Context: an optimization exercise on an open-source flow, tuned for small area and a short achievable clock period. The choices shown serve that exercise and are no tape-out recipe.
Where RTL was checked, it was by simulation tests only, not by an equivalence proof against the original.
The series may have gaps, and a smaller design here may also do less where the tests do not look.
Only the layout flow was run in runs 1, 2, 4 and 6; the RTL was not checked for function there.
Power and IR drop assume default switching activity.

==> flow/design.v, too long to show whole: its modules and the start of the top module <==
// module mul32lo: 1207 lines
// module c_a222oi: 3 lines
// module c_a21oi: 3 lines
// module c_o21ai: 3 lines
// module c_o22ai: 3 lines
// module c_nand2: 3 lines
// module c_nand3: 3 lines
// module c_nand4: 3 lines
// module c_nor2: 3 lines
// module c_inv: 3 lines
// module c_xor2: 3 lines
// module c_xnor2: 3 lines
// module c_fa: 4 lines
// module c_ha: 4 lines
// module register_bank: 74 lines
// module arctos32_top: 100 lines
module arctos32_top (
    input         clock,
    input         reset,
    output [26:0] imem_addr,
    output        imem_en,
    input  [31:0] imem_rdata,
    output [22:0] dmem_addr,
    output [31:0] dmem_wdata,
    output        dmem_we,
    output        dmem_re,
    input  [31:0] dmem_rdata
);
  // ...
==> flow/flow/run.sh <==
#!/bin/bash
# Own flow: the standard layout (standard synthesis included), with
# repair_timing asked to reach a setup margin, so that the layout is optimised
# for a shorter period than the 25 ns constraint. The SDC is unchanged.
set -euo pipefail
MARGIN=$(cat flow/margin.txt)
bash standard.sh SETUP_SLACK_MARGIN=$MARGIN finish > standard_flow.log 2>&1
==> flow/flow/margin.txt <==
16.5
==> flow/standard.sh <==
#!/bin/bash
# synth_recipe.tcl (not shown) runs the flow's synth.tcl, then flattens the netlist and writes it again
# the make line also repeats each setting of config.mk as NAME=value (left out here)
make -C /OpenROAD-flow-scripts/flow DESIGN_CONFIG=/design/flow/config.mk WORK_HOME=/design/flow/orfs CLKGATE_MAP_FILE= SYNTH_SCRIPT=/design/flow/synth_recipe.tcl "${@:-finish}"
==> flow/config.mk <==
export PLATFORM = sky130hd
export DESIGN_NAME = arctos32_top
export DESIGN_NICKNAME = arctos32_top
export VERILOG_FILES = /design/flow/design.v
export SDC_FILE = /design/flow/constraint.sdc
export NUM_CORES = 8
export LEC_CHECK = 0
export CAP_MARGIN = 20
export CORE_MARGIN = 2
export CORE_UTILIZATION = 40
export SLEW_MARGIN = 20
export SYNTH_HIERARCHICAL = 1
==> flow/constraint.sdc <==
create_clock -name core_clock -period 25.0 [get_ports {clock}]
set_input_delay 5.0000 -clock core_clock [delete_from_list [all_inputs] [get_ports {clock}]]
set_output_delay 5.0000 -clock core_clock [all_outputs]
set_load 0.01 [all_outputs]
run_1/density.png
The die is cut into 21 by 21 equal tiles; dark purple is low, yellow is high, 0 to 100% covered.
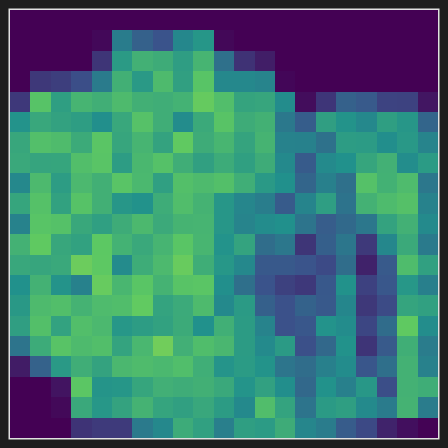
nearly empty tiles: 14%
fullest tile: 78%
emptiest ninth of the die: north-east
tiles over 75% full: 2.0%
Core ar.: 165000 um2
initial core utilization: 40.4%
fin util: 46.7%

run_1/final_routing.png
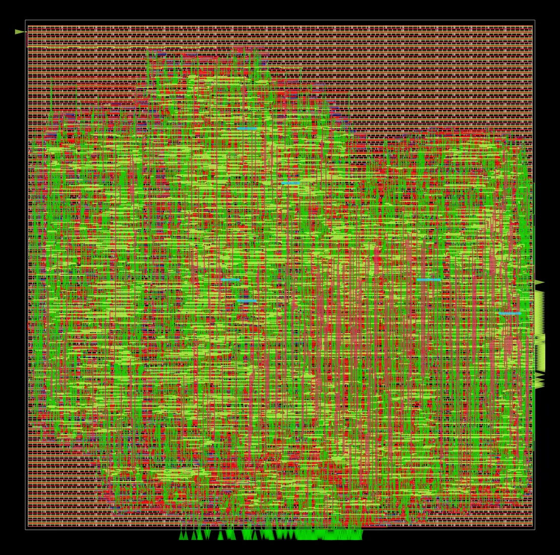
metal3 WL: 37.8 mm
WL/cell: 37.0 um
wire length on met1: 105 mm
top layer in use: met5

run_1/met1.png
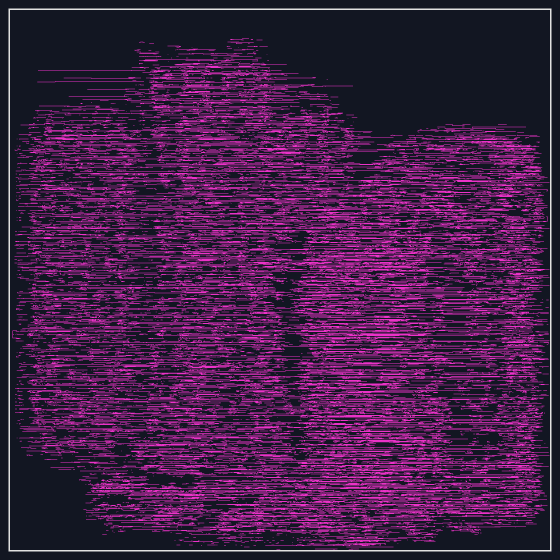
nets with wire on the layer: 5718
wire length on this layer: 105 mm

==> impl_metrics.yaml, run 1 <==
global_route:
  grt_pass1_wl_mm: 414
  grt_max_degree: 79
  antenna_found_initial: 37
  track_usage_pct: 33.7
  grt_pass1_vias: 55200
sta:
  rsz0062_at_grt: "yes"
  worstMarginPinSlew_ns: 1.22
  hold_viol: 0
  min_period_over_period_pct: 34.4
  slew_headroom_pct: 18.6
  fin_skew_ns: 0.0394
  setup_viol_count_final: 0
cells_and_area:
  area_delta_synth_final_pct: 15.6
  final_area_um2: 77100
  layout_common_cells: "edfxtp_1 (992), a222oi_1 (640), nand2_1 (341), xor2_1 (321), o22ai_1 (317)"
  mostFrequentLayoutCell: "edfxtp_1"
placed_design:
  dpl_cell_area_um2: 72000
  hpwl_mm: 199
  gp_congestion: 1.06
synth:
  syn_area_um2: 66700
  yosys-top-cells-area: "edfxtp_1 (45%), a222oi_1 (9.6%), fa_1 (6.3%), dfrtp_1 (5.8%), xor2_1 (4.2%)"
  synth_edf_count: 992
  synth.top_cell.area_share_pct: 44.6
  yosysWarnings: 8
  yosys.area_share.adder_pct: 9.33
  synth_compound_area_share_pct: 20.3
  yosysMostFrequentCell: "edfxtp_1"
  ys_seq_elements: 1146
  ys_seq_area_share_pct: 50.4
  synthTopCellsByCount: "edfxtp_1 (992), a222oi_1 (640), nand2_1 (343), xor2_1 (321), o22ai_1 (319)"
  ys.flop_type: "edfxtp_1"
worst_setup_path:
  r2r_cells: 27
  rrSetupSlack_ns: 16.40
  cp.required_ns: 25.47
  end_kind: "flip-flop"
pwr:
  power_w: 0.00615
  pwr-share-clk_pct: 27.5
  powerDensity_nw_per_um2: 79.8
  netSwitchingFraction_pct: 37.7
route:
  num_vias: 57600
  firstDrtPassIters: 12
  wl_mm: 296
  drtIter0Drc: 11600
  postRouteAntennaNets: 0
clock_tree:
  clk_pin_slew_worst_paths_ns: 0.06
  cts_made_buffers: 109
  clk_latency_ns: 0.75
floorplanning:
  die-area_um2: 170000
  pin_count: 151
status:
  status: "timing/DRC/antenna clean"
run 1: cell families after synthesis:
kind of cell	Yosys count
AO/OA/AOI/OAI	1731
XOR/XNOR	373
adder cells (fa/ha/maj)	371
buffers and inverters	430
flip-flops	1146
multiplexers	136
other	1
AND/OR/NAND/NOR	1207
run 1: worst max-delay path: stages (launching register included):
cell and delay, ns:
dfrtp_1 0.40, buf_12 0.18, a222oi_1 0.49, nand4_1 0.49, or3_4 0.55, buf_12 0.18
and3b_2 0.28, a21oi_4 0.20, buf_12 0.17, clkbuf_16 0.15, o22ai_1 0.07, xor2_1 0.21
fa_1 0.58, fa_1 0.45, fa_1 0.42, fa_1 0.51, fa_1 0.44, ha_1 0.39
nand2_1 0.17, nor2_4 0.24, nand2_2 0.17, nor2_1 0.22, a21oi_4 0.14, xnor2_1 0.19
a22oi_2 0.31, o211ai_1 0.15, buf_4 0.24, buf_2 0.23
run 1: routing by layer:
layer / up-vias / GRT usage [%] / wire (um)
met5: - / 0 / 86
met3: 949 / 7.92 / 37800
li1: 23100 / - / -
met2: 4635 / 53.7 / 135000
met1: 28800 / 43.0 / 105000
met4: 12 / 16.6 / 18300
run 1: power groups by stage:
stage               combinational, W  clock, W  sequential [W]
global placement             0.00215         0         0.00213
CTS                          0.00219   0.00170         0.00209
global route                 0.00250   0.00178         0.00209
floorplan                    0.00167         0         0.00212
detailed placement           0.00213         0         0.00213
finish                       0.00237   0.00169         0.00209
run 1: metrics by stage:
step	hold slack, ns	worst slack (ns)	utilization [%]
2_1_floorplan	0.425	16.60	-
5_1_grt	0.475	16.36	46.6
3_3_place_gp	0.447	15.29	43.5
3_5_place_dp	0.451	15.66	43.5
4_1_cts	0.467	16.44	46.1
6_report	0.464	16.40	46.7
run 1: what timing repair did:
item / CTS / global route
endpoints found under the setup margin: 488 / 478
setup buffers: 20 / 23
resized for setup: 99 / 117
pin swaps: 57 / 104
gates cloned: 7 / 7
run 1: final cells by class:
cell class | count | area [um2]
antenna | 14 | 35.0
clock buffer | 126 | 2850
clock inverter | 79 | 763
fill | 14800 | 88200
inverter | 184 | 709
multi-input combinational | 3824 | 32100
sequential | 1146 | 33600
tap | 2189 | 2740
timing repair buffer | 439 | 4270
run_1/port_nets.png
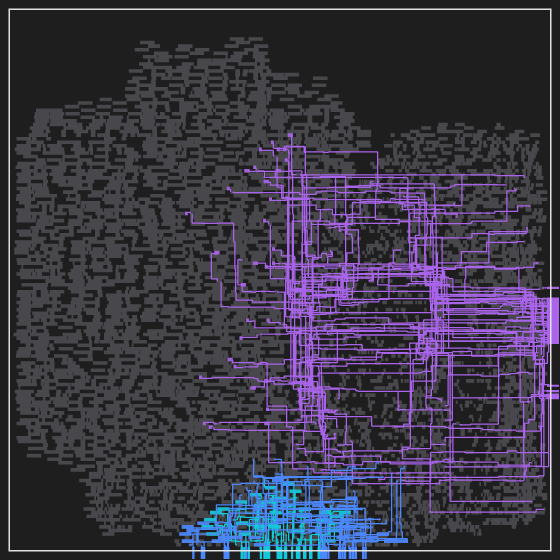

==> run 1 -> run 2 <==
==> flow/flow/margin.txt (replaced) <==
17.5
run_2/port_nets.png
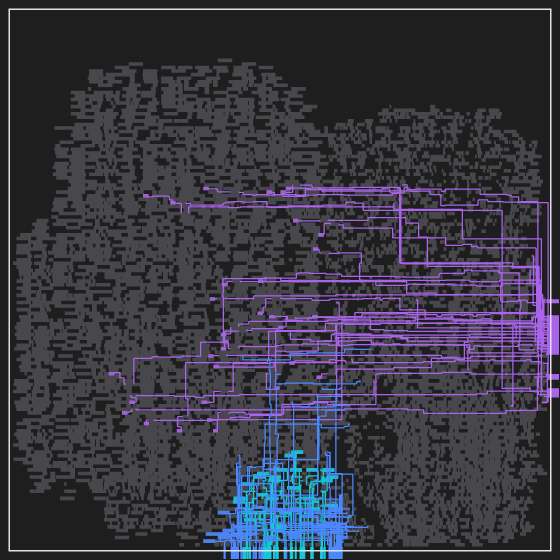
legend:
  cyan:
    port: imem_addr
    bits: 27
    direction: output
    edge: south
    end_cells: 27
    buffers: 27
    wire: 1730 um
  blue:
    port: dmem_addr
    bits: 23
    direction: output
    edge: south
    end_cells: 23
    buffers: 23
    wire: 3600 um
  purple:
    port: dmem_wdata
    bits: 32
    direction: output
    edge: east
    end_cells: 32
    buffers: 64
    wire: 9920 um

==> run 2 against run 1 <==
Critical path depth is 5 lower. Clock power is 4% higher. Final cell count is 4.1% higher. Setup slack better by 0.13 ns. Clock skew is 0.0055 ns higher.
==> impl_metrics.yaml, run 2 <==
status:
  status: "timing/DRC/antenna clean"
route:
  wl_per_cell_um: 41.4
  drc: 0
  vias_per_cell: 7.48
  postRouteAntennaNets: 0
  wl_mm: 345
  firstDrtPassIters: 14
  num_vias: 62300
  drtIter0Drc: 14600
worst_setup_path:
  slowest_stage: "xnor2_2"
  cp.required_ns: 25.46
  crit_path_start_kind: "flip-flop"
  path_max_fanout: 37
  critPathKind: "reg2reg"
  cp_common_cell: "fa_1"
  critical_path_arrival_ns: 8.93
  r2r_cells: 22
  slowest_delay_ns: 0.81
  path_cells: "buf_12, a222oi_1, nand4_1, or3_4, buf_8, xnor2_2, o22ai_1, xor2_1, fa_1, fa_1, fa_1, fa_1, ha_4, nand2_2, nor2_4, buf_4, nand2_4, o21ai_4, a21oi_4, xnor2_4, a221o_4, buf_16"
  rrSetupSlack_ns: 16.53
  end_kind: "flip-flop"
pwr:
  pwr-share-seq_pct: 28.4
  p_int_w: 0.00460
  pwr-share-clk_pct: 23.9
  powerDensity_nw_per_um2: 87.5
  irDropWorstVdd_uv: 187
  p_sw_w: 0.00276
  power_w: 0.00736
  p_leak_nw: 29.7
  pwr-share-comb_pct: 47.8
  netSwitchingFraction_pct: 37.5
synth:
  avgSynthCellArea_um2: 12.4
  synth_area_leader_cell: "edfxtp_1"
  yosysWarnings: 8
  synth.distinct_cells: 99
  syn_area_um2: 66700
  synth_edf_count: 992
  ys_seq_elements: 1146
  yosysMostFrequentCell: "edfxtp_1"
  syn_inst: 5395
  synth.top_cell.area_share_pct: 44.6
  ys_seq_area_share_pct: 50.4
  yosys-top-cells-area: "edfxtp_1 (45%), a222oi_1 (9.6%), fa_1 (6.3%), dfrtp_1 (5.8%), xor2_1 (4.2%)"
  ys.flop_type: "edfxtp_1"
  synthArstFlopShare_pct: 13.4
  synthTopCellsByCount: "edfxtp_1 (992), a222oi_1 (640), nand2_1 (343), xor2_1 (321), o22ai_1 (319)"
placed_design:
  post-place-ws_ns: 15.47
  gp_congestion: 1.04
  hpwl_mm: 196
  io_buffers: 150
floorplanning:
  core_um2: 165000
  die_h_um: 412
  initial_utilization_pct: 40.4
  die-area_um2: 170000
  pin_count: 151
  fp.dieW_um: 412
global_route:
  grt_pass1_wl_mm: 460
  grt_max_degree: 112
  track_usage_pct: 38.5
  grt_pass1_vias: 57700
  grt_overflow: 0
  antenna_found_initial: 35
clock_tree:
  cts_sinks: 1146
  holdBufCountCts: 0
  cts_buffer_depth: 3
  clk_pin_slew_worst_paths_ns: 0.06
  tritoncts: "yes"
  root_buffer: "clkbuf_16"
  clk_latency_ns: 0.74
  cts_made_buffers: 109
  htree_num_levels: 3
sta:
  setup_viol_count_final: 0
  setup_ws_ns: 16.53
  hold_ws_ns: 0.456
  max_freq_mhz: 118
  finalMaxSlewViolations: 0
  min_period_over_period_pct: 33.9
  fin_skew_ns: 0.0449
  slew_headroom_pct: 9.58
  worstMarginPinSlew_ns: 1.35
  rsz0062_at_grt: "yes"
  hold_viol: 0
  post-route-min-period_ns: 8.47
cells_and_area:
  largest_register_ffs: 992
  layout.nets: 6461
  mostFrequentLayoutCell: "edfxtp_1"
  seqCellArea_um2: 33700
  final_layout_size_suffix_gt1_share_pct: 22.9
  layout_common_cells: "edfxtp_1 (992), a222oi_1 (640), buf_4 (336), nand2_1 (312), xor2_1 (311)"
  multi_input_area_um2: 34200
  fillers: 14000
  area_delta_synth_final_pct: 26.1
worst_hold_path:
  min_path_cells: 2
  worstHoldPathType: "reg2reg"
job:
  drv_cap: 0
run_2/met1.png
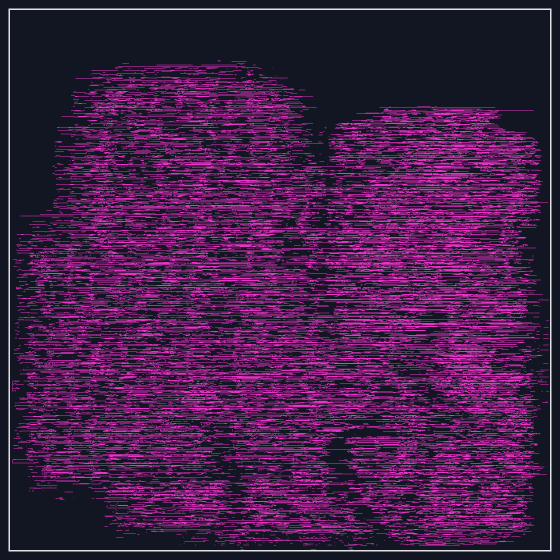
wire length on this layer: 111 mm
share of all routed wire: 32%
nets with wire on the layer: 6041

[run 2: stage by stage]
stage	cells	utilization [%]	instance area, um2
floorplan	5396	-	67000
global placement	7710	43.5	72000
detailed placement	7710	43.5	72000
CTS	8178	49.2	81400
global route	8313	50.9	84100
finish	8332	50.9	84100
[run 2: repair_timing]
item                                    CTS  global route
gates resized for setup                 689           279
setup buffers                           208            97
pin swaps                               257           168
endpoints found under the setup margin  748           746
cloned                                   55            27
[run 2: final cells by class]
type | instances | area share, %
multi-input combinational | 3846 | 40.6
sequential | 1146 | 40.0
timing repair buffer | 736 | 10.6
clock buffer | 139 | 3.60
tap | 2189 | 3.26
clock inverter | 66 | 0.892
inverter | 184 | 0.892
antenna | 25 | 0.0744
timing repair inverter | 1 | 0.00595
[run 2: cell families after synthesis]
kind of cell | synth area share (%)
compound gates | 20.3
flops | 50.4
fa+ha+maj | 9.33
other cells | 0.00562
buf+inv | 2.91
simple gates | 9.11
xor+xnor | 4.90
mux | 3.00
[run 2: layer usage]
| metal | part of all wire, % | track usage, % | vias to the layer above |
|---|---|---|---|
| met5 | 0.095 | 0.339 | - |
| met4 | 10 | 28.3 | 28 |
| met3 | 17 | 16.2 | 1582 |
| met2 | 40 | 54.8 | 6192 |
| met1 | 32 | 46.5 | 30700 |
| li1 | - | - | 23900 |
[run 2: power groups by stage]
stage          Sequential [W]  Clock [W]  Combinational, W
4_1_cts               0.00209    0.00176           0.00274
6_report              0.00209    0.00176           0.00351
5_1_grt               0.00209    0.00183           0.00362
3_5_place_dp          0.00213          0           0.00200
3_3_place_gp          0.00213          0           0.00205
2_1_floorplan         0.00212          0           0.00167
[run 2: critical path, delay by kind of cell, from the launching register on]
| family | cells | cell delay [ns] |
|---|---|---|
| XOR/XNOR | 3 | 1.18 |
| flip-flops | 1 | 0.42 |
| AO/OA/AOI/OAI | 5 | 1.45 |
| adder cells (fa/ha/maj) | 5 | 2.37 |
| AND/OR/NAND/NOR | 5 | 1.82 |
| buffers and inverters | 4 | 0.77 |
run_2/registers.png
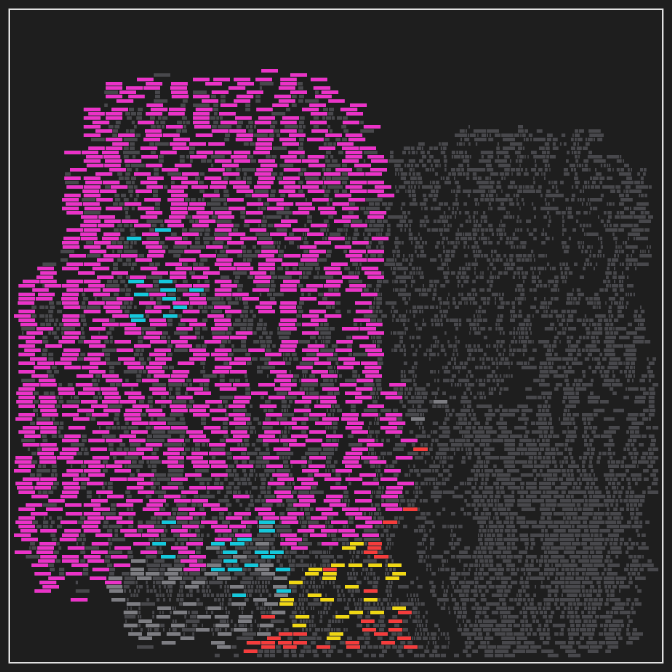

==> run 3: too many edits to list; what changed since run 2 <==
flow/design.v: 1422 -> 1475 lines; modules unchanged: 13
  mul32lo: edited, 1207 -> 1242 lines
  c_or3: new, 3 lines
  c_nor3: new, 3 lines
  register_bank: edited, 74 -> 78 lines
  arctos32_top: edited, 100 -> 108 lines
==> module arctos32_top as of run 3 <==
module arctos32_top (
    input         clock,
    input         reset,
    output [26:0] imem_addr,
    output        imem_en,
    input  [31:0] imem_rdata,
    output [22:0] dmem_addr,
    output [31:0] dmem_wdata,
    output        dmem_we,
    output        dmem_re,
    input  [31:0] dmem_rdata
);
reg  [31:0] ir;         
reg  [26:0] pc;
reg         zf, cf;
wire [2:0] op     = ir[31:29];
wire       is_rr  = (op == 3'd0);
wire       is_imm = (op == 3'd1);
wire       is_li  = (op == 3'd2);
wire       is_mem = (op == 3'd3);
wire       is_br  = (op == 3'd4);
wire       stop   = ir[31] & (ir[30] | ir[29]);    
wire       is_alu = is_rr | is_imm;
wire [3:0] f      = ir[28:25];
always @(posedge clock or negedge reset)
    if (!reset)
        ir <= 32'd0;
    else
        ir <= {imem_rdata[31:29] | {3{stop}}, imem_rdata[28:0]};
wire take = is_br & ((ir[28:27] == 2'd0) | ((ir[28:27] == 2'd1) &  zf) |
                     ((ir[28:27] == 2'd2) & ~zf) | ((ir[28:27] == 2'd3) & cf));
always @(posedge clock or negedge reset)
    if (!reset)
        pc <= 27'd0;
    else if (!stop)
        pc <= take ? ir[26:0] : pc + 27'd1;
assign imem_addr = pc;
assign imem_en   = ~stop;
wire [31:0] a, a_w, a_n, b, b_n, wd;
wire        we = is_alu | is_li | (is_mem & ~ir[28]);
wire [4:0]  wa = is_li ? ir[28:24] : (is_mem ? ir[27:23] : ir[24:20]);
wire [4:0]  ra_nxt = (imem_rdata[31:29] == 3'd3) ? imem_rdata[27:23] : imem_rdata[19:15];
register_bank RB (.clock(clock), .reset(reset), .we(we), .wa(wa), .wd(wd),
                  .ra_nxt(ra_nxt), .rb_nxt(imem_rdata[14:10]), .rb_en_nxt(~imem_rdata[29]),
                  .b_or({32{ir[29]}} & {{17{ir[14]}}, ir[14:0]}),
                  .qa(a), .qa_w(a_w), .qa_n(a_n), .qb(b), .qb_n(b_n));
wire        f_add = (f == 4'd0), f_sub = (f == 4'd1), f_mul = (f == 4'd2);
wire        f_inc = (f == 4'd10), f_dec = (f == 4'd11);
wire        f_shl = (f == 4'd12), f_shr = (f == 4'd13);
wire        use_b = f_add | f_sub;
wire        inv_b = f_sub | f_dec;
wire        cin   = f_sub | f_inc;
wire [31:0] bx    = ({32{use_b}} & b) ^ {32{inv_b}};
wire [33:0] sum34 = {1'b0, a, 1'b1} + {1'b0, bx, cin};
wire [31:0] sum   = sum34[32:1];
wire        cout  = sum34[33];
wire        sh_small = ~|b[31:5];
wire [31:0] shl_raw  = a << b[4:0];
wire [31:0] shr_raw  = a >> b[4:0];
reg  [31:0] fast;
always @* begin
    case (f)
        4'd0, 4'd1, 4'd10, 4'd11: fast = sum;
        4'd3:  fast = a & b;
        4'd4:  fast = a | b;
        4'd5:  fast = ~a;
        4'd6:  fast = ~(a | b);
        4'd7:  fast = ~(a & b);
        4'd8:  fast = a ^ b;
        4'd9:  fast = ~(a ^ b);
        4'd12: fast = sh_small ? shl_raw : 32'd0;
        4'd13: fast = sh_small ? shr_raw : 32'd0;
        default: fast = 32'd0;
    endcase
end
wire [31:0] prod;
mul32lo MUL (.a_n(a_n), .b_n(b_n), .p(prod));
wire za = ~|a, zb = ~|b;
wire zfast = ~|fast;
wire zshl  = ~sh_small & (|b[31:6] | ~|shl_raw) | (sh_small & za);
wire z_new = f_mul ? (za | zb) :
             f_shl ? zshl :
             (zfast & ~(cout & (f_add | f_inc)));
wire c_new = (f_add & cout) | (f_sub & (cout | ir[29]));
always @(posedge clock or negedge reset)
    if (!reset) begin
        zf <= 1'b0;
        cf <= 1'b0;
    end else if (is_alu) begin
        zf <= z_new;
        cf <= c_new;
    end
wire [31:0] limm  = {{8{ir[23]}}, ir[23:0]};
wire        msel  = is_alu & f_mul;
wire [31:0] other_n = ~(msel ? 32'd0 : (is_alu ? fast : (is_li ? limm : dmem_rdata)));
genvar j;
generate
    for (j = 0; j < 32; j = j + 1) begin : w
        wire t;
        c_nand2 m0 (.Y(t), .A(prod[j]), .B(msel));
        c_nand2 m1 (.Y(wd[j]), .A(t), .B(other_n[j]));
    end
endgenerate
assign dmem_addr  = ir[22:0];
assign dmem_wdata = a_w;
assign dmem_we    = is_mem & ir[28];
assign dmem_re    = is_mem & ~ir[28];
endmodule
==> module c_nor3 as of run 3 <==
module c_nor3 (output Y, input A, B, C);
    assign Y = ~(A | B | C);
endmodule
==> module register_bank as of run 3 <==
module register_bank (
    input         clock,
    input         reset,
    input         we,        
    input  [4:0]  wa,
    input  [31:0] wd,
    input  [4:0]  ra_nxt,    
    input  [4:0]  rb_nxt,    
    input         rb_en_nxt,
    input  [31:0] b_or,      
    output [31:0] qa,
    output [31:0] qa_w,      
    output [31:0] qa_n,      
    output [31:0] qb,
    output [31:0] qb_n       
);
reg  [31:1] valid;
wire [31:1] wsel;
wire [31:1] valid_nxt = valid | wsel;
reg  [31:1] sa, sb;          
wire [31:0] q [0:31];
assign q[0] = 32'd0;
genvar k, j;
generate
    for (k = 1; k < 32; k = k + 1) begin : r
        reg [31:0] d;
        assign wsel[k] = we & (wa == k);
        always @(posedge clock)
            if (wsel[k])
                d <= wd;
        assign q[k] = d;
    end
endgenerate
integer i;
always @(posedge clock or negedge reset)
    if (!reset) begin
        valid <= 31'd0;
        sa    <= 31'd0;
        sb    <= 31'd0;
    end else begin
        valid <= valid_nxt;
        for (i = 1; i < 32; i = i + 1) begin
            sa[i] <= valid_nxt[i] & (ra_nxt == i);
            sb[i] <= valid_nxt[i] & rb_en_nxt & (rb_nxt == i);
        end
    end
wire [31:0] s_a = {sa, 1'b0};
wire [31:0] s_b = {sb, 1'b0};
generate
    for (j = 0; j < 32; j = j + 1) begin : b
        wire [10:0] na, nb;      
        for (k = 0; k < 10; k = k + 1) begin : t
            c_a222oi ua (.Y(na[k]),
                .A1(s_a[3*k+1]), .A2(q[3*k+1][j]), .B1(s_a[3*k+2]), .B2(q[3*k+2][j]),
                .C1(s_a[3*k+3]), .C2(q[3*k+3][j]));
            c_a222oi ub (.Y(nb[k]),
                .A1(s_b[3*k+1]), .A2(q[3*k+1][j]), .B1(s_b[3*k+2]), .B2(q[3*k+2][j]),
                .C1(s_b[3*k+3]), .C2(q[3*k+3][j]));
        end
        c_nand2 la (.Y(na[10]), .A(s_a[31]), .B(q[31][j]));
        c_nand2 lb (.Y(nb[10]), .A(s_b[31]), .B(q[31][j]));
        wire im_n;
        c_inv ib (.Y(im_n), .A(b_or[j]));
        wire [2:0] oa, ob;
        c_nand4 a0 (.Y(oa[0]), .A(na[0]), .B(na[1]), .C(na[2]), .D(na[3]));
        c_nand4 a1 (.Y(oa[1]), .A(na[4]), .B(na[5]), .C(na[6]), .D(na[7]));
        c_nand3 a2 (.Y(oa[2]), .A(na[8]), .B(na[9]), .C(na[10]));
        c_nand4 b0 (.Y(ob[0]), .A(nb[0]), .B(nb[1]), .C(nb[2]), .D(nb[3]));
        c_nand4 b1 (.Y(ob[1]), .A(nb[4]), .B(nb[5]), .C(nb[6]), .D(nb[7]));
        c_nand4 b2 (.Y(ob[2]), .A(nb[8]), .B(nb[9]), .C(nb[10]), .D(im_n));
        c_or3  oqa  (.X(qa[j]),   .A(oa[0]), .B(oa[1]), .C(oa[2]));
        c_or3  oqaw (.X(qa_w[j]), .A(oa[0]), .B(oa[1]), .C(oa[2]));
        c_nor3 oqan (.Y(qa_n[j]), .A(oa[0]), .B(oa[1]), .C(oa[2]));
        c_or3  oqb  (.X(qb[j]),   .A(ob[0]), .B(ob[1]), .C(ob[2]));
        c_nor3 oqbn (.Y(qb_n[j]), .A(ob[0]), .B(ob[1]), .C(ob[2]));
    end
endgenerate
endmodule
==> module c_or3 as of run 3 <==
module c_or3 (output X, input A, B, C);
    assign X = A | B | C;
endmodule
==> flow/flow/run.sh (replaced) <==
#!/bin/bash
# Own flow: the standard layout (standard synthesis included, unchanged),
# with repair_timing asked for a setup margin so that the layout is optimised
# for a shorter clock period than the 25 ns constraint. The SDC is unchanged;
# the margin only steers repair_timing. make's output goes to standard_flow.log
# and each ORFS step writes its own log under orfs/logs.
set -euo pipefail
bash standard.sh SETUP_SLACK_MARGIN=17.5 finish > standard_flow.log 2>&1
--- a/flow/config.mk
+++ b/flow/config.mk
@@ -8,5 +8,5 @@
 export CAP_MARGIN = 20
 export CORE_MARGIN = 2
-export CORE_UTILIZATION = 40
+export CORE_UTILIZATION = 60
 export SLEW_MARGIN = 20
 export SYNTH_HIERARCHICAL = 1
removed: flow/flow/margin.txt
run_3/registers.png
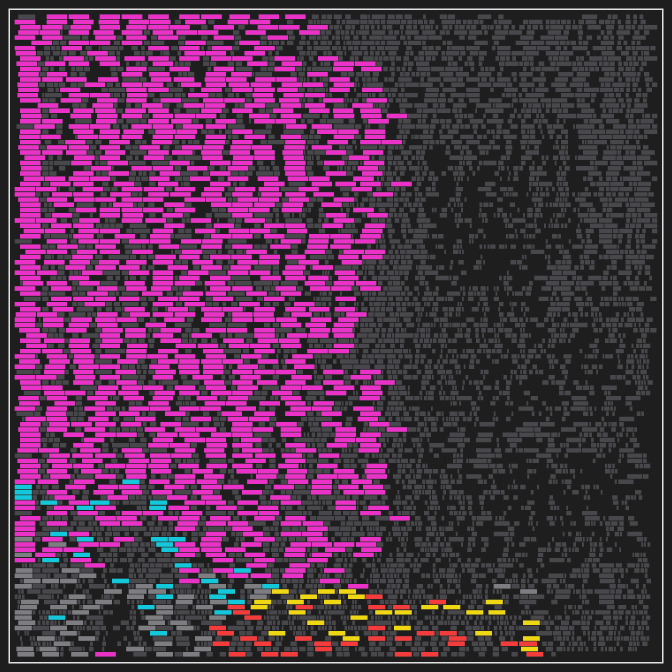
legend:
  cyan:
    signal: RB.sb
    sequential_cells: 31
    where: south-west
  magenta:
    signal: RB.r.d
    sequential_cells: 992
  yellow:
    signal: pc
    sequential_cells: 27
    where: south
  red:
    signal: ir
    sequential_cells: 32
    where: south
seq pwr: 0.00209 W
FF/Latch Area: 33700 um2
fin util: 71.2%
register share of the cell area: 42.2%

==> run 3 against run 2 <==
Now fails the layout checks on capacitance limit, slew limit. Sequential power is essentially flat. Synthesized area is 1.2% higher. Utilization grew 20 points. Synthesized cell count up 1.5%. Fmax rose by 7.7%. Via count decreased by 1.5%.
==> impl_metrics.yaml, run 3 <==
status:
  status: "failed layout checks"
  failed_checks: "capacitance limit, slew limit"
clock_tree:
  cts_buffer_depth: 3
  htree_num_levels: 3
  holdBufCountCts: 0
  clk_pin_slew_worst_paths_ns: 0.07
  cts_sinks: 1146
  root_buffer: "clkbuf_16"
  clk_latency_ns: 0.71
  tritoncts: "yes"
  cts_made_buffers: 105
synth:
  synth.top_cell.area_share_pct: 44.1
  ys_seq_elements: 1146
  synth.area.mux_share_pct: 3.66
  yosys.area_share.adder_pct: 8.65
  ys_seq_area_share_pct: 49.8
  synth_top_family_by_area: "compound AO/OA/AOI/OAI gates"
  synth.distinct_cells: 102
  syn_inst: 5476
  synth_area_leader_cell: "edfxtp_1"
  synth_simple_gate_area_share_pct: 10.4
  synth_edf_count: 992
  yosysWarnings: 8
  synthTopCellsByCount: "edfxtp_1 (992), a222oi_1 (642), nand2_1 (392), o22ai_1 (317), xor2_1 (310)"
  yosys-top-cells-area: "edfxtp_1 (44%), a222oi_1 (9.5%), fa_1 (6.3%), dfrtp_1 (5.7%), xor2_1 (4.0%)"
  avgSynthCellArea_um2: 12.3
  synth_xor_area_share_pct: 5.16
  syn_area_um2: 67500
  ys.flop_type: "edfxtp_1"
  yosysMostFrequentCell: "edfxtp_1"
  synthArstFlopShare_pct: 13.4
  synth_compound_area_share_pct: 19.4
floorplanning:
  die-area_um2: 115000
  die_h_um: 339
  core_um2: 112000
  rows: 123
  initial_utilization_pct: 60.3
  fp.dieW_um: 339
worst_setup_path:
  path_cells: "buf_12, clkbuf_16, a222oi_1, nand4_1, buf_4, or3_4, buf_6"
  crit_buf_inv: 4
  slowest_delay_ns: 0.45
  critical_path_arrival_ns: 2.87
  r2r_cells: 19
  end_kind: "primary output"
  crit_cells: 7
  critPathKind: "reg2out"
  path_max_fanout: 8
  rrSetupSlack_ns: 17.43
  crit_path_start_kind: "flip-flop"
  critPathTopFamily: "buffers and inverters"
  slowest_stage: "dfrtp_2"
  cp.required_ns: 20.00
sta:
  post-route-min-period_ns: 7.87
  hold_viol: 0
  hold_ws_ns: 0.458
  min_period_over_period_pct: 31.5
  worstMarginPinSlew_ns: 1.62
  rsz0062_at_grt: "yes"
  setup_tns_ns: 0
  slew_headroom_pct: -8.12
  setup_viol_count_final: 0
  finalMaxSlewViolations: 10
  fin_skew_ns: 0.0442
  max_freq_mhz: 127
route:
  wl_per_cell_um: 40.1
  drc: 0
  num_vias: 61400
  vias_per_cell: 8.11
  drtIter0Drc: 14200
  postRouteAntennaNets: 0
  firstDrtPassIters: 15
  wl_mm: 303
global_route:
  grt_pass1_vias: 57900
  grt_overflow: 0
  track_usage_pct: 49.1
  grt_max_degree: 82
  antenna_found_initial: 4
  grt_pass1_wl_mm: 411
worst_hold_path:
  min_path_cells: 2
  worstHoldPathType: "reg2reg"
cells_and_area:
  area_delta_synth_final_pct: 18.2
  mostFrequentLayoutCell: "edfxtp_1"
  layout_common_cells: "edfxtp_1 (992), a222oi_1 (642), nand2_1 (357), buf_4 (334), o22ai_1 (316)"
  layout.nets: 6383
  largest_register_ffs: 992
  final_layout_size_suffix_gt1_share_pct: 18.8
job:
  drv_cap: 1
pwr:
  p_leak_nw: 28.5
  irDropWorstVdd_uv: 137
  powerDensity_nw_per_um2: 78.8
placed_design:
  hpwl_mm: 184
  gp_congestion: 1.02
run_3/port_nets.png
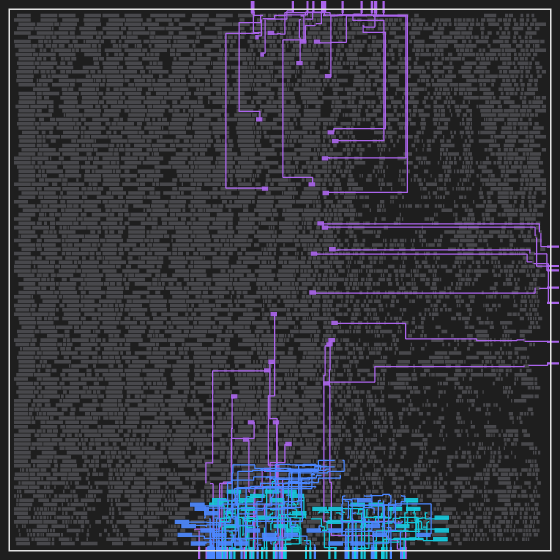
legend:
  purple:
    port: dmem_wdata
    bits: 32
    direction: output
    edge: 14 north, 11 south, 7 east
    end_cells: 32
    buffers: 32
    wire: 3830 um
  blue:
    port: dmem_addr
    bits: 23
    direction: output
    edge: south
    end_cells: 23
    buffers: 23
    wire: 2430 um
  cyan:
    port: imem_addr
    bits: 27
    direction: output
    edge: south
    end_cells: 27
    buffers: 27
    wire: 1440 um
Top Ports: 151
port bufs: 150

run 3: cell types whose count changed in the layout (fill, tap and decap cells not counted), sizes merged, moves of 21 or more:
cell   delta
a21oi    -45
diode    -21
or3      +21
ha       -31
o21ai    +21
buf     -101
xnor2    +31
nor3     +60
nand2    +59
a221o    -21
mux4     +21
run 3: worst reg2reg max path, delay by kind of cell (launching register included):
| kind | cells | cell delay, ns |
|---|---|---|
| adders and majority gates | 1 | 0.43 |
| and+or+nand+nor | 8 | 2.73 |
| buffers and inverters | 4 | 1.68 |
| AOI/OAI and AO/OA | 6 | 2.22 |
| DFF | 1 | 0.34 |
run 3: report_power, final:
part           switching, W  internal, W  leakage (nW)
clock network      0.000723     0.000908          1.67
logic               0.00152      0.00105          15.9
registers        0.00000548      0.00208          11.0
total               0.00225      0.00404          28.5
run 3: what timing repair did:
item                                   in CTS  in global routing
setup buffers                             136                 92
endpoints found under the hold margin       0                  0
setup endpoints to repair                 717                687
pin swaps                                 177                193
gates cloned                                7                 30
gates resized for setup                   298                256
run 3: per-stage QoR:
stage	setup slack, ns	cell area [um2]	total power, W	std cells
3_3_place_gp	16.53	71800	0.00398	7103
4_1_cts	17.17	77200	0.00560	7438
3_5_place_dp	16.34	71800	0.00396	7103
6_report	17.13	79800	0.00629	7566
2_1_floorplan	17.50	67500	0.00379	5476
5_1_grt	17.09	79800	0.00650	7562
run 3: logic make-up (layout without fill, tap and decap cells):
group                    after synthesis  after routing
XOR/XNOR                             398            398
multiplexers                         158            158
AO/OA/AOI/OAI                       1680           1681
other                                  0              4
adder cells (fa/ha/maj)              340            340
flip-flops                          1146           1146
buffers and inverters                421            996
AND/OR/NAND/NOR                     1333           1343
run 3: final cells by class:
type,count,area (um2)
flip-flops and latches,1146,33700
diodes,4,10.0
repair buffers,622,6260
clock inverters,55,618
clock buffers,137,2840
inverters,182,687
multi-input cells,3920,33900
well taps,1500,1880
fillers,7748,32200
run 3: routing by layer:
metal  share of wire [%]  track usage (%)
met1                  32             63.4
met2                  42             71.8
met3                  17             17.4
met4                 9.0             29.2
met5               0.070                0
run_3/final_routing.png
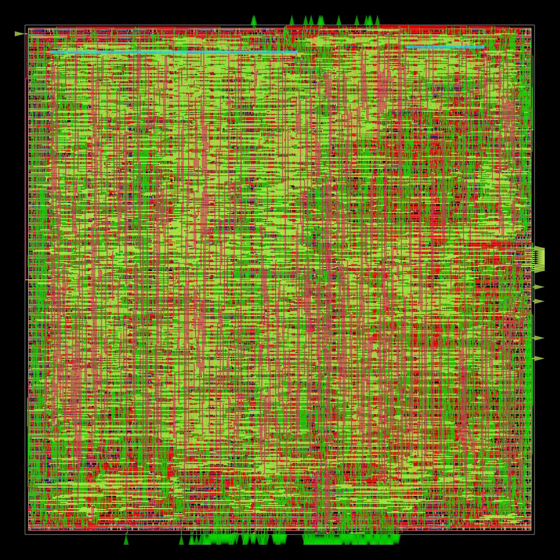

--- run 4: outline of the changes from run 3 ---
flow/design.v: 1475 -> 1541 lines; modules unchanged: 15
  mul32lo: edited, 1242 -> 1245 lines
  c_o31ai: new, 3 lines
  c_mux2: new, 3 lines
  c_nand4b: new, 3 lines
  register_bank: edited, 78 -> 90 lines
  arctos32_top: edited, 108 -> 150 lines
==> module arctos32_top as of run 4 <==
module arctos32_top (
    input         clock,
    input         reset,
    output [26:0] imem_addr,
    output        imem_en,
    input  [31:0] imem_rdata,
    output [22:0] dmem_addr,
    output [31:0] dmem_wdata,
    output        dmem_we,
    output        dmem_re,
    input  [31:0] dmem_rdata
);
genvar j;
reg  [31:0] ir;         
reg  [31:0] a, b;       
reg  [31:0] wdata_n;    
reg  [26:0] pc;
reg         zf, cf;
wire [2:0] op     = ir[31:29];
wire       is_rr  = (op == 3'd0);
wire       is_imm = (op == 3'd1);
wire       is_li  = (op == 3'd2);
wire       is_mem = (op == 3'd3);
wire       is_br  = (op == 3'd4);
wire       stop   = ir[31] & (ir[30] | ir[29]);    
wire       is_alu = is_rr | is_imm;
wire [3:0] f      = ir[28:25];
always @(posedge clock or negedge reset)
    if (!reset)
        ir[31:24] <= 8'b010_00000;
    else
        ir[31:24] <= {imem_rdata[31:29] | {3{stop}}, imem_rdata[28:24]};
always @(posedge clock)
    ir[23:0] <= imem_rdata[23:0];
wire take = is_br & ((ir[28:27] == 2'd0) | ((ir[28:27] == 2'd1) &  zf) |
                     ((ir[28:27] == 2'd2) & ~zf) | ((ir[28:27] == 2'd3) & cf));
always @(posedge clock or negedge reset)
    if (!reset)
        pc <= 27'd0;
    else if (!stop)
        pc <= take ? ir[26:0] : pc + 27'd1;
wire [2:0] op_nxt = imem_rdata[31:29] | {3{stop}};
reg        en_q, we_q, re_q;
always @(posedge clock or negedge reset)
    if (!reset) begin
        en_q <= 1'b1;
        we_q <= 1'b0;
        re_q <= 1'b0;
    end else begin
        en_q <= ~(op_nxt[2] & (op_nxt[1] | op_nxt[0]));
        we_q <= (op_nxt == 3'd3) &  imem_rdata[28];
        re_q <= (op_nxt == 3'd3) & ~imem_rdata[28];
    end
assign imem_addr = pc;
assign imem_en   = en_q;
wire [31:0] wd, wd_f;    
wire        we = is_alu | is_li | (is_mem & ~ir[28]);
wire [4:0]  wa = is_li ? ir[28:24] : (is_mem ? ir[27:23] : ir[24:20]);
wire [31:0] nx     = imem_rdata;
wire [4:0]  ra_nxt = nx[30] ? nx[27:23] : nx[19:15];
wire [4:0]  rb_nxt = nx[14:10];
wire [31:0] qa_n, qb_n;
register_bank RB (.clock(clock), .reset(reset), .we(we), .wa(wa), .wd(wd),
                  .ra_sel(nx[30]), .ra0(nx[19:15]), .ra1(nx[27:23]), .rb(rb_nxt), .rb_off(nx[29]),
                  .qa_n(qa_n), .qb_n(qb_n));
wire        fwd_a = we & (wa == ra_nxt) & (|ra_nxt);
wire        fwd_b = we & ~nx[29] & (wa == rb_nxt) & (|rb_nxt);
wire [31:0] a_d, b_d;
wire [31:0] imm_n = ~({32{nx[29]}} & {{17{nx[14]}}, nx[14:0]});    
generate
    for (j = 0; j < 32; j = j + 1) begin : fw
        wire ta, tb;
        c_nand2 a0 (.Y(ta), .A(wd_f[j]), .B(fwd_a));
        c_nand2 a2 (.Y(a_d[j]), .A(ta), .B(qa_n[j]));
        c_nand2 b0 (.Y(tb), .A(wd_f[j]), .B(fwd_b));
        c_nand3 b2 (.Y(b_d[j]), .A(tb), .B(qb_n[j]), .C(imm_n[j]));
    end
endgenerate
always @(posedge clock) begin
    a       <= a_d;
    b       <= b_d;
    wdata_n <= ~a_d;
end
wire        f_add = (f == 4'd0), f_sub = (f == 4'd1), f_mul = (f == 4'd2);
wire        f_inc = (f == 4'd10), f_dec = (f == 4'd11);
wire        f_shl = (f == 4'd12), f_shr = (f == 4'd13);
wire        use_b = f_add | f_sub;
wire        inv_b = f_sub | f_dec;
wire        cin   = f_sub | f_inc;
wire [31:0] bx    = ({32{use_b}} & b) ^ {32{inv_b}};
wire [33:0] sum34 = {1'b0, a, 1'b1} + {1'b0, bx, cin};
wire [31:0] sum   = sum34[32:1];
wire        cout  = sum34[33];
wire        sh_small = ~|b[31:5];
function [31:0] rev32(input [31:0] x);
    integer i;
    for (i = 0; i < 32; i = i + 1)
        rev32[i] = x[31-i];
endfunction
wire [31:0] sh_in    = f[0] ? rev32(a) : a;      
wire [31:0] shl_raw  = sh_in << b[4:0];
wire [31:0] shr_raw  = rev32(shl_raw);
reg  [31:0] fast;
always @* begin
    case (f)
        4'd0, 4'd1, 4'd10, 4'd11: fast = sum;
        4'd3:  fast = a & b;
        4'd4:  fast = a | b;
        4'd5:  fast = ~a;
        4'd6:  fast = ~(a | b);
        4'd7:  fast = ~(a & b);
        4'd8:  fast = a ^ b;
        4'd9:  fast = ~(a ^ b);
        4'd12: fast = sh_small ? shl_raw : 32'd0;
        4'd13: fast = sh_small ? shr_raw : 32'd0;
        default: fast = 32'd0;
    endcase
end
wire [31:0] prod;
mul32lo MUL (.a(a), .b(b), .p(prod));
wire za = ~|a, zb = ~|b;
wire zfast = ~|fast;
wire zshl  = ~sh_small & (|b[31:6] | ~|shl_raw) | (sh_small & za);
wire z_new = f_mul ? (za | zb) :
             f_shl ? zshl :
             (zfast & ~(cout & (f_add | f_inc)));
wire c_new = (f_add & cout) | (f_sub & (cout | ir[29]));
always @(posedge clock or negedge reset)
    if (!reset) begin
        zf <= 1'b1;
        cf <= 1'b0;
    end else if (is_alu) begin
        zf <= z_new;
        cf <= c_new;
    end
wire        msel    = is_alu & f_mul;
wire [31:0] other_n = ~(msel ? 32'd0 : (is_alu ? fast : (is_li ? {{8{ir[23]}}, ir[23:0]} : dmem_rdata)));
generate
    for (j = 0; j < 32; j = j + 1) begin : w
        wire t;
        c_nand2 m0 (.Y(t), .A(prod[j]), .B(msel));
        c_nand2 m1 (.Y(wd[j]), .A(t), .B(other_n[j]));
        c_nand2 m2 (.Y(wd_f[j]), .A(t), .B(other_n[j]));
    end
endgenerate
assign dmem_addr  = ir[22:0];
assign dmem_wdata = ~wdata_n;
assign dmem_we    = we_q;     
assign dmem_re    = re_q;     
endmodule
==> module c_mux2 as of run 4 <==
module c_mux2 (output X, input S, A0, A1);
    assign X = S ? A1 : A0;
endmodule
==> module c_o31ai as of run 4 <==
module c_o31ai (output Y, input A1, A2, A3, B1);
    assign Y = ~((A1 | A2 | A3) & B1);
endmodule
==> module c_nand4b as of run 4 <==
module c_nand4b (output Y, input A_N, B, C, D);
    assign Y = ~(~A_N & B & C & D);
endmodule
==> module register_bank as of run 4 <==
module register_bank (
    input         clock,
    input         reset,
    input         we,        
    input  [4:0]  wa,
    input  [31:0] wd,
    input         ra_sel,    
    input  [4:0]  ra0,
    input  [4:0]  ra1,
    input  [4:0]  rb,        
    input         rb_off,    
    output [31:0] qa_n,      
    output [31:0] qb_n       
);
reg  [31:1] valid;
wire [31:1] wsel;
wire [31:0] q [0:31];
assign q[0] = 32'd0;
genvar k, j;
generate
    for (k = 1; k < 32; k = k + 1) begin : r
        reg [31:0] d;
        assign wsel[k] = we & (wa == k);
        always @(posedge clock)
            if (wsel[k])
                d <= wd;
        assign q[k] = d;
    end
endgenerate
always @(posedge clock or negedge reset)
    if (!reset)
        valid <= 31'd0;
    else
        valid <= valid | wsel;
wire [31:0] s_a, s_b;
wire [4:0]  ra0_n, ra1_n, rb_n;
wire        ra_sel_n;
wire [7:0]  pa0_n, pa1_n, pb_n;      
wire [31:1] rd_ok = valid & ~wsel;
c_inv isel (.Y(ra_sel_n), .A(ra_sel));
generate
    for (k = 0; k < 5; k = k + 1) begin : li
        c_inv ia0 (.Y(ra0_n[k]), .A(ra0[k]));
        c_inv ia1 (.Y(ra1_n[k]), .A(ra1[k]));
        c_inv ib  (.Y(rb_n[k]),  .A(rb[k]));
    end
    for (k = 0; k < 8; k = k + 1) begin : p
        c_nand4 pa0 (.Y(pa0_n[k]), .A(k & 1 ? ra0[0] : ra0_n[0]), .B(k & 2 ? ra0[1] : ra0_n[1]),
                     .C(k & 4 ? ra0[2] : ra0_n[2]), .D(ra_sel_n));
        c_nand4 pa1 (.Y(pa1_n[k]), .A(k & 1 ? ra1[0] : ra1_n[0]), .B(k & 2 ? ra1[1] : ra1_n[1]),
                     .C(k & 4 ? ra1[2] : ra1_n[2]), .D(ra_sel));
        c_nand4b pb (.Y(pb_n[k]),  .A_N(rb_off), .B(k & 1 ? rb[0] : rb_n[0]),
                     .C(k & 2 ? rb[1] : rb_n[1]), .D(k & 4 ? rb[2] : rb_n[2]));
    end
    for (k = 1; k < 32; k = k + 1) begin : s
        wire ha0_n, ha1_n, hb_n;
        c_nand3 ha0 (.Y(ha0_n), .A(rd_ok[k]), .B(k & 8 ? ra0[3] : ra0_n[3]), .C(k & 16 ? ra0[4] : ra0_n[4]));
        c_nand3 ha1 (.Y(ha1_n), .A(rd_ok[k]), .B(k & 8 ? ra1[3] : ra1_n[3]), .C(k & 16 ? ra1[4] : ra1_n[4]));
        c_nand3 hb  (.Y(hb_n),  .A(rd_ok[k]), .B(k & 8 ? rb[3] : rb_n[3]),   .C(k & 16 ? rb[4] : rb_n[4]));
        c_o22ai sa (.Y(s_a[k]), .A1(pa0_n[k % 8]), .A2(ha0_n), .B1(pa1_n[k % 8]), .B2(ha1_n));
        c_nor2  sb (.Y(s_b[k]), .A(pb_n[k % 8]), .B(hb_n));
    end
endgenerate
assign s_a[0] = 1'b0;
assign s_b[0] = 1'b0;
generate
    for (j = 0; j < 32; j = j + 1) begin : b
        wire [10:0] na, nb;      
        for (k = 0; k < 10; k = k + 1) begin : t
            c_a222oi ua (.Y(na[k]),
                .A1(s_a[3*k+1]), .A2(q[3*k+1][j]), .B1(s_a[3*k+2]), .B2(q[3*k+2][j]),
                .C1(s_a[3*k+3]), .C2(q[3*k+3][j]));
            c_a222oi ub (.Y(nb[k]),
                .A1(s_b[3*k+1]), .A2(q[3*k+1][j]), .B1(s_b[3*k+2]), .B2(q[3*k+2][j]),
                .C1(s_b[3*k+3]), .C2(q[3*k+3][j]));
        end
        c_nand2 la (.Y(na[10]), .A(s_a[31]), .B(q[31][j]));
        c_nand2 lb (.Y(nb[10]), .A(s_b[31]), .B(q[31][j]));
        wire [2:0] oa, ob;
        c_nand4 a0 (.Y(oa[0]), .A(na[0]), .B(na[1]), .C(na[2]), .D(na[3]));
        c_nand4 a1 (.Y(oa[1]), .A(na[4]), .B(na[5]), .C(na[6]), .D(na[7]));
        c_nand3 a2 (.Y(oa[2]), .A(na[8]), .B(na[9]), .C(na[10]));
        c_nand4 b0 (.Y(ob[0]), .A(nb[0]), .B(nb[1]), .C(nb[2]), .D(nb[3]));
        c_nand4 b1 (.Y(ob[1]), .A(nb[4]), .B(nb[5]), .C(nb[6]), .D(nb[7]));
        c_nand3 b2 (.Y(ob[2]), .A(nb[8]), .B(nb[9]), .C(nb[10]));
        c_nor3  oqa (.Y(qa_n[j]), .A(oa[0]), .B(oa[1]), .C(oa[2]));
        c_nor3  oqb (.Y(qb_n[j]), .A(ob[0]), .B(ob[1]), .C(ob[2]));
    end
endgenerate
endmodule
==> flow/flow/run.sh (replaced) <==
#!/bin/bash
# Own flow: the standard layout (standard synthesis included, unchanged)
# with changes that only steer optimisation; the SDC is unchanged:
#  - repair_timing is asked for a setup margin (flow/margin.txt), so the
#    layout is optimised for a shorter period than the 25 ns constraint;
#  - the port buffers are buf_4 (buffer_ports would otherwise pick a slow
#    delay cell);
set -euo pipefail
MARGIN=$(cat flow/margin.txt)
bash standard.sh synth > standard_synth.log 2>&1
bash standard.sh SETUP_SLACK_MARGIN=$MARGIN POST_GLOBAL_ROUTE_TCL=$PWD/flow/post_grt.tcl \
    "BUFFER_PORTS_ARGS=-buffer_cell sky130_fd_sc_hd__buf_4" finish > standard_flow.log 2>&1
==> flow/flow/margin.txt (new file) <==
18.5
==> flow/flow/post_grt.tcl (new file) <==
# Sourced by ORFS's global_route.tcl (POST_GLOBAL_ROUTE_TCL) after its
# repair_timing: repair max slew and capacitance once more, with a wider
# margin, then legalise and re-route the changed nets incrementally.
puts "post_grt: repair_design after repair_timing"
estimate_parasitics -global_routing
repair_design -slew_margin 35 -cap_margin 35 -verbose
global_route -start_incremental
detailed_placement
global_route -end_incremental
estimate_parasitics -global_routing
report_check_types -max_slew -max_cap -violators
--- a/flow/config.mk
+++ b/flow/config.mk
@@ -8,5 +8,5 @@
 export CAP_MARGIN = 20
 export CORE_MARGIN = 2
-export CORE_UTILIZATION = 60
+export CORE_UTILIZATION = 50
 export SLEW_MARGIN = 20
 export SYNTH_HIERARCHICAL = 1
run_4/final_routing.png
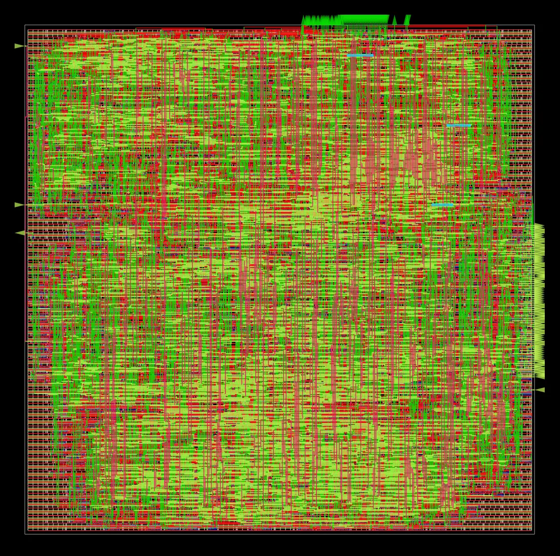
GR Util All Layers: 44.7%
total number of vias: 62100

run_4/port_nets.png
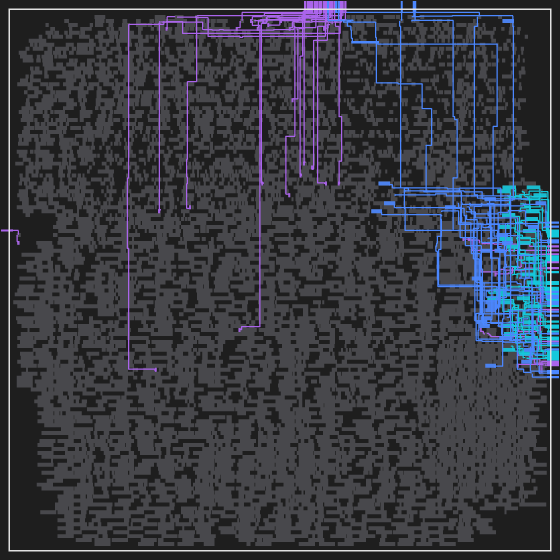
legend:
  cyan:
    port: imem_addr
    bits: 27
    direction: output
    edge: east
    end_cells: 27
    buffers: 27
    wire: 1520 um
  blue:
    port: dmem_addr
    bits: 23
    direction: output
    edge: 17 east, 6 north
    end_cells: 23
    buffers: 23
    wire: 4470 um
  purple:
    port: dmem_wdata
    bits: 32
    direction: output
    edge: 21 north, 10 east, 1 west
    end_cells: 32
    buffers: 32
    wire: 3180 um

==> run 4 against run 3 <==
The run now finishes clean. Combinational power down 35%. Sequential power up 3%. Synthesized area down 0.44%. Total power down 9.0%. Critical path depth up 4. Via count up 1.1%. Register-to-register slack better by 1.1 ns. Largest cell class is now registers. Utilization down 10 points. Non-clock buffer count down 57. Global-route usage down 4.5 points. Setup slack better by 1.1 ns.
==> impl_metrics.yaml, run 4 <==
pwr:
  p_sw_w: 0.00188
  pwr-share-seq_pct: 37.7
  power_w: 0.00572
  netSwitchingFraction_pct: 32.8
  irDropWorstVdd_uv: 99.7
  pwr-share-comb_pct: 29.1
  pwr-share-clk_pct: 33.2
  p_int_w: 0.00385
  p_leak_nw: 29.2
  powerDensity_nw_per_um2: 70.6
clock_tree:
  htree_num_levels: 3
  tritoncts: "yes"
  clk_pin_slew_worst_paths_ns: 0.06
  root_buffer: "clkbuf_16"
  cts_sinks: 1183
  post_cts_buffers: 80
  cts_buffer_depth: 3
  holdBufCountCts: 0
  clk_latency_ns: 0.76
  cts_made_buffers: 119
  post_cts_resized: 243
synth:
  syn_inst: 5533
  synthArstFlopShare_pct: 6.00
  synthTopCellsByCount: "edfxtp_1 (992), a222oi_1 (654), nand2_1 (482), o22ai_1 (372), xor2_1 (314)"
  ys_seq_elements: 1183
  synth_edf_count: 992
  avgSynthCellArea_um2: 12.1
  ys_seq_area_share_pct: 50.5
  ys.flop_type: "edfxtp_1"
  synth.distinct_cells: 95
  synth.top_cell.area_share_pct: 44.3
  yosysMostFrequentCell: "edfxtp_1"
  yosys-top-cells-area: "edfxtp_1 (44%), a222oi_1 (9.7%), fa_1 (6.3%), xor2_1 (4.1%), dfxtp_1 (3.6%)"
  syn_area_um2: 67200
  yosysWarnings: 8
  synth_area_leader_cell: "edfxtp_1"
cells_and_area:
  mostFrequentLayoutCell: "edfxtp_1"
  layout_common_cells: "edfxtp_1 (992), a222oi_1 (654), nand2_1 (438), buf_4 (359), o22ai_1 (331)"
  final_layout_size_suffix_gt1_share_pct: 20.2
  largest_register_ffs: 992
  layout.nets: 6438
  multi_input_area_um2: 33300
  fillers: 10600
  seqCellArea_um2: 34000
  area_delta_synth_final_pct: 20.7
worst_setup_path:
  cp.required_ns: 25.62
  crit_path_start_kind: "input port"
  path_max_fanout: 9
  critPathKind: "in2reg"
  end_kind: "flip-flop"
  r2r_cells: 18
  rrSetupSlack_ns: 18.50
  critical_path_arrival_ns: 7.43
floorplanning:
  die-area_um2: 137000
  core_um2: 133000
  pin_count: 151
  rows: 134
  initial_utilization_pct: 50.4
  fp.dieW_um: 371
  die_h_um: 371
global_route:
  grt_max_degree: 72
  antenna_found_initial: 10
  grt_pass1_wl_mm: 432
  grt_overflow: 0
  grt_pass1_vias: 56500
sta:
  worstMarginPinSlew_ns: 1.09
  fin_skew_ns: 0.0355
  slew_headroom_pct: 27.6
  setup_tns_ns: 0
  hold_viol: 0
  post-route-min-period_ns: 6.81
  setup_viol_count_final: 0
  max_freq_mhz: 147
  min_period_over_period_pct: 27.2
  finalMaxSlewViolations: 0
route:
  vias_per_cell: 7.85
  drc: 0
  wl_mm: 328
  firstDrtPassIters: 14
  wl_per_cell_um: 41.4
  postRouteAntennaNets: 0
  drtIter0Drc: 14300
worst_hold_path:
  worstHoldPathType: "reg2reg"
  min_path_cells: 1
placed_design:
  gp_congestion: 1.08
  io_buffers: 150
  hpwl_mm: 192
job:
  drv_cap: 0
status:
  status: "timing/DRC/antenna clean"
-- run 4: through the flow --
stage | area [um2] | setup slack [ns] | hold slack (ns) | std cells | util (%)
final | 81100 | 18.19 | 0.478 | 7906 | 60.8
after CTS | 78800 | 18.47 | 0.479 | 7781 | 59.0
after detailed placement | 72100 | 17.17 | 0.462 | 7458 | 54.1
after global placement | 72100 | 16.86 | 0.458 | 7458 | 54.0
after floorplan | 67500 | 18.08 | 0.444 | 5533 | -
-- run 4: power groups by stage --
stage / combinational, W / clock (W) / sequential, W
6_report: 0.00166 / 0.00190 / 0.00216
4_1_cts: 0.00157 / 0.00189 / 0.00216
3_5_place_dp: 0.00149 / 0 / 0.00220
3_3_place_gp: 0.00150 / 0 / 0.00220
2_1_floorplan: 0.00126 / 0 / 0.00220
-- run 4: kinds of logic (layout without fill, tap and decap cells) --
| kind of cell | count (synthesis) | in the layout | share of synthesized area [%] |
|---|---|---|---|
| AOI/OAI and AO/OA | 1681 | 1681 | 19.8 |
| xor gates and xnor gates | 416 | 417 | 5.42 |
| DFF | 1183 | 1183 | 50.5 |
| adders and majority gates | 339 | 339 | 8.67 |
| muxes | 117 | 117 | 2.53 |
| other | 0 | 5 | 0 |
| buffers and inverters | 408 | 1006 | 2.72 |
| and+or+nand+nor | 1389 | 1390 | 10.3 |
-- run 4: cell type report --
cell class | count | area share, %
Antenna cell | 5 | 0.0154
Clock buffer | 155 | 4.06
Clock inverter | 66 | 1.03
Inverter | 216 | 1.06
Multi-Input combinational cell | 3944 | 41.1
Sequential cell | 1183 | 42.0
Tap cell | 1768 | 2.73
Timing Repair Buffer | 565 | 8.02
Timing Repair inverter | 4 | 0.0370
-- run 4: metal layers --
| metal | track usage, % | wire, um |
|---|---|---|
| met2 | 60.6 | 129000 |
| met3 | 16.8 | 58800 |
| met4 | 28.4 | 26500 |
| met1 | 59.9 | 113000 |
| met5 | 0 | 46 |
-- run 4: worst max-delay path, stage by stage --
cell        delay [ns]
buf_16            0.09
clkinvlp_4        0.22
buf_4             0.22
nand3_2           0.07
o22ai_4           0.15
buf_12            0.20
buf_8             0.17
a222oi_1          0.45
nand4_1           0.34
nor3_4            0.38
nand2_1           0.13
run_4/registers.png
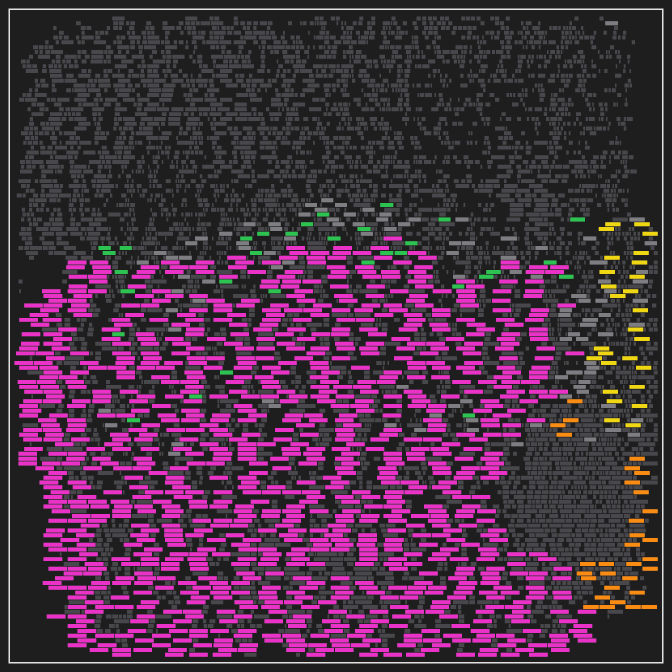

==> run 4 -> run 5 <==
--- a/flow/design.v
+++ b/flow/design.v
@@ -1296,9 +1296,6 @@
 module c_mux2 (output X, input S, A0, A1);
     assign X = S ? A1 : A0;
 endmodule
-module c_nand4b (output Y, input A_N, B, C, D);
-    assign Y = ~(~A_N & B & C & D);
-endmodule
 module register_bank (
     input         clock,
     input         reset,
@@ -1309,7 +1306,7 @@
     input  [4:0]  ra0,
     input  [4:0]  ra1,
     input  [4:0]  rb,        
-    input         rb_off,    
+    input         rb_en,     
     output [31:0] qa_n,      
     output [31:0] qb_n       
 );
@@ -1350,8 +1347,8 @@
                      .C(k & 4 ? ra0[2] : ra0_n[2]), .D(ra_sel_n));
         c_nand4 pa1 (.Y(pa1_n[k]), .A(k & 1 ? ra1[0] : ra1_n[0]), .B(k & 2 ? ra1[1] : ra1_n[1]),
                      .C(k & 4 ? ra1[2] : ra1_n[2]), .D(ra_sel));
-        c_nand4b pb (.Y(pb_n[k]),  .A_N(rb_off), .B(k & 1 ? rb[0] : rb_n[0]),
-                     .C(k & 2 ? rb[1] : rb_n[1]), .D(k & 4 ? rb[2] : rb_n[2]));
+        c_nand3 pb  (.Y(pb_n[k]),  .A(k & 1 ? rb[0] : rb_n[0]),   .B(k & 2 ? rb[1] : rb_n[1]),
+                     .C(k & 4 ? rb[2] : rb_n[2]));
     end
     for (k = 1; k < 32; k = k + 1) begin : s
         wire ha0_n, ha1_n, hb_n;
@@ -1385,7 +1382,7 @@
         c_nand4 b1 (.Y(ob[1]), .A(nb[4]), .B(nb[5]), .C(nb[6]), .D(nb[7]));
         c_nand3 b2 (.Y(ob[2]), .A(nb[8]), .B(nb[9]), .C(nb[10]));
         c_nor3  oqa (.Y(qa_n[j]), .A(oa[0]), .B(oa[1]), .C(oa[2]));
-        c_nor3  oqb (.Y(qb_n[j]), .A(ob[0]), .B(ob[1]), .C(ob[2]));
+        c_o31ai oqb (.Y(qb_n[j]), .A1(ob[0]), .A2(ob[1]), .A3(ob[2]), .B1(rb_en));
     end
 endgenerate
 endmodule
@@ -1404,7 +1401,6 @@
 genvar j;
 reg  [31:0] ir;         
 reg  [31:0] a, b;       
-reg  [31:0] wdata_n;    
 reg  [26:0] pc;
 reg         zf, cf;
 wire [2:0] op     = ir[31:29];
@@ -1452,7 +1448,7 @@
 wire [4:0]  rb_nxt = nx[14:10];
 wire [31:0] qa_n, qb_n;
 register_bank RB (.clock(clock), .reset(reset), .we(we), .wa(wa), .wd(wd),
-                  .ra_sel(nx[30]), .ra0(nx[19:15]), .ra1(nx[27:23]), .rb(rb_nxt), .rb_off(nx[29]),
+                  .ra_sel(nx[30]), .ra0(nx[19:15]), .ra1(nx[27:23]), .rb(rb_nxt), .rb_en(~nx[29]),
                   .qa_n(qa_n), .qb_n(qb_n));
 wire        fwd_a = we & (wa == ra_nxt) & (|ra_nxt);
 wire        fwd_b = we & ~nx[29] & (wa == rb_nxt) & (|rb_nxt);
@@ -1468,9 +1464,8 @@
     end
 endgenerate
 always @(posedge clock) begin
-    a       <= a_d;
-    b       <= b_d;
-    wdata_n <= ~a_d;
+    a  <= a_d;
+    b  <= b_d;
 end
 wire        f_add = (f == 4'd0), f_sub = (f == 4'd1), f_mul = (f == 4'd2);
 wire        f_inc = (f == 4'd10), f_dec = (f == 4'd11);
@@ -1535,7 +1530,7 @@
     end
 endgenerate
 assign dmem_addr  = ir[22:0];
-assign dmem_wdata = ~wdata_n;
+assign dmem_wdata = a;
 assign dmem_we    = we_q;     
 assign dmem_re    = re_q;     
 endmodule
==> flow/flow/run.sh (replaced) <==
#!/bin/bash
set -euo pipefail
MARGIN=$(cat flow/margin.txt)
bash standard.sh SETUP_SLACK_MARGIN=$MARGIN POST_GLOBAL_ROUTE_TCL=$PWD/flow/post_grt.tcl finish > standard_flow.log 2>&1
run_5/registers.png
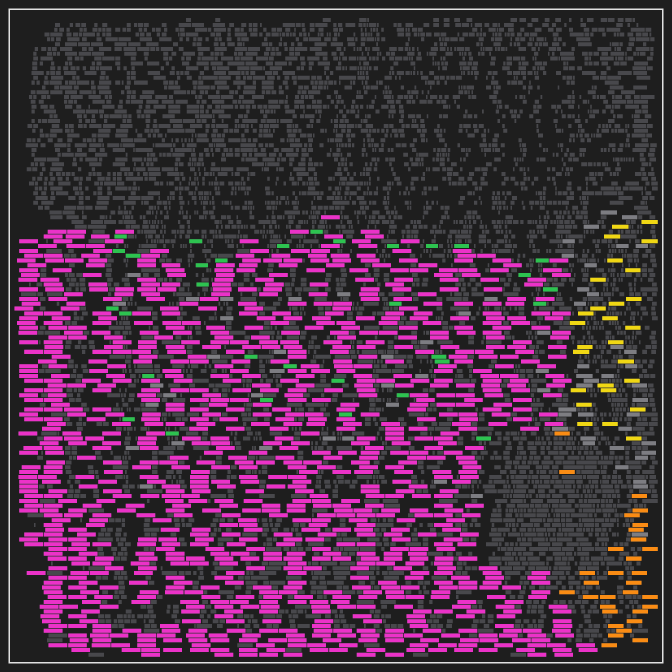
legend:
  orange:
    signal: RB.valid
    sequential_cells: 31
    where: south-east
  yellow:
    signal: pc
    sequential_cells: 27
    where: east
  magenta:
    signal: RB.r.d
    sequential_cells: 992
  green:
    signal: b
    sequential_cells: 32
not colored: 69

run_5/final_routing.png
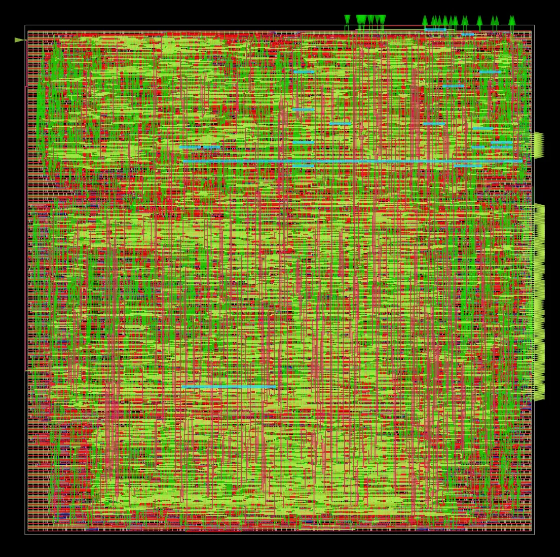
metal2 WL: 129 mm
GR Util All Layers: 45.1%
WL/cell: 41.3 um
metal3 WL: 59.9 mm
wire length on met1: 114 mm

==> run 5 against run 4 <==
Still clean. Synthesized area fell by 0.97%. Sequential share of layout area fell by 0.36 points. Final cell count fell by 0.19%. First-iteration DRC count rose by 4.1%. Setup slack improved by 0.17 ns. Critical path type unchanged. Largest cell class is now multi-input gates. Largest power group unchanged.
==> impl_metrics.yaml, run 5 <==
status:
  status: "timing/DRC/antenna clean"
worst_hold_path:
  min_path_cells: 2
  worstHoldPathType: "reg2reg"
global_route:
  grtUsageMet1_pct: 60.0
  grt_overflow: 0
  grt_pass1_wl_mm: 434
  antenna_found_initial: 21
  grt_most_used_layer: "met2"
  met3_usage_pct: 19.8
  use_met2_pct: 61.3
  grt_pass1_vias: 56800
  grt_max_degree: 72
worst_setup_path:
  cp_common_cell: "buf_12"
  end_kind: "flip-flop"
  slowest_stage: "a222oi_1"
  critical_path_arrival_ns: 7.24
  path_cells: "buf_8, buf_12, clkinvlp_4, buf_12, nand3_4, nor2_4, buf_12, buf_16, a222oi_1, nand4_1, o31ai_2, nand3_1"
  rrSetupSlack_ns: 18.59
  path_max_fanout: 8
  cp.required_ns: 25.60
  slowest_delay_ns: 0.43
  r2r_cells: 21
  critPathKind: "in2reg"
  crit_path_start_kind: "input port"
sta:
  min_period_over_period_pct: 26.6
  setup_viol_count_final: 0
  slew_headroom_pct: 30.5
  max_freq_mhz: 151
  worstMarginPinSlew_ns: 1.04
  post-route-min-period_ns: 6.64
  finalMaxSlewViolations: 0
  hold_ws_ns: 0.461
  fin_skew_ns: 0.0233
  setup_tns_ns: 0
  hold_viol: 0
clock_tree:
  holdBufCountCts: 0
  tritoncts: "yes"
  cts_made_buffers: 107
  post_cts_resized: 584
  post_cts_buffers: 99
  root_buffer: "clkbuf_16"
  cts_sinks: 1151
  clk_pin_slew_worst_paths_ns: 0.06
  htree_num_levels: 3
  cts_buffer_depth: 3
  clk_latency_ns: 0.73
synth:
  ys_seq_elements: 1151
  synthTopCellsByCount: "edfxtp_1 (992), a222oi_1 (643), nand2_1 (550), o22ai_1 (339), xor2_1 (313)"
  syn_area_um2: 66600
  synth.distinct_cells: 91
  yosysWarnings: 8
  yosysMostFrequentCell: "edfxtp_1"
  yosys-top-cells-area: "edfxtp_1 (45%), a222oi_1 (9.7%), fa_1 (6.3%), xor2_1 (4.1%), o22ai_1 (3.2%)"
  synthArstFlopShare_pct: 6.17
  ys.flop_type: "edfxtp_1"
  ys_seq_area_share_pct: 50.1
  synth.top_cell.area_share_pct: 44.8
  avgSynthCellArea_um2: 12.1
  synth_area_leader_cell: "edfxtp_1"
  syn_inst: 5523
  synth_edf_count: 992
placed_design:
  dpl_cell_area_um2: 72000
  hpwl_mm: 184
  io_buffers: 150
  gp_congestion: 0.993
pwr:
  p_leak_nw: 28.7
  powerDensity_nw_per_um2: 68.0
  irDropWorstVdd_uv: 85.8
route:
  drtIter0Drc: 14800
  num_vias: 62000
  wl_mm: 326
  firstDrtPassIters: 14
  postRouteAntennaNets: 0
  drc: 0
  vias_per_cell: 7.86
cells_and_area:
  final_area_um2: 80400
  final_layout_size_suffix_gt1_share_pct: 19.0
  largest_register_ffs: 992
  mostFrequentLayoutCell: "edfxtp_1"
  layout.nets: 6437
  layout_common_cells: "edfxtp_1 (992), a222oi_1 (643), nand2_1 (518), xor2_1 (313), o22ai_1 (308)"
  area_delta_synth_final_pct: 20.8
floorplanning:
  initial_utilization_pct: 50.5
  fp.dieW_um: 369
  core_um2: 132000
  pin_count: 151
  die_h_um: 369
  die-area_um2: 136000
  rows: 133
job:
  drv_cap: 0
run 5: critical path, delay by kind of cell:
family                 cells  cell delay [ns]
buffers and inverters      6             0.86
AOI/OAI and AO/OA          2             0.80
and+or+nand+nor            4             0.58
run 5: report_power, final:
part | switching (W) | leakage [nW] | internal, W
Combinational | 0.00107 | 16.4 | 0.000643
Sequential | 0.0000175 | 10.6 | 0.00209
Clock | 0.000741 | 1.69 | 0.000901
Total | 0.00183 | 28.7 | 0.00363
run 5: layout make-up:
class,count,area (um2)
inverter,148,612
timing repair inverter,1,7.51
antenna,13,32.5
clock inverter,73,637
timing repair buffer,602,7140
fill,10500,51400
tap,1755,2200
multi-input combinational,4021,33500
clock buffer,127,2790
sequential,1151,33400
run 5: layer usage:
layer	up-vias	share of wire, %
li1	23900	-
met1	30300	35
met2	6395	39
met3	1298	18
met4	38	7.0
met5	-	0.16
run 5: logic make-up (layout without fill, tap and decap cells):
logic type               count (synthesis)  after routing  share of synthesized area [%]
flip-flops                            1151           1151                           50.1
buffers and inverters                  358            951                           2.43
multiplexers                           124            124                           2.71
AO/OA/AOI/OAI                         1710           1710                           20.4
adder cells (fa/ha/maj)                339            339                           8.75
XOR/XNOR                               414            414                           5.45
other                                    0             13                              0
AND/OR/NAND/NOR                       1427           1434                           10.2
run 5: through the flow:
stage / instances / utilization (%) / worst slack (ns) / total power (W)
4_1_cts: 7767 / 59.4 / 18.49 / 0.00533
2_1_floorplan: 5523 / - / 18.46 / 0.00341
3_3_place_gp: 7443 / 54.6 / 16.40 / 0.00363
3_5_place_dp: 7445 / 54.6 / 16.37 / 0.00363
6_report: 7891 / 61.0 / 18.36 / 0.00546
run_5/port_nets.png
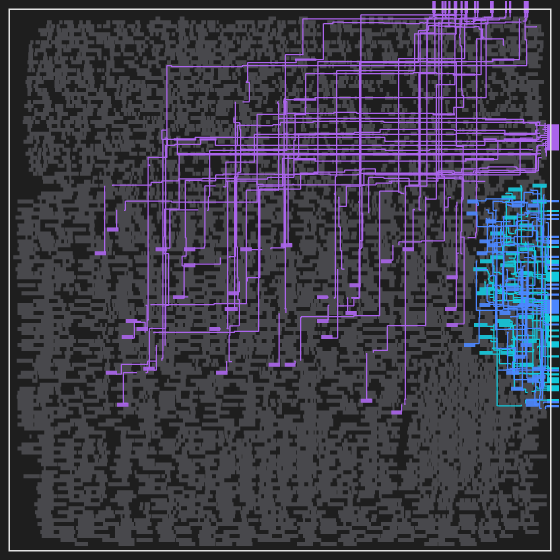

==> run 5 -> run 6 <==
--- a/flow/design.v
+++ b/flow/design.v
@@ -1296,6 +1296,9 @@
 module c_mux2 (output X, input S, A0, A1);
     assign X = S ? A1 : A0;
 endmodule
+module c_nand4b (output Y, input A_N, B, C, D);
+    assign Y = ~(~A_N & B & C & D);
+endmodule
 module register_bank (
     input         clock,
     input         reset,
@@ -1306,7 +1309,7 @@
     input  [4:0]  ra0,
     input  [4:0]  ra1,
     input  [4:0]  rb,        
-    input         rb_en,     
+    input         rb_off,    
     output [31:0] qa_n,      
     output [31:0] qb_n       
 );
@@ -1347,8 +1350,8 @@
                      .C(k & 4 ? ra0[2] : ra0_n[2]), .D(ra_sel_n));
         c_nand4 pa1 (.Y(pa1_n[k]), .A(k & 1 ? ra1[0] : ra1_n[0]), .B(k & 2 ? ra1[1] : ra1_n[1]),
                      .C(k & 4 ? ra1[2] : ra1_n[2]), .D(ra_sel));
-        c_nand3 pb  (.Y(pb_n[k]),  .A(k & 1 ? rb[0] : rb_n[0]),   .B(k & 2 ? rb[1] : rb_n[1]),
-                     .C(k & 4 ? rb[2] : rb_n[2]));
+        c_nand4b pb (.Y(pb_n[k]),  .A_N(rb_off), .B(k & 1 ? rb[0] : rb_n[0]),
+                     .C(k & 2 ? rb[1] : rb_n[1]), .D(k & 4 ? rb[2] : rb_n[2]));
     end
     for (k = 1; k < 32; k = k + 1) begin : s
         wire ha0_n, ha1_n, hb_n;
@@ -1382,7 +1385,7 @@
         c_nand4 b1 (.Y(ob[1]), .A(nb[4]), .B(nb[5]), .C(nb[6]), .D(nb[7]));
         c_nand3 b2 (.Y(ob[2]), .A(nb[8]), .B(nb[9]), .C(nb[10]));
         c_nor3  oqa (.Y(qa_n[j]), .A(oa[0]), .B(oa[1]), .C(oa[2]));
-        c_o31ai oqb (.Y(qb_n[j]), .A1(ob[0]), .A2(ob[1]), .A3(ob[2]), .B1(rb_en));
+        c_nor3  oqb (.Y(qb_n[j]), .A(ob[0]), .B(ob[1]), .C(ob[2]));
     end
 endgenerate
 endmodule
@@ -1448,7 +1451,7 @@
 wire [4:0]  rb_nxt = nx[14:10];
 wire [31:0] qa_n, qb_n;
 register_bank RB (.clock(clock), .reset(reset), .we(we), .wa(wa), .wd(wd),
-                  .ra_sel(nx[30]), .ra0(nx[19:15]), .ra1(nx[27:23]), .rb(rb_nxt), .rb_en(~nx[29]),
+                  .ra_sel(nx[30]), .ra0(nx[19:15]), .ra1(nx[27:23]), .rb(rb_nxt), .rb_off(nx[29]),
                   .qa_n(qa_n), .qb_n(qb_n));
 wire        fwd_a = we & (wa == ra_nxt) & (|ra_nxt);
 wire        fwd_b = we & ~nx[29] & (wa == rb_nxt) & (|rb_nxt);
@@ -1464,8 +1467,8 @@
     end
 endgenerate
 always @(posedge clock) begin
-    a  <= a_d;
-    b  <= b_d;
+    a <= a_d;
+    b <= b_d;
 end
 wire        f_add = (f == 4'd0), f_sub = (f == 4'd1), f_mul = (f == 4'd2);
 wire        f_inc = (f == 4'd10), f_dec = (f == 4'd11);
@@ -1474,34 +1477,38 @@
 wire        inv_b = f_sub | f_dec;
 wire        cin   = f_sub | f_inc;
 wire [31:0] bx    = ({32{use_b}} & b) ^ {32{inv_b}};
-wire [33:0] sum34 = {1'b0, a, 1'b1} + {1'b0, bx, cin};
-wire [31:0] sum   = sum34[32:1];
-wire        cout  = sum34[33];
-wire        sh_small = ~|b[31:5];
+wire [31:0] sum;
+wire        cout;
+alu_add ADD (.a(a), .b(bx), .cin(cin), .sum(sum), .cout(cout));
 function [31:0] rev32(input [31:0] x);
     integer i;
     for (i = 0; i < 32; i = i + 1)
         rev32[i] = x[31-i];
 endfunction
+wire        sh_small = ~|b[31:5];
 wire [31:0] sh_in    = f[0] ? rev32(a) : a;      
-wire [31:0] shl_raw  = sh_in << b[4:0];
+wire [31:0] shl_raw;
+alu_shl SHL (.x(sh_in), .s(b[4:0]), .y(shl_raw));
 wire [31:0] shr_raw  = rev32(shl_raw);
-reg  [31:0] fast;
+reg  [3:0]  tt;
 always @* begin
     case (f)
-        4'd0, 4'd1, 4'd10, 4'd11: fast = sum;
-        4'd3:  fast = a & b;
-        4'd4:  fast = a | b;
-        4'd5:  fast = ~a;
-        4'd6:  fast = ~(a | b);
-        4'd7:  fast = ~(a & b);
-        4'd8:  fast = a ^ b;
-        4'd9:  fast = ~(a ^ b);
-        4'd12: fast = sh_small ? shl_raw : 32'd0;
-        4'd13: fast = sh_small ? shr_raw : 32'd0;
-        default: fast = 32'd0;
+        4'd3:    tt = 4'b1000;    
+        4'd4:    tt = 4'b1110;    
+        4'd5:    tt = 4'b0011;    
+        4'd6:    tt = 4'b0001;    
+        4'd7:    tt = 4'b0111;    
+        4'd8:    tt = 4'b0110;    
+        4'd9:    tt = 4'b1001;    
+        default: tt = 4'b0000;
     endcase
 end
+wire [31:0] lgc;
+alu_logic LGC (.a(a), .b(b), .t(tt), .y(lgc));
+wire        s_sum = f_add | f_sub | f_inc | f_dec;
+wire        s_shl = f_shl & sh_small;
+wire        s_shr = f_shr & sh_small;
+wire [31:0] fast  = ({32{s_sum}} & sum) | lgc | ({32{s_shl}} & shl_raw) | ({32{s_shr}} & shr_raw);
 wire [31:0] prod;
 mul32lo MUL (.a(a), .b(b), .p(prod));
 wire za = ~|a, zb = ~|b;
@@ -1534,3 +1541,17 @@
 assign dmem_we    = we_q;     
 assign dmem_re    = re_q;     
 endmodule
+module alu_add (input [31:0] a, input [31:0] b, input cin, output [31:0] sum, output cout);
+    assign {cout, sum} = a + b + cin;
+endmodule
+module alu_shl (input [31:0] x, input [4:0] s, output [31:0] y);
+    assign y = x << s;
+endmodule
+module alu_logic (input [31:0] a, input [31:0] b, input [3:0] t, output [31:0] y);
+    genvar j;
+    generate
+        for (j = 0; j < 32; j = j + 1) begin : g
+            assign y[j] = t[{a[j], b[j]}];
+        end
+    endgenerate
+endmodule
==> flow/flow/run.sh (replaced) <==
#!/bin/bash
# Own flow: the standard layout (standard synthesis included, unchanged)
# with changes that only steer optimisation; the SDC is unchanged:
#  - repair_timing is asked for a setup margin (flow/margin.txt), so the
#    layout is optimised for a shorter period than the 25 ns constraint;
#  - the port buffers are buf_4 (buffer_ports would otherwise pick a slow
#    delay cell);
set -euo pipefail
MARGIN=$(cat flow/margin.txt)
bash standard.sh synth > standard_synth.log 2>&1
bash standard.sh SETUP_SLACK_MARGIN=$MARGIN POST_GLOBAL_ROUTE_TCL=$PWD/flow/post_grt.tcl \
    "BUFFER_PORTS_ARGS=-buffer_cell sky130_fd_sc_hd__buf_4" finish > standard_flow.log 2>&1
run_6/port_nets.png
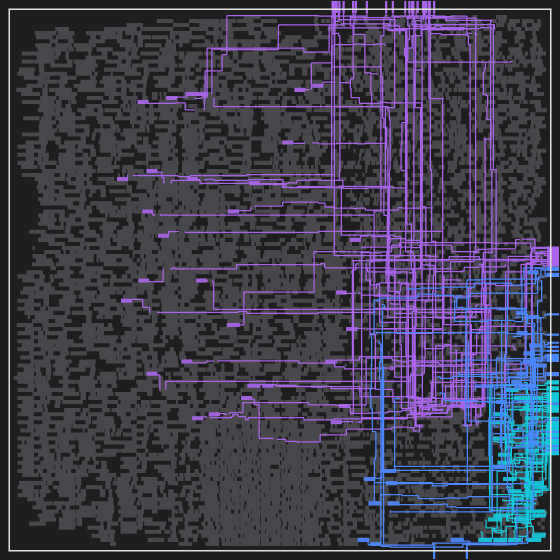
legend:
  cyan:
    port: imem_addr
    bits: 27
    direction: output
    edge: east
    end_cells: 27
    buffers: 27
    wire: 2370 um
  purple:
    port: dmem_wdata
    bits: 32
    direction: output
    edge: 22 north, 10 east
    end_cells: 32
    buffers: 61
    wire: 14200 um
  blue:
    port: dmem_addr
    bits: 23
    direction: output
    edge: 21 east, 2 south
    end_cells: 23
    buffers: 24
    wire: 4440 um

run_6/final_routing.png
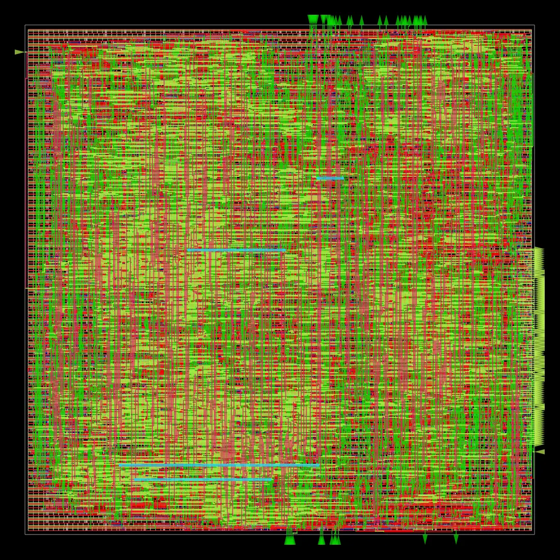
total number of vias: 58400
WL/cell: 42.6 um
GR Util All Layers: 44.3%
metal2 WL: 130 mm
final WL: 316 mm

==> run 6 against run 5 <==
Still clean on timing, DRC and antenna. Sequential share of layout area is 0.94 points higher. Final area shrank 2.3%. Non-clock buffer count is 26 higher. Critical endpoint is now a[0].
==> impl_metrics.yaml, run 6 <==
status:
  status: "timing/DRC/antenna clean"
worst_setup_path:
  slowest_stage: "nand4_1"
  critical_path_arrival_ns: 7.29
  slowest_delay_ns: 0.45
  path_max_fanout: 32
  r2r_cells: 16
  cp.required_ns: 25.60
  end_kind: "flip-flop"
  crit_path_start_kind: "input port"
placed_design:
  dp.cells: 6914
  io_buffers: 150
  hpwl_mm: 180
route:
  vias_per_cell: 7.87
  drc: 0
  postRouteAntennaNets: 0
  drtIter0Drc: 13400
  firstDrtPassIters: 14
job:
  drv_cap: 0
sta:
  slew_headroom_pct: 27.3
  post-route-min-period_ns: 6.70
  fin_skew_ns: 0.0949
  setup_viol_count_final: 0
  worstMarginPinSlew_ns: 1.08
  hold_viol: 0
  finalMaxSlewViolations: 0
  max_freq_mhz: 149
  setup_tns_ns: 0
global_route:
  grt_pass1_vias: 53000
  grt_max_degree: 68
  grt_overflow: 0
  grt_pass1_wl_mm: 410
  antenna_found_initial: 7
synth:
  syn_inst: 5065
  avgSynthCellArea_um2: 12.7
  synth_edf_count: 992
  ys.flop_type: "edfxtp_1"
  synth_area_leader_cell: "edfxtp_1"
  ys_seq_elements: 1151
  synthTopCellsByCount: "edfxtp_1 (992), a222oi_1 (648), nand2_1 (470), o22ai_1 (297), xor2_1 (295)"
  ys_seq_area_share_pct: 51.9
  synth.distinct_cells: 105
  yosys-top-cells-area: "edfxtp_1 (46%), a222oi_1 (10%), fa_1 (6.6%), xor2_1 (4.0%), o22ai_1 (2.9%)"
  synth.top_cell.area_share_pct: 46.4
  yosysWarnings: 8
cells_and_area:
  layout.nets: 5986
  area_delta_synth_final_pct: 22.3
  final_layout_size_suffix_gt1_share_pct: 22.9
  mostFrequentLayoutCell: "edfxtp_1"
  layout_common_cells: "edfxtp_1 (992), a222oi_1 (648), nand2_1 (438), buf_4 (391), xor2_1 (295)"
  finalNonFillerCells: 7423
  largest_register_ffs: 992
floorplanning:
  die_h_um: 362
  core_um2: 128000
  fp.dieW_um: 362
  die-area_um2: 131000
  initial_utilization_pct: 50.3
clock_tree:
  cts_sinks: 1151
  clk_pin_slew_worst_paths_ns: 0.06
  clk_latency_ns: 0.81
  root_buffer: "clkbuf_16"
  post_cts_buffers: 127
  cts_buffer_depth: 3
  cts_made_buffers: 117
worst_hold_path:
  worstHoldPathType: "reg2reg"
pwr:
  powerDensity_nw_per_um2: 71.3
[run 6: metal layers]
metal	GRT usage [%]	up-vias	share of wire [%]
met5	0.777	-	0.10
met4	28.8	8	9.4
met3	16.2	1382	16
met2	63.5	5723	41
met1	56.5	28700	33
li1	-	22600	-
[run 6: where the power goes]
part	switching (W)	leakage (nW)	internal [W]
logic	0.00101	15.5	0.000592
clock network	0.000800	2.01	0.00108
registers	0.0000194	10.6	0.00209
[run 6: cell type report]
| cell class | instances | area [um2] |
|---|---|---|
| clock buffers | 155 | 3240 |
| repair buffers | 628 | 7200 |
| multi-input cells | 3664 | 31300 |
| diodes | 10 | 25.0 |
| inverters | 80 | 340 |
| fillers | 9864 | 49000 |
| repair inverters | 4 | 27.5 |
| clock inverters | 69 | 887 |
| flip-flops and latches | 1151 | 33400 |
| well taps | 1662 | 2080 |
[run 6: kinds of logic after synthesis]
logic type	Yosys count	synth area share, %
AOI/OAI and AO/OA	1540	19.1
and+or+nand+nor	1325	10.4
buffers and inverters	252	1.96
muxes	134	3.50
DFF	1151	51.9
xor gates and xnor gates	389	5.31
adders and majority gates	274	7.82
[run 6: through the flow]
stage                     setup slack, ns  hold WS (ns)  cell area [um2]
after detailed placement            17.11         0.462            69100
after CTS                           18.50         0.475            75800
final                               18.30         0.477            78500
after floorplan                     18.39         0.432            64900
after global placement              17.13         0.453            69100
[run 6: worst max-delay path: cells and delay by family]
family / cells / cell delay [ns]
buf+inv: 4 / 0.76
compound gates: 2 / 0.45
simple gates: 4 / 0.98
run_6/met1.png
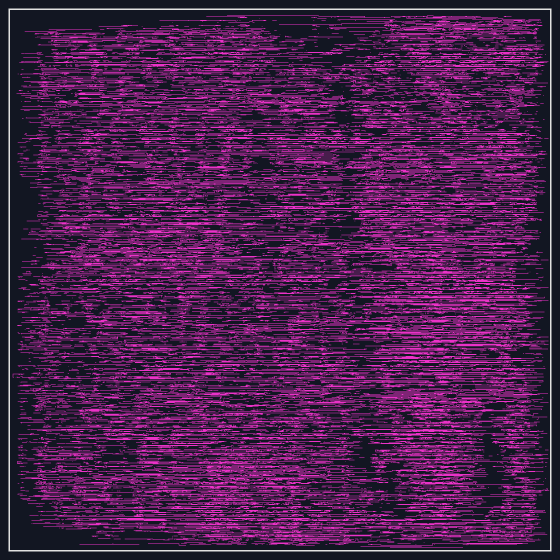

==> run 6 -> run 7 <==
--- a/flow/design.v
+++ b/flow/design.v
@@ -1333,7 +1333,8 @@
         valid <= 31'd0;
     else
         valid <= valid | wsel;
-wire [31:0] s_a, s_b;
+wire [31:0] s_a, s_b;        
+wire [31:0] s_a2, s_b2;      
 wire [4:0]  ra0_n, ra1_n, rb_n;
 wire        ra_sel_n;
 wire [7:0]  pa0_n, pa1_n, pb_n;      
@@ -1358,25 +1359,31 @@
         c_nand3 ha0 (.Y(ha0_n), .A(rd_ok[k]), .B(k & 8 ? ra0[3] : ra0_n[3]), .C(k & 16 ? ra0[4] : ra0_n[4]));
         c_nand3 ha1 (.Y(ha1_n), .A(rd_ok[k]), .B(k & 8 ? ra1[3] : ra1_n[3]), .C(k & 16 ? ra1[4] : ra1_n[4]));
         c_nand3 hb  (.Y(hb_n),  .A(rd_ok[k]), .B(k & 8 ? rb[3] : rb_n[3]),   .C(k & 16 ? rb[4] : rb_n[4]));
-        c_o22ai sa (.Y(s_a[k]), .A1(pa0_n[k % 8]), .A2(ha0_n), .B1(pa1_n[k % 8]), .B2(ha1_n));
-        c_nor2  sb (.Y(s_b[k]), .A(pb_n[k % 8]), .B(hb_n));
+        c_o22ai sa  (.Y(s_a[k]),  .A1(pa0_n[k % 8]), .A2(ha0_n), .B1(pa1_n[k % 8]), .B2(ha1_n));
+        c_o22ai sa2 (.Y(s_a2[k]), .A1(pa0_n[k % 8]), .A2(ha0_n), .B1(pa1_n[k % 8]), .B2(ha1_n));
+        c_nor2  sb  (.Y(s_b[k]),  .A(pb_n[k % 8]), .B(hb_n));
+        c_nor2  sb2 (.Y(s_b2[k]), .A(pb_n[k % 8]), .B(hb_n));
     end
 endgenerate
-assign s_a[0] = 1'b0;
-assign s_b[0] = 1'b0;
+assign s_a[0]  = 1'b0;
+assign s_b[0]  = 1'b0;
+assign s_a2[0] = 1'b0;
+assign s_b2[0] = 1'b0;
 generate
     for (j = 0; j < 32; j = j + 1) begin : b
+        wire [31:0] sa = j < 16 ? s_a : s_a2;
+        wire [31:0] sb = j < 16 ? s_b : s_b2;
         wire [10:0] na, nb;      
         for (k = 0; k < 10; k = k + 1) begin : t
             c_a222oi ua (.Y(na[k]),
-                .A1(s_a[3*k+1]), .A2(q[3*k+1][j]), .B1(s_a[3*k+2]), .B2(q[3*k+2][j]),
-                .C1(s_a[3*k+3]), .C2(q[3*k+3][j]));
+                .A1(sa[3*k+1]), .A2(q[3*k+1][j]), .B1(sa[3*k+2]), .B2(q[3*k+2][j]),
+                .C1(sa[3*k+3]), .C2(q[3*k+3][j]));
             c_a222oi ub (.Y(nb[k]),
-                .A1(s_b[3*k+1]), .A2(q[3*k+1][j]), .B1(s_b[3*k+2]), .B2(q[3*k+2][j]),
-                .C1(s_b[3*k+3]), .C2(q[3*k+3][j]));
+                .A1(sb[3*k+1]), .A2(q[3*k+1][j]), .B1(sb[3*k+2]), .B2(q[3*k+2][j]),
+                .C1(sb[3*k+3]), .C2(q[3*k+3][j]));
         end
-        c_nand2 la (.Y(na[10]), .A(s_a[31]), .B(q[31][j]));
-        c_nand2 lb (.Y(nb[10]), .A(s_b[31]), .B(q[31][j]));
+        c_nand2 la (.Y(na[10]), .A(sa[31]), .B(q[31][j]));
+        c_nand2 lb (.Y(nb[10]), .A(sb[31]), .B(q[31][j]));
         wire [2:0] oa, ob;
         c_nand4 a0 (.Y(oa[0]), .A(na[0]), .B(na[1]), .C(na[2]), .D(na[3]));
         c_nand4 a1 (.Y(oa[1]), .A(na[4]), .B(na[5]), .C(na[6]), .D(na[7]));
run_7/met1.png
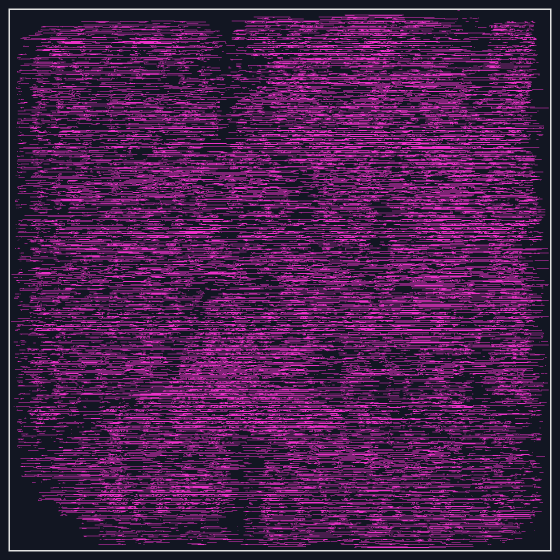
main direction: horizontal
nets with wire on the layer: 5741
wire length on this layer: 105 mm
longest straight run: 86.5 um

run_7/port_nets.png
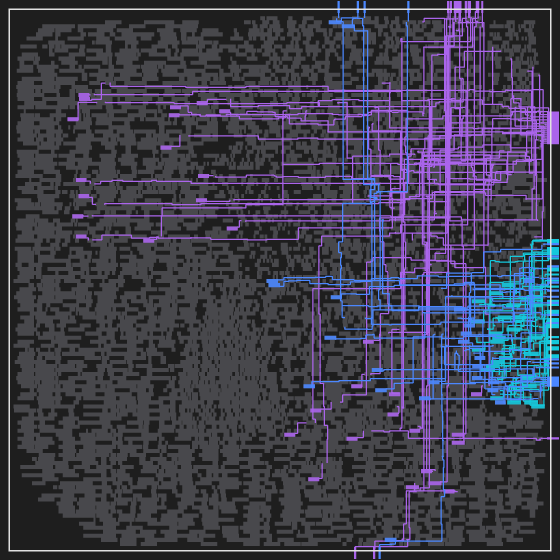
legend:
  blue:
    port: dmem_addr
    bits: 23
    direction: output
    edge: 18 east, 4 north, 1 south
    end_cells: 23
    buffers: 24
    wire: 4350 um
  purple:
    port: dmem_wdata
    bits: 32
    direction: output
    edge: 17 east, 13 north, 2 south
    end_cells: 32
    buffers: 61
    wire: 12400 um
  cyan:
    port: imem_addr
    bits: 27
    direction: output
    edge: east
    end_cells: 27
    buffers: 27
    wire: 2000 um

==> run 7 against run 6 <==
Clock power down 2%. Still clean on timing, DRC and antenna. Clock skew up 0.00058 ns. Sequential power about the same. Highest routed layer unchanged.
==> impl_metrics.yaml, run 7 <==
synth:
  synth_edf_count: 992
  ys_seq_elements: 1151
  yosysMostFrequentCell: "edfxtp_1"
  ys.flop_type: "edfxtp_1"
  syn_area_um2: 64500
  synthArstFlopShare_pct: 6.17
  synthTopCellsByCount: "edfxtp_1 (992), a222oi_1 (648), nand2_1 (470), o22ai_1 (328), xor2_1 (295)"
  syn_inst: 5127
  synth.top_cell.area_share_pct: 46.2
  ys_seq_area_share_pct: 51.7
clock_tree:
  holdBufCountCts: 0
  clk_pin_slew_worst_paths_ns: 0.06
  post_cts_resized: 183
  cts_buffer_depth: 3
  post_cts_buffers: 99
  clk_latency_ns: 0.81
  htree_num_levels: 3
cells_and_area:
  multi_input_area_um2: 31500
  largest_register_ffs: 992
  area_delta_synth_final_pct: 20.7
  mostFrequentLayoutCell: "edfxtp_1"
  layout_common_cells: "edfxtp_1 (992), a222oi_1 (648), buf_4 (485), nand2_1 (439), xor2_1 (295)"
  layout.nets: 6097
  final_layout_size_suffix_gt1_share_pct: 23.4
  fillers: 10100
  seqCellArea_um2: 33400
route:
  firstDrtPassIters: 14
  drc: 0
  vias_per_cell: 7.83
  drtIter0Drc: 13600
  postRouteAntennaNets: 0
sta:
  setup_tns_ns: 0
  setup_ws_ns: 18.25
  min_period_over_period_pct: 27.0
  worstMarginPinSlew_ns: 1.10
  hold_viol: 0
  finalMaxSlewViolations: 0
  slew_headroom_pct: 26.2
  setup_viol_count_final: 0
  fin_skew_ns: 0.0955
  hold_ws_ns: 0.473
pwr:
  powerDensity_nw_per_um2: 73.3
  power_w: 0.00571
status:
  status: "timing/DRC/antenna clean"
job:
  drv_cap: 0
floorplanning:
  pin_count: 151
  initial_utilization_pct: 50.5
  die_h_um: 363
  die-area_um2: 132000
  rows: 131
worst_hold_path:
  min_path_cells: 2
  worstHoldPathType: "reg2reg"
global_route:
  grt_max_degree: 64
  grt_pass1_wl_mm: 415
  antenna_found_initial: 12
worst_setup_path:
  r2r_cells: 18
  cp.required_ns: 25.64
  end_kind: "flip-flop"
  crit_path_start_kind: "input port"
run 7: changes by cell type in the layout (fill, tap and decap cells not counted), moves of 8 or more:
cell,delta
nor2_2,+14
buf_6,+25
nor2_1,+38
clkbuf_16,-22
clkbuf_1,+13
buf_12,-60
clkbuf_8,-8
nor2_4,-23
buf_2,+14
o22ai_2,+27
clkinv_2,-12
o22ai_1,+22
buf_4,+94
o22ai_4,-18
run 7: metal layers:
layer	share of wire (%)	wire, um	up-vias	global-route usage (%)
li1	-	-	22900	-
met1	34	105000	28800	57.6
met2	41	126000	5831	63.6
met3	18	54700	1369	17.9
met4	7.9	24600	14	26.7
met5	0.041	129	-	0
run 7: layout make-up:
| cell class | count | share of cell area [%] |
|---|---|---|
| clock buffers | 156 | 3.96 |
| diodes | 3 | 0.00964 |
| well taps | 1662 | 2.67 |
| repair inverters | 2 | 0.0161 |
| flip-flops and latches | 1151 | 42.9 |
| multi-input cells | 3725 | 40.4 |
| clock inverters | 60 | 1.19 |
| inverters | 80 | 0.464 |
| repair buffers | 682 | 8.39 |
run 7: per-stage QoR:
| stage | utilization [%] | cells | instance area (um2) |
|---|---|---|---|
| 2_1_floorplan | - | 5127 | 64600 |
| 3_3_place_gp | 54.2 | 7030 | 69300 |
| 3_5_place_dp | 54.3 | 7033 | 69400 |
| 4_1_cts | 58.7 | 7351 | 75100 |
| 6_report | 60.9 | 7521 | 77900 |
run 7: logic make-up after synthesis:
family,synth area share [%]
XOR/XNOR,5.28
flip-flops,51.7
AND/OR/NAND/NOR,10.5
adder cells (fa/ha/maj),7.78
multiplexers,3.49
AO/OA/AOI/OAI,19.3
buffers and inverters,1.95
run 7: critical path, cell delays in order:
cell        delay (ns)
buf_16            0.10
clkinvlp_4        0.16
nand4_1           0.20
buf_4             0.17
o22ai_1           0.12
buf_4             0.26
a222oi_1          0.39
nand4_1           0.56
nor3_2            0.33
nand2_1           0.07
run 7: where the power goes:
| group | switching (W) | total (W) | leakage, nW | internal [W] |
|---|---|---|---|---|
| sequential | 0.0000179 | 0.00211 | 10.6 | 0.00209 |
| clock | 0.000793 | 0.00184 | 1.92 | 0.00105 |
| combinational | 0.00112 | 0.00176 | 15.4 | 0.000639 |
run_7/density.png
The die is cut into 36 by 36 equal tiles; dark purple is low, yellow is high, 0 to 100% covered.
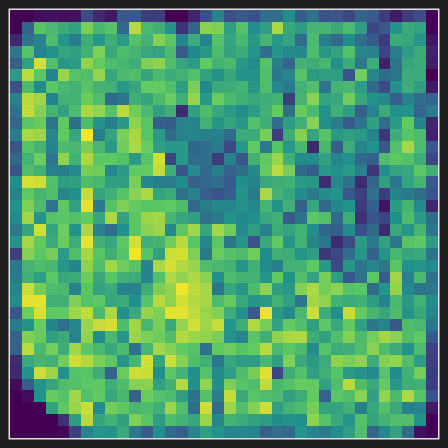

==> run 7 -> run 8 <==
--- a/flow/flow/run.sh
+++ b/flow/flow/run.sh
@@ -5,8 +5,13 @@
 #    layout is optimised for a shorter period than the 25 ns constraint;
 #  - the port buffers are buf_4 (buffer_ports would otherwise pick a slow
 #    delay cell);
+#  - clock tree synthesis clusters the sinks more coarsely and adds no dummy
+#    loads (a smaller clock tree; every register still gets the clock
+#    through the same balanced tree);
 set -euo pipefail
 MARGIN=$(cat flow/margin.txt)
 bash standard.sh synth > standard_synth.log 2>&1
 bash standard.sh SETUP_SLACK_MARGIN=$MARGIN POST_GLOBAL_ROUTE_TCL=$PWD/flow/post_grt.tcl \
-    "BUFFER_PORTS_ARGS=-buffer_cell sky130_fd_sc_hd__buf_4" finish > standard_flow.log 2>&1
+    "BUFFER_PORTS_ARGS=-buffer_cell sky130_fd_sc_hd__buf_4" \
+    "CTS_ARGS=-sink_clustering_enable -repair_clock_nets -dont_use_dummy_load -sink_clustering_size 24 -sink_clustering_max_diameter 70" \
+    finish > standard_flow.log 2>&1
run_8/density.png
The die is cut into 36 by 36 equal tiles; dark purple is low, yellow is high, 0 to 100% covered.
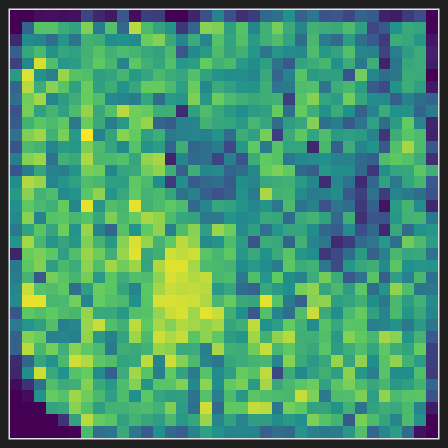
fullest tile: 100%
mean over tiles: 56%
tiles over 75% full: 17%
nearly empty tiles: 1.9%

==> run 8 against run 7 <==
Still clean. Clock power down 36%. Via count down 0.53%. Final cell count down 1.8%. Critical path depth unchanged. Non-clock buffer count down 7. Sequential power about the same.
==> impl_metrics.yaml, run 8 <==
status:
  status: "timing/DRC/antenna clean"
pwr:
  p_leak_nw: 27.0
  powerDensity_nw_per_um2: 66.8
  irDropWorstVdd_uv: 100
worst_hold_path:
  min_path_cells: 2
  worstHoldPathType: "reg2reg"
clock_tree:
  clk_pin_slew_worst_paths_ns: 0.08
  cts_sinks: 1151
  root_buffer: "clkbuf_16"
  clk_latency_ns: 0.78
  holdBufCountCts: 0
  htree_num_levels: 3
  tritoncts: "yes"
  cts_buffer_depth: 3
  post_cts_resized: 154
  cts_made_buffers: 77
  post_cts_buffers: 93
floorplanning:
  pin_count: 151
  core_um2: 128000
  rows: 131
  fp.dieW_um: 363
  die_h_um: 363
  initial_utilization_pct: 50.5
  die-area_um2: 132000
synth:
  ys_seq_elements: 1151
  synth_edf_count: 992
  synthTopCellsByCount: "edfxtp_1 (992), a222oi_1 (648), nand2_1 (470), o22ai_1 (328), xor2_1 (295)"
  synth.distinct_cells: 105
  yosys-top-cells-area: "edfxtp_1 (46%), a222oi_1 (10%), fa_1 (6.6%), xor2_1 (4.0%), o22ai_1 (3.2%)"
  yosysMostFrequentCell: "edfxtp_1"
  yosysWarnings: 8
  ys_seq_area_share_pct: 51.7
  syn_inst: 5127
  synth.top_cell.area_share_pct: 46.2
  avgSynthCellArea_um2: 12.6
  synthArstFlopShare_pct: 6.17
  syn_area_um2: 64500
  synth_area_leader_cell: "edfxtp_1"
  ys.flop_type: "edfxtp_1"
route:
  vias_per_cell: 7.93
  wl_per_cell_um: 41.7
  wl_met2_mm: 126
  postRouteAntennaNets: 0
  highest_layer: "met5"
  drc: 0
  firstDrtPassIters: 12
  drtIter0Drc: 14100
cells_and_area:
  area_delta_synth_final_pct: 17.7
  final_layout_size_suffix_gt1_share_pct: 22.3
  layout.nets: 6053
  layout_common_cells: "edfxtp_1 (992), a222oi_1 (648), buf_4 (470), nand2_1 (439), xor2_1 (295)"
  mostFrequentLayoutCell: "edfxtp_1"
  fillers: 10200
  largest_register_ffs: 992
  final_area_um2: 75900
sta:
  min_period_over_period_pct: 27.0
  post-route-min-period_ns: 6.76
  worstMarginPinSlew_ns: 1.18
  fin_skew_ns: 0.141
  setup_tns_ns: 0
  slew_headroom_pct: 20.3
  max_freq_mhz: 148
  setup_viol_count_final: 0
  setup_ws_ns: 18.24
  hold_viol: 0
  finalMaxSlewViolations: 0
global_route:
  grt_overflow: 0
  grt_pass1_vias: 53500
  grt_pass1_wl_mm: 410
  antenna_found_initial: 20
  grt_max_degree: 64
placed_design:
  io_buffers: 150
  post-place-ws_ns: 17.13
  hpwl_mm: 196
  dpl_cell_area_um2: 69400
  gp_congestion: 1.05
worst_setup_path:
  critPathKind: "in2reg"
  path_max_fanout: 8
  crit_path_start_kind: "input port"
  critical_path_arrival_ns: 7.32
  cp.required_ns: 25.57
  rrSetupSlack_ns: 18.36
  r2r_cells: 18
  end_kind: "flip-flop"
job:
  drv_cap: 0
run_8/final_routing.png
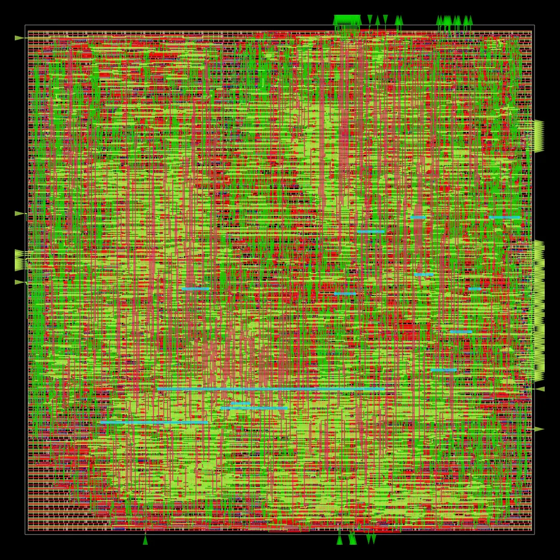
GR Util All Layers: 44.1%
metal3 WL: 52.4 mm
final WL: 308 mm
total number of vias: 58600
wire length on met1: 105 mm

## run 8: cell types whose count changed in the layout (fill, tap and decap cells not counted), moves of 11 or more
cell and change:
buf_6 +11, nand3_2 +18, clkbuf_16 -37, nand3_1 -16, clkinvlp_4 -11, clkinv_2 -14, buf_4 -15, clkbuf_1 -36
bufinv_16 -17
## run 8: worst max-delay path, stage by stage
cell,delay (ns)
buf_16,0.10
clkinvlp_4,0.15
nand4_1,0.16
buf_6,0.16
o22ai_4,0.09
buf_6,0.16
a222oi_1,0.52
nand4_1,0.57
nor3_2,0.33
nand2_1,0.08
## run 8: area by class of cell
class,count,area [um2],area share [%]
flip-flops and latches,1151,33400,44.0
multi-input cells,3725,31700,41.7
repair buffers,675,6490,8.55
well taps,1662,2080,2.74
clock buffers,77,1930,2.54
inverters,80,340,0.448
diodes,12,30.0,0.0395
repair inverters,3,22.5,0.0297
## run 8: per-layer routing
| layer | global-route usage [%] | up-vias |
|---|---|---|
| met5 | 0 | - |
| met4 | 24.3 | 26 |
| met3 | 17.8 | 1338 |
| met2 | 63.4 | 5652 |
| met1 | 56.9 | 28900 |
| li1 | - | 22700 |
## run 8: logic make-up after synthesis
group / Yosys count / share of synthesized area, %
mux: 134 / 3.49
fa+ha+maj: 274 / 7.78
simple gates: 1356 / 10.5
xor+xnor: 389 / 5.28
flops: 1151 / 51.7
compound gates: 1571 / 19.3
buf+inv: 252 / 1.95
## run 8: through the flow
stage	total power, W	hold WS [ns]	cells	util (%)
2_1_floorplan	0.00339	0.432	5127	-
3_3_place_gp	0.00368	0.446	7030	54.2
3_5_place_dp	0.00366	0.454	7033	54.3
4_1_cts	0.00486	0.472	7208	57.0
6_report	0.00507	0.478	7385	59.4
## run 8: power by group
group	internal [W]	leakage [nW]	switching (W)
combinational	0.000654	15.4	0.00114
sequential	0.00209	10.6	0.0000180
clock	0.000545	0.949	0.000633
total	0.00329	27.0	0.00179
run_8/port_nets.png
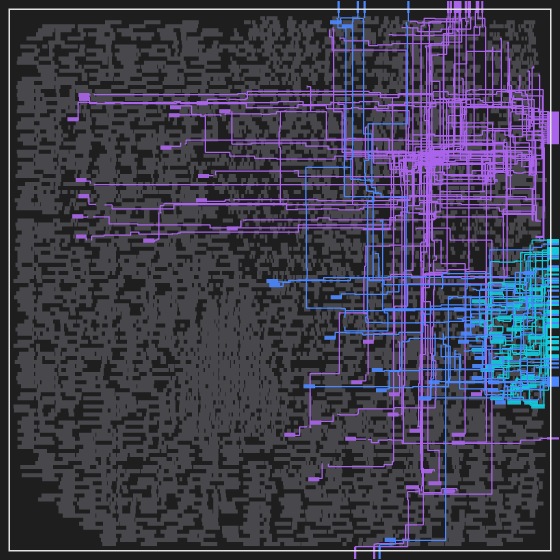

--- run 9: outline of the changes from run 8 ---
flow/design.v: 1564 -> 1569 lines; modules unchanged: 23
  mul32lo: edited, 1245 -> 1250 lines
==> flow/flow/run.sh (replaced) <==
#!/bin/bash
# Own flow: the standard layout (standard synthesis included, unchanged)
# with changes that only steer optimisation; the SDC is unchanged:
#  - repair_timing is asked for a setup margin, so the layout is optimised
#    for a shorter period than the 25 ns constraint: flow/margin.txt after
#    clock tree synthesis, flow/margin_grt.txt after global routing (a little
#    more, since detailed routing loses some of what it gains);
#  - the port buffers are buf_4 (buffer_ports would otherwise pick a slow
#    delay cell);
#  - clock tree synthesis clusters the sinks more coarsely and adds no dummy
#    loads (a smaller clock tree; every register still gets the clock
#    through the same balanced tree);
set -euo pipefail
MARGIN=$(cat flow/margin.txt)
MARGIN_GRT=$(cat flow/margin_grt.txt)
COMMON=("BUFFER_PORTS_ARGS=-buffer_cell sky130_fd_sc_hd__buf_4"
        "CTS_ARGS=-sink_clustering_enable -repair_clock_nets -dont_use_dummy_load -sink_clustering_size 24 -sink_clustering_max_diameter 70"
        "POST_GLOBAL_ROUTE_TCL=$PWD/flow/post_grt.tcl")
bash standard.sh synth > standard_synth.log 2>&1
bash standard.sh SETUP_SLACK_MARGIN=$MARGIN "${COMMON[@]}" cts > standard_cts.log 2>&1
bash standard.sh SETUP_SLACK_MARGIN=$MARGIN_GRT "${COMMON[@]}" finish > standard_flow.log 2>&1
==> flow/flow/margin_grt.txt (new file) <==
18.8
run_9/port_nets.png
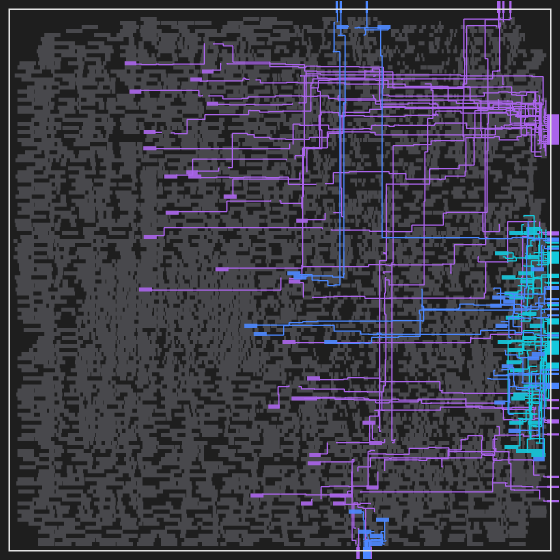
legend:
  purple:
    port: dmem_wdata
    bits: 32
    direction: output
    edge: 25 east, 4 north, 3 south
    end_cells: 32
    buffers: 57
    wire: 8800 um
  blue:
    port: dmem_addr
    bits: 23
    direction: output
    edge: 15 east, 5 south, 3 north
    end_cells: 23
    buffers: 24
    wire: 2240 um
  cyan:
    port: imem_addr
    bits: 27
    direction: output
    edge: east
    end_cells: 27
    buffers: 27
    wire: 1330 um

==> run 9 against run 8 <==
Fmax about the same. Clock-buffer cell count is 4 higher. Global-route usage down 3.8 points. Critical path type unchanged.
==> impl_metrics.yaml, run 9 <==
cells_and_area:
  mostFrequentLayoutCell: "edfxtp_1"
  largest_register_ffs: 992
  final_area_um2: 79700
  fillers: 9934
  area_delta_synth_final_pct: 23.2
  final_layout_size_suffix_gt1_share_pct: 26.7
  fin_util_pct: 62.2
  layout_common_cells: "edfxtp_1 (992), a222oi_1 (648), buf_4 (473), nand2_1 (427), xor2_1 (293)"
  layout.nets: 6264
  multi_input_area_um2: 32700
  seqCellArea_um2: 33500
route:
  drc: 0
  wl_per_cell_um: 38.7
  firstDrtPassIters: 13
  postRouteAntennaNets: 0
  vias_per_cell: 7.61
  drtIter0Drc: 12500
synth:
  synth_edf_count: 992
  syn_area_um2: 64700
  yosys-top-cells-area: "edfxtp_1 (46%), a222oi_1 (10%), fa_1 (6.6%), xor2_1 (4.0%), o22ai_1 (3.2%)"
  synth.distinct_cells: 105
  yosysWarnings: 8
  synth_area_leader_cell: "edfxtp_1"
  ys.flop_type: "edfxtp_1"
  synthArstFlopShare_pct: 6.17
  syn_inst: 5175
  synth.top_cell.area_share_pct: 46.0
  yosysMostFrequentCell: "edfxtp_1"
  avgSynthCellArea_um2: 12.5
  synthTopCellsByCount: "edfxtp_1 (992), a222oi_1 (648), nand2_1 (470), o22ai_1 (328), xor2_1 (295)"
  ys_seq_elements: 1151
  ys_seq_area_share_pct: 51.5
clock_tree:
  holdBufCountCts: 0
  clk_pin_slew_worst_paths_ns: 0.06
  clk_latency_ns: 0.74
  post_cts_resized: 191
  tritoncts: "yes"
  post_cts_buffers: 68
  root_buffer: "clkbuf_16"
  cts_made_buffers: 81
  cts_sinks: 1151
  htree_num_levels: 3
  cts_buffer_depth: 3
placed_design:
  gp_congestion: 1.01
  io_buffers: 150
  hpwl_mm: 189
  dpl_cell_area_um2: 69400
job:
  drv_cap: 0
floorplanning:
  fp.dieW_um: 364
  die_h_um: 364
  initial_utilization_pct: 50.5
  rows: 131
  pin_count: 151
  core_um2: 128000
  die-area_um2: 132000
global_route:
  grt_max_degree: 67
  antenna_found_initial: 11
  grt_overflow: 0
  grt_pass1_vias: 52000
  track_usage_pct: 40.4
  grt_pass1_wl_mm: 383
worst_hold_path:
  worstHoldPathType: "reg2reg"
  min_path_cells: 1
sta:
  setup_tns_ns: 0
  setup_viol_count_final: 0
  finalMaxSlewViolations: 0
  max_freq_mhz: 148
  worstMarginPinSlew_ns: 1.04
  fin_skew_ns: 0.103
  hold_viol: 0
  min_period_over_period_pct: 27.0
  slew_headroom_pct: 30.1
  hold_ws_ns: 0.476
  post-route-min-period_ns: 6.76
worst_setup_path:
  crit_path_start_kind: "input port"
  critical_path_arrival_ns: 7.35
  rrSetupSlack_ns: 18.79
  path_max_fanout: 7
  r2r_cells: 22
  critPathKind: "in2reg"
  cp.required_ns: 25.60
  end_kind: "flip-flop"
status:
  status: "timing/DRC/antenna clean"
pwr:
  irDropWorstVdd_uv: 116
  p_leak_nw: 28.4
  powerDensity_nw_per_um2: 69.9
run_9/met1.png
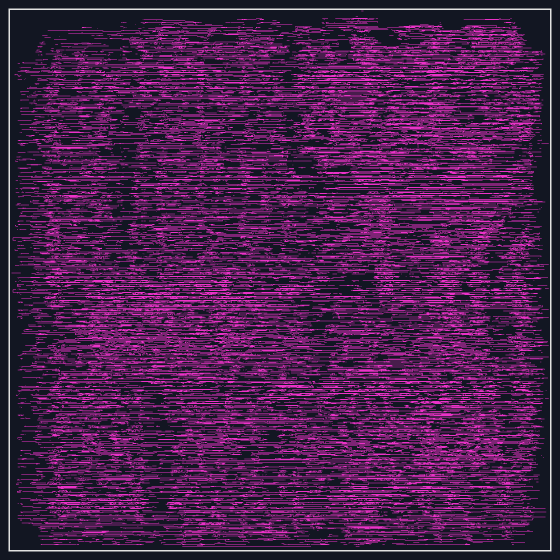
share of all routed wire: 35%
nets with wire on the layer: 5899
main direction: horizontal
longest straight run: 117 um
wire length on this layer: 103 mm
final WL: 296 mm
met1 Track Usage GR: 54.7%
total number of vias: 58200

run 9: layout make-up:
| cell class | instances | share of cell area (%) |
|---|---|---|
| sequential | 1151 | 42.1 |
| multi-input combinational | 3737 | 41.0 |
| antenna | 6 | 0.0188 |
| clock buffer | 81 | 2.54 |
| tap | 1729 | 2.72 |
| inverter | 128 | 0.674 |
| timing repair buffer | 822 | 10.9 |
| timing repair inverter | 3 | 0.0251 |
run 9: where the power goes:
| group | switching, W | leakage (nW) | internal [W] | total (W) |
|---|---|---|---|---|
| registers | 0.0000139 | 10.6 | 0.00208 | 0.00210 |
| clock network | 0.000635 | 0.998 | 0.000571 | 0.00121 |
| logic | 0.00139 | 16.8 | 0.000877 | 0.00226 |
| total | 0.00204 | 28.4 | 0.00353 | 0.00557 |
run 9: worst max-delay path: stages:
cell and delay, ns:
buf_16 0.11, clkinvlp_4 0.17, buf_6 0.17, buf_12 0.13
nand3_4 0.16, o22ai_4 0.19, buf_12 0.19, a222oi_1 0.32
nand4_1 0.55, nor3_2 0.28, nand2_1 0.07
run 9: logic make-up (layout without fill, tap and decap cells):
kind of cell | count (synthesis) | count (layout) | share of synthesized area (%)
AOI/OAI and AO/OA | 1571 | 1578 | 19.2
xor gates and xnor gates | 389 | 389 | 5.27
adders and majority gates | 274 | 274 | 7.76
buffers and inverters | 300 | 1034 | 2.23
DFF | 1151 | 1151 | 51.5
muxes | 134 | 134 | 3.48
other | 0 | 6 | 0
and+or+nand+nor | 1356 | 1362 | 10.5
run 9: per-layer routing:
metal	vias to the layer above	routed length, um	global-route usage (%)
met3	1136	47300	12.3
met2	5416	125000	60.1
li1	23100	-	-
met1	28500	103000	54.7
met4	8	21400	17.6
met5	-	60	0
run 9: through the flow:
stage | total power, W | worst slack [ns] | instances
final | 0.00557 | 18.24 | 7657
after CTS | 0.00502 | 18.50 | 7278
after detailed placement | 0.00373 | 17.24 | 7124
after floorplan | 0.00339 | 18.39 | 5175
after global placement | 0.00377 | 17.23 | 7121
run_9/density.png
The die is cut into 36 by 36 equal tiles; dark purple is low, yellow is high, 0 to 100% covered.
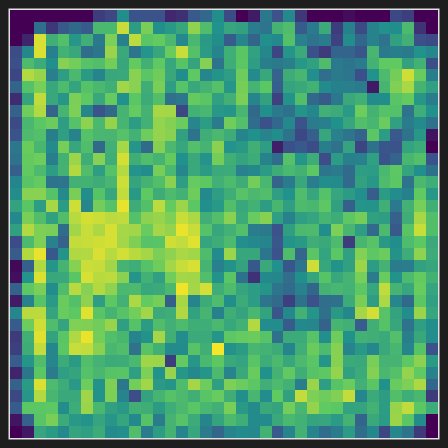

==> run 9 -> run 10 <==
==> flow/flow/run.sh (replaced) <==
#!/bin/bash
# Own flow: the standard layout (standard synthesis included, unchanged)
# with changes that only steer optimisation; the SDC is unchanged:
#  - repair_timing is asked for a setup margin (flow/margin.txt), so the
#    layout is optimised for a shorter period than the 25 ns constraint;
#  - the port buffers are buf_4 (buffer_ports would otherwise pick a slow
#    delay cell);
#  - clock tree synthesis clusters the sinks more coarsely and adds no dummy
#    loads (a smaller clock tree; every register still gets the clock
#    through the same balanced tree);
set -euo pipefail
MARGIN=$(cat flow/margin.txt)
bash standard.sh synth > standard_synth.log 2>&1
bash standard.sh SETUP_SLACK_MARGIN=$MARGIN POST_GLOBAL_ROUTE_TCL=$PWD/flow/post_grt.tcl \
    "BUFFER_PORTS_ARGS=-buffer_cell sky130_fd_sc_hd__buf_4" \
    "CTS_ARGS=-sink_clustering_enable -repair_clock_nets -dont_use_dummy_load -sink_clustering_size 24 -sink_clustering_max_diameter 70" \
    finish > standard_flow.log 2>&1
==> flow/flow/margin.txt (replaced) <==
18.25
removed: flow/flow/margin_grt.txt
run_10/density.png
The die is cut into 36 by 36 equal tiles; dark purple is low, yellow is high, 0 to 100% covered.
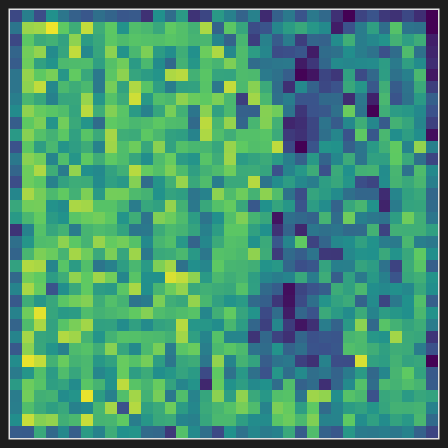
fullest tile: 98%
emptiest ninth of the die: north-east
mean over tiles: 54%
fin util: 57.7%
Core ar.: 128000 um2
initial core utilization: 50.5%

run_10/registers.png
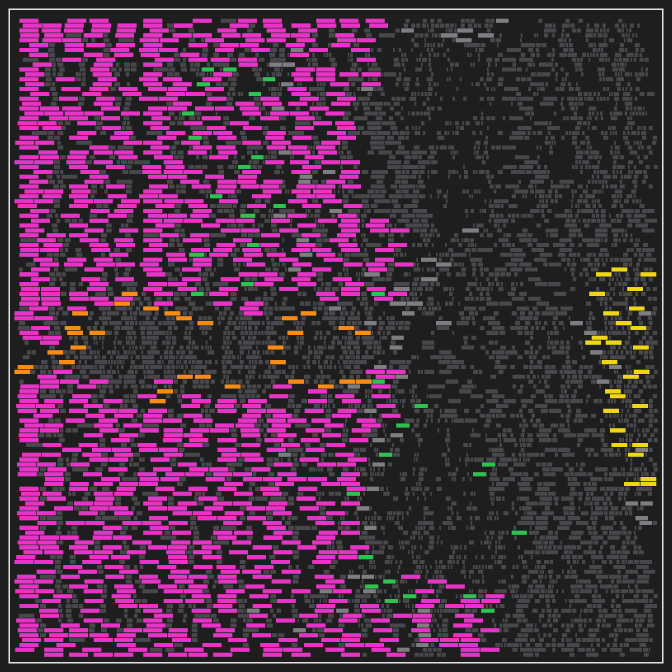
legend:
  green:
    signal: b
    sequential_cells: 32
  orange:
    signal: RB.valid
    sequential_cells: 31
  magenta:
    signal: RB.r.d
    sequential_cells: 992
  yellow:
    signal: pc
    sequential_cells: 27
    where: east
not colored: 69

==> run 10 against run 9 <==
Register-to-register slack lost 0.44 ns. Synthesized cell count is the same. Wire length is 4.5% lower. Largest cell class unchanged. Highest routed layer unchanged.
==> impl_metrics.yaml, run 10 <==
status:
  status: "timing/DRC/antenna clean"
synth:
  synth_area_leader_cell: "edfxtp_1"
  yosysWarnings: 8
  synthTopCellsByCount: "edfxtp_1 (992), a222oi_1 (648), nand2_1 (470), o22ai_1 (328), xor2_1 (295)"
  synth.distinct_cells: 105
  ys_seq_area_share_pct: 51.5
clock_tree:
  post_cts_buffers: 73
  clk_latency_ns: 0.73
  tritoncts: "yes"
  cts_buffer_depth: 3
  cts_made_buffers: 81
  root_buffer: "clkbuf_16"
  cts_sinks: 1151
placed_design:
  post-place-ws_ns: 17.21
  hpwl_mm: 191
  io_buffers: 150
  dpl_cell_area_um2: 69500
floorplanning:
  die_h_um: 364
  rows: 131
  fp.dieW_um: 364
pwr:
  powerDensity_nw_per_um2: 69.9
  p_leak_nw: 25.9
worst_setup_path:
  critical_path_arrival_ns: 7.39
  crit_path_start_kind: "input port"
  rrSetupSlack_ns: 18.35
  end_kind: "flip-flop"
route:
  firstDrtPassIters: 14
  num_vias: 55600
  postRouteAntennaNets: 0
  wl_per_cell_um: 38.7
  wl_mm: 283
  vias_per_cell: 7.60
  drtIter0Drc: 11600
cells_and_area:
  fillers: 10600
  layout_common_cells: "edfxtp_1 (992), a222oi_1 (648), nand2_1 (435), buf_4 (414), xor2_1 (295)"
  final_layout_size_suffix_gt1_share_pct: 18.5
  seqCellArea_um2: 33400
  largest_register_ffs: 992
  layout.nets: 5929
sta:
  max_freq_mhz: 147
  min_period_over_period_pct: 27.2
  setup_viol_count_final: 0
  post-route-min-period_ns: 6.81
  fin_skew_ns: 0.132
  finalMaxSlewViolations: 0
  setup_tns_ns: 0
global_route:
  grt_pass1_vias: 52100
  grt_max_degree: 54
  grt_pass1_wl_mm: 389
job:
  drv_cap: 0
[run 10: cells by family after synthesis]
kind of cell,after synthesis,share of synthesized area (%)
compound gates,1571,19.2
fa+ha+maj,274,7.76
mux,134,3.48
flops,1151,51.5
simple gates,1356,10.5
buf+inv,300,2.23
xor+xnor,389,5.27
[run 10: stage by stage]
step / std cells / utilization [%] / total power (W) / hold WS (ns)
finish: 7319 / 57.7 / 0.00516 / 0.466
floorplan: 5175 / - / 0.00339 / 0.432
detailed placement: 7119 / 54.3 / 0.00378 / 0.455
CTS: 7274 / 56.9 / 0.00503 / 0.462
global placement: 7114 / 54.2 / 0.00379 / 0.451
[run 10: layer usage]
| layer | global-route usage [%] | up-vias | part of all wire [%] |
|---|---|---|---|
| met5 | 0.145 | - | 0.0035 |
| met4 | 20.0 | 2 | 6.4 |
| met3 | 12.0 | 808 | 14 |
| met2 | 61.8 | 4738 | 43 |
| met1 | 55.2 | 27600 | 36 |
| li1 | - | 22500 | - |
[run 10: final cells by class]
| cell class | count | share of cell area (%) |
|---|---|---|
| Sequential cell | 1151 | 45.2 |
| Timing Repair Buffer | 496 | 5.88 |
| Multi-Input combinational cell | 3730 | 42.5 |
| Clock buffer | 81 | 2.75 |
| Timing Repair inverter | 1 | 0.0102 |
| Antenna cell | 3 | 0.0102 |
| Tap cell | 1729 | 2.93 |
| Inverter | 128 | 0.686 |
[run 10: worst max-delay path, stage by stage]
cell and delay (ns):
buf_6 0.19, clkinvlp_4 0.20, nand4_1 0.12, buf_4 0.20
buf_6 0.17, o22ai_4 0.18, a222oi_1 0.54, nand4_1 0.28
nor3_2 0.36, nand2_1 0.12
[run 10: power by group]
part	leakage (nW)	internal (W)	total (W)	switching, W
Sequential	10.6	0.00209	0.00211	0.0000219
Combinational	14.3	0.000643	0.00185	0.00121
Clock	0.998	0.000571	0.00120	0.000631
Total	25.9	0.00330	0.00516	0.00186

==> screenshots <==
Cell area per tile.
Plate I
The die is cut into 37 by 37 equal tiles; dark purple is low, yellow is high, 0 to 100% covered.
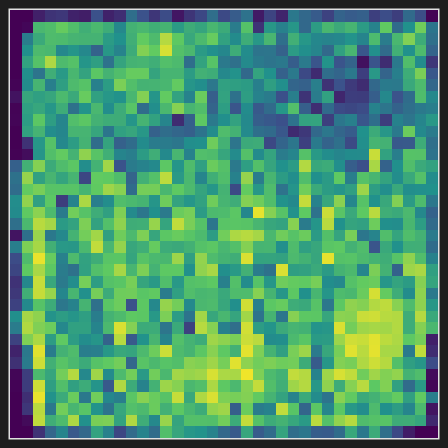
Plate II
The die is cut into 36 by 36 equal tiles; dark purple is low, yellow is high, 0 to 100% covered.
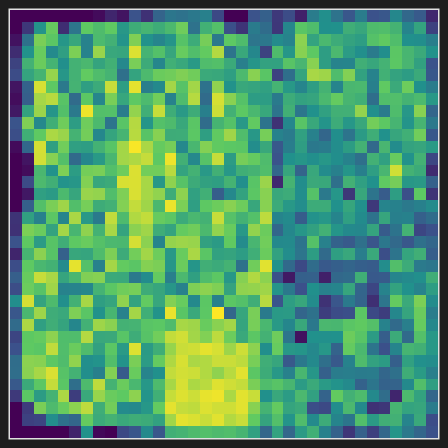
Plate III
The die is cut into 21 by 21 equal tiles; dark purple is low, yellow is high, 0 to 100% covered.
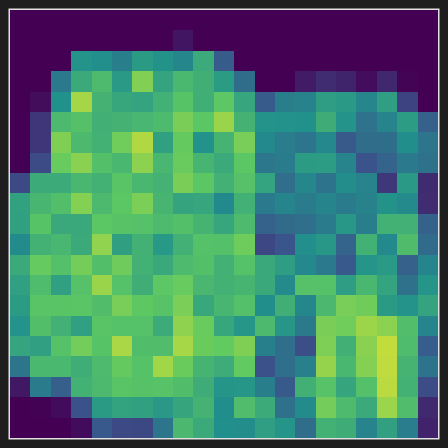
Plate IV
The die is cut into 34 by 34 equal tiles; dark purple is low, yellow is high, 0 to 100% covered.
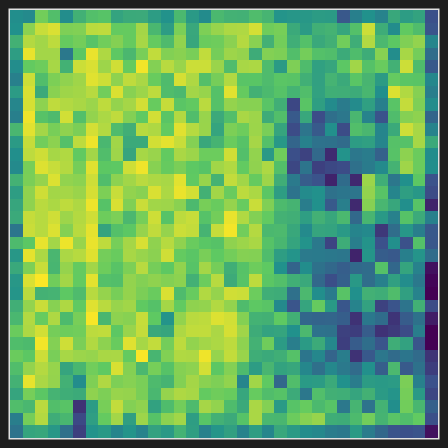
run 5 -> Plate I
run 6 -> Plate II
run 2 -> Plate III
run 3 -> Plate IV
The one with the lowest utilization is Plate III.
The one with the highest utilization is Plate IV.

Key to Plate I:
tiles over 75% full: 21%
emptiest ninth of the die: north-east
mean over tiles: 57%
fullest tile: 98%
nearly empty tiles: 1.8%

afterwards: timing with drivers on the ports:
How much do the figures lean on ideal ports? The routed layouts below were timed once more, with nothing changed but the port constraints.
Step 1, drivers: a clkbuf_16 drives clock and a buf_2 each remaining input, both assumed.
Step 2, shift: input delay + t, output delay - t, t = (earliest + latest rising clock arrival at the registers) / 2. This alone moves slack from input paths to output paths.
Three values: ideal, step 1, step 2; two values: the first two.
run	t, ns	slack for setup (ns)	worst setup path after step 2
run 1	0.814	16.404 / 16.348 / 16.404	register to register
run 2	0.792	16.532 / 16.510 / 16.532	register to register
run 3	0.759	17.134 / 17.065 / 17.434	register to register
run 4	0.827	18.189 / 18.101 / 17.275	input to register
run 5	0.802	18.359 / 18.347 / 17.545	input to register
run 6	0.833	18.304 / 18.256 / 17.424	input to register
run 7	0.851	18.253 / 18.101 / 17.250	input to register
run 8	0.793	18.244 / 18.070 / 17.277	input to register
run 9	0.769	18.240 / 18.169 / 17.399	input to register
run 10	0.739	18.194 / 18.134 / 17.395	input to register
The setup slack of run 7, which loses most, moves by -0.152 ns with the drivers and by -1.003 ns with both steps.
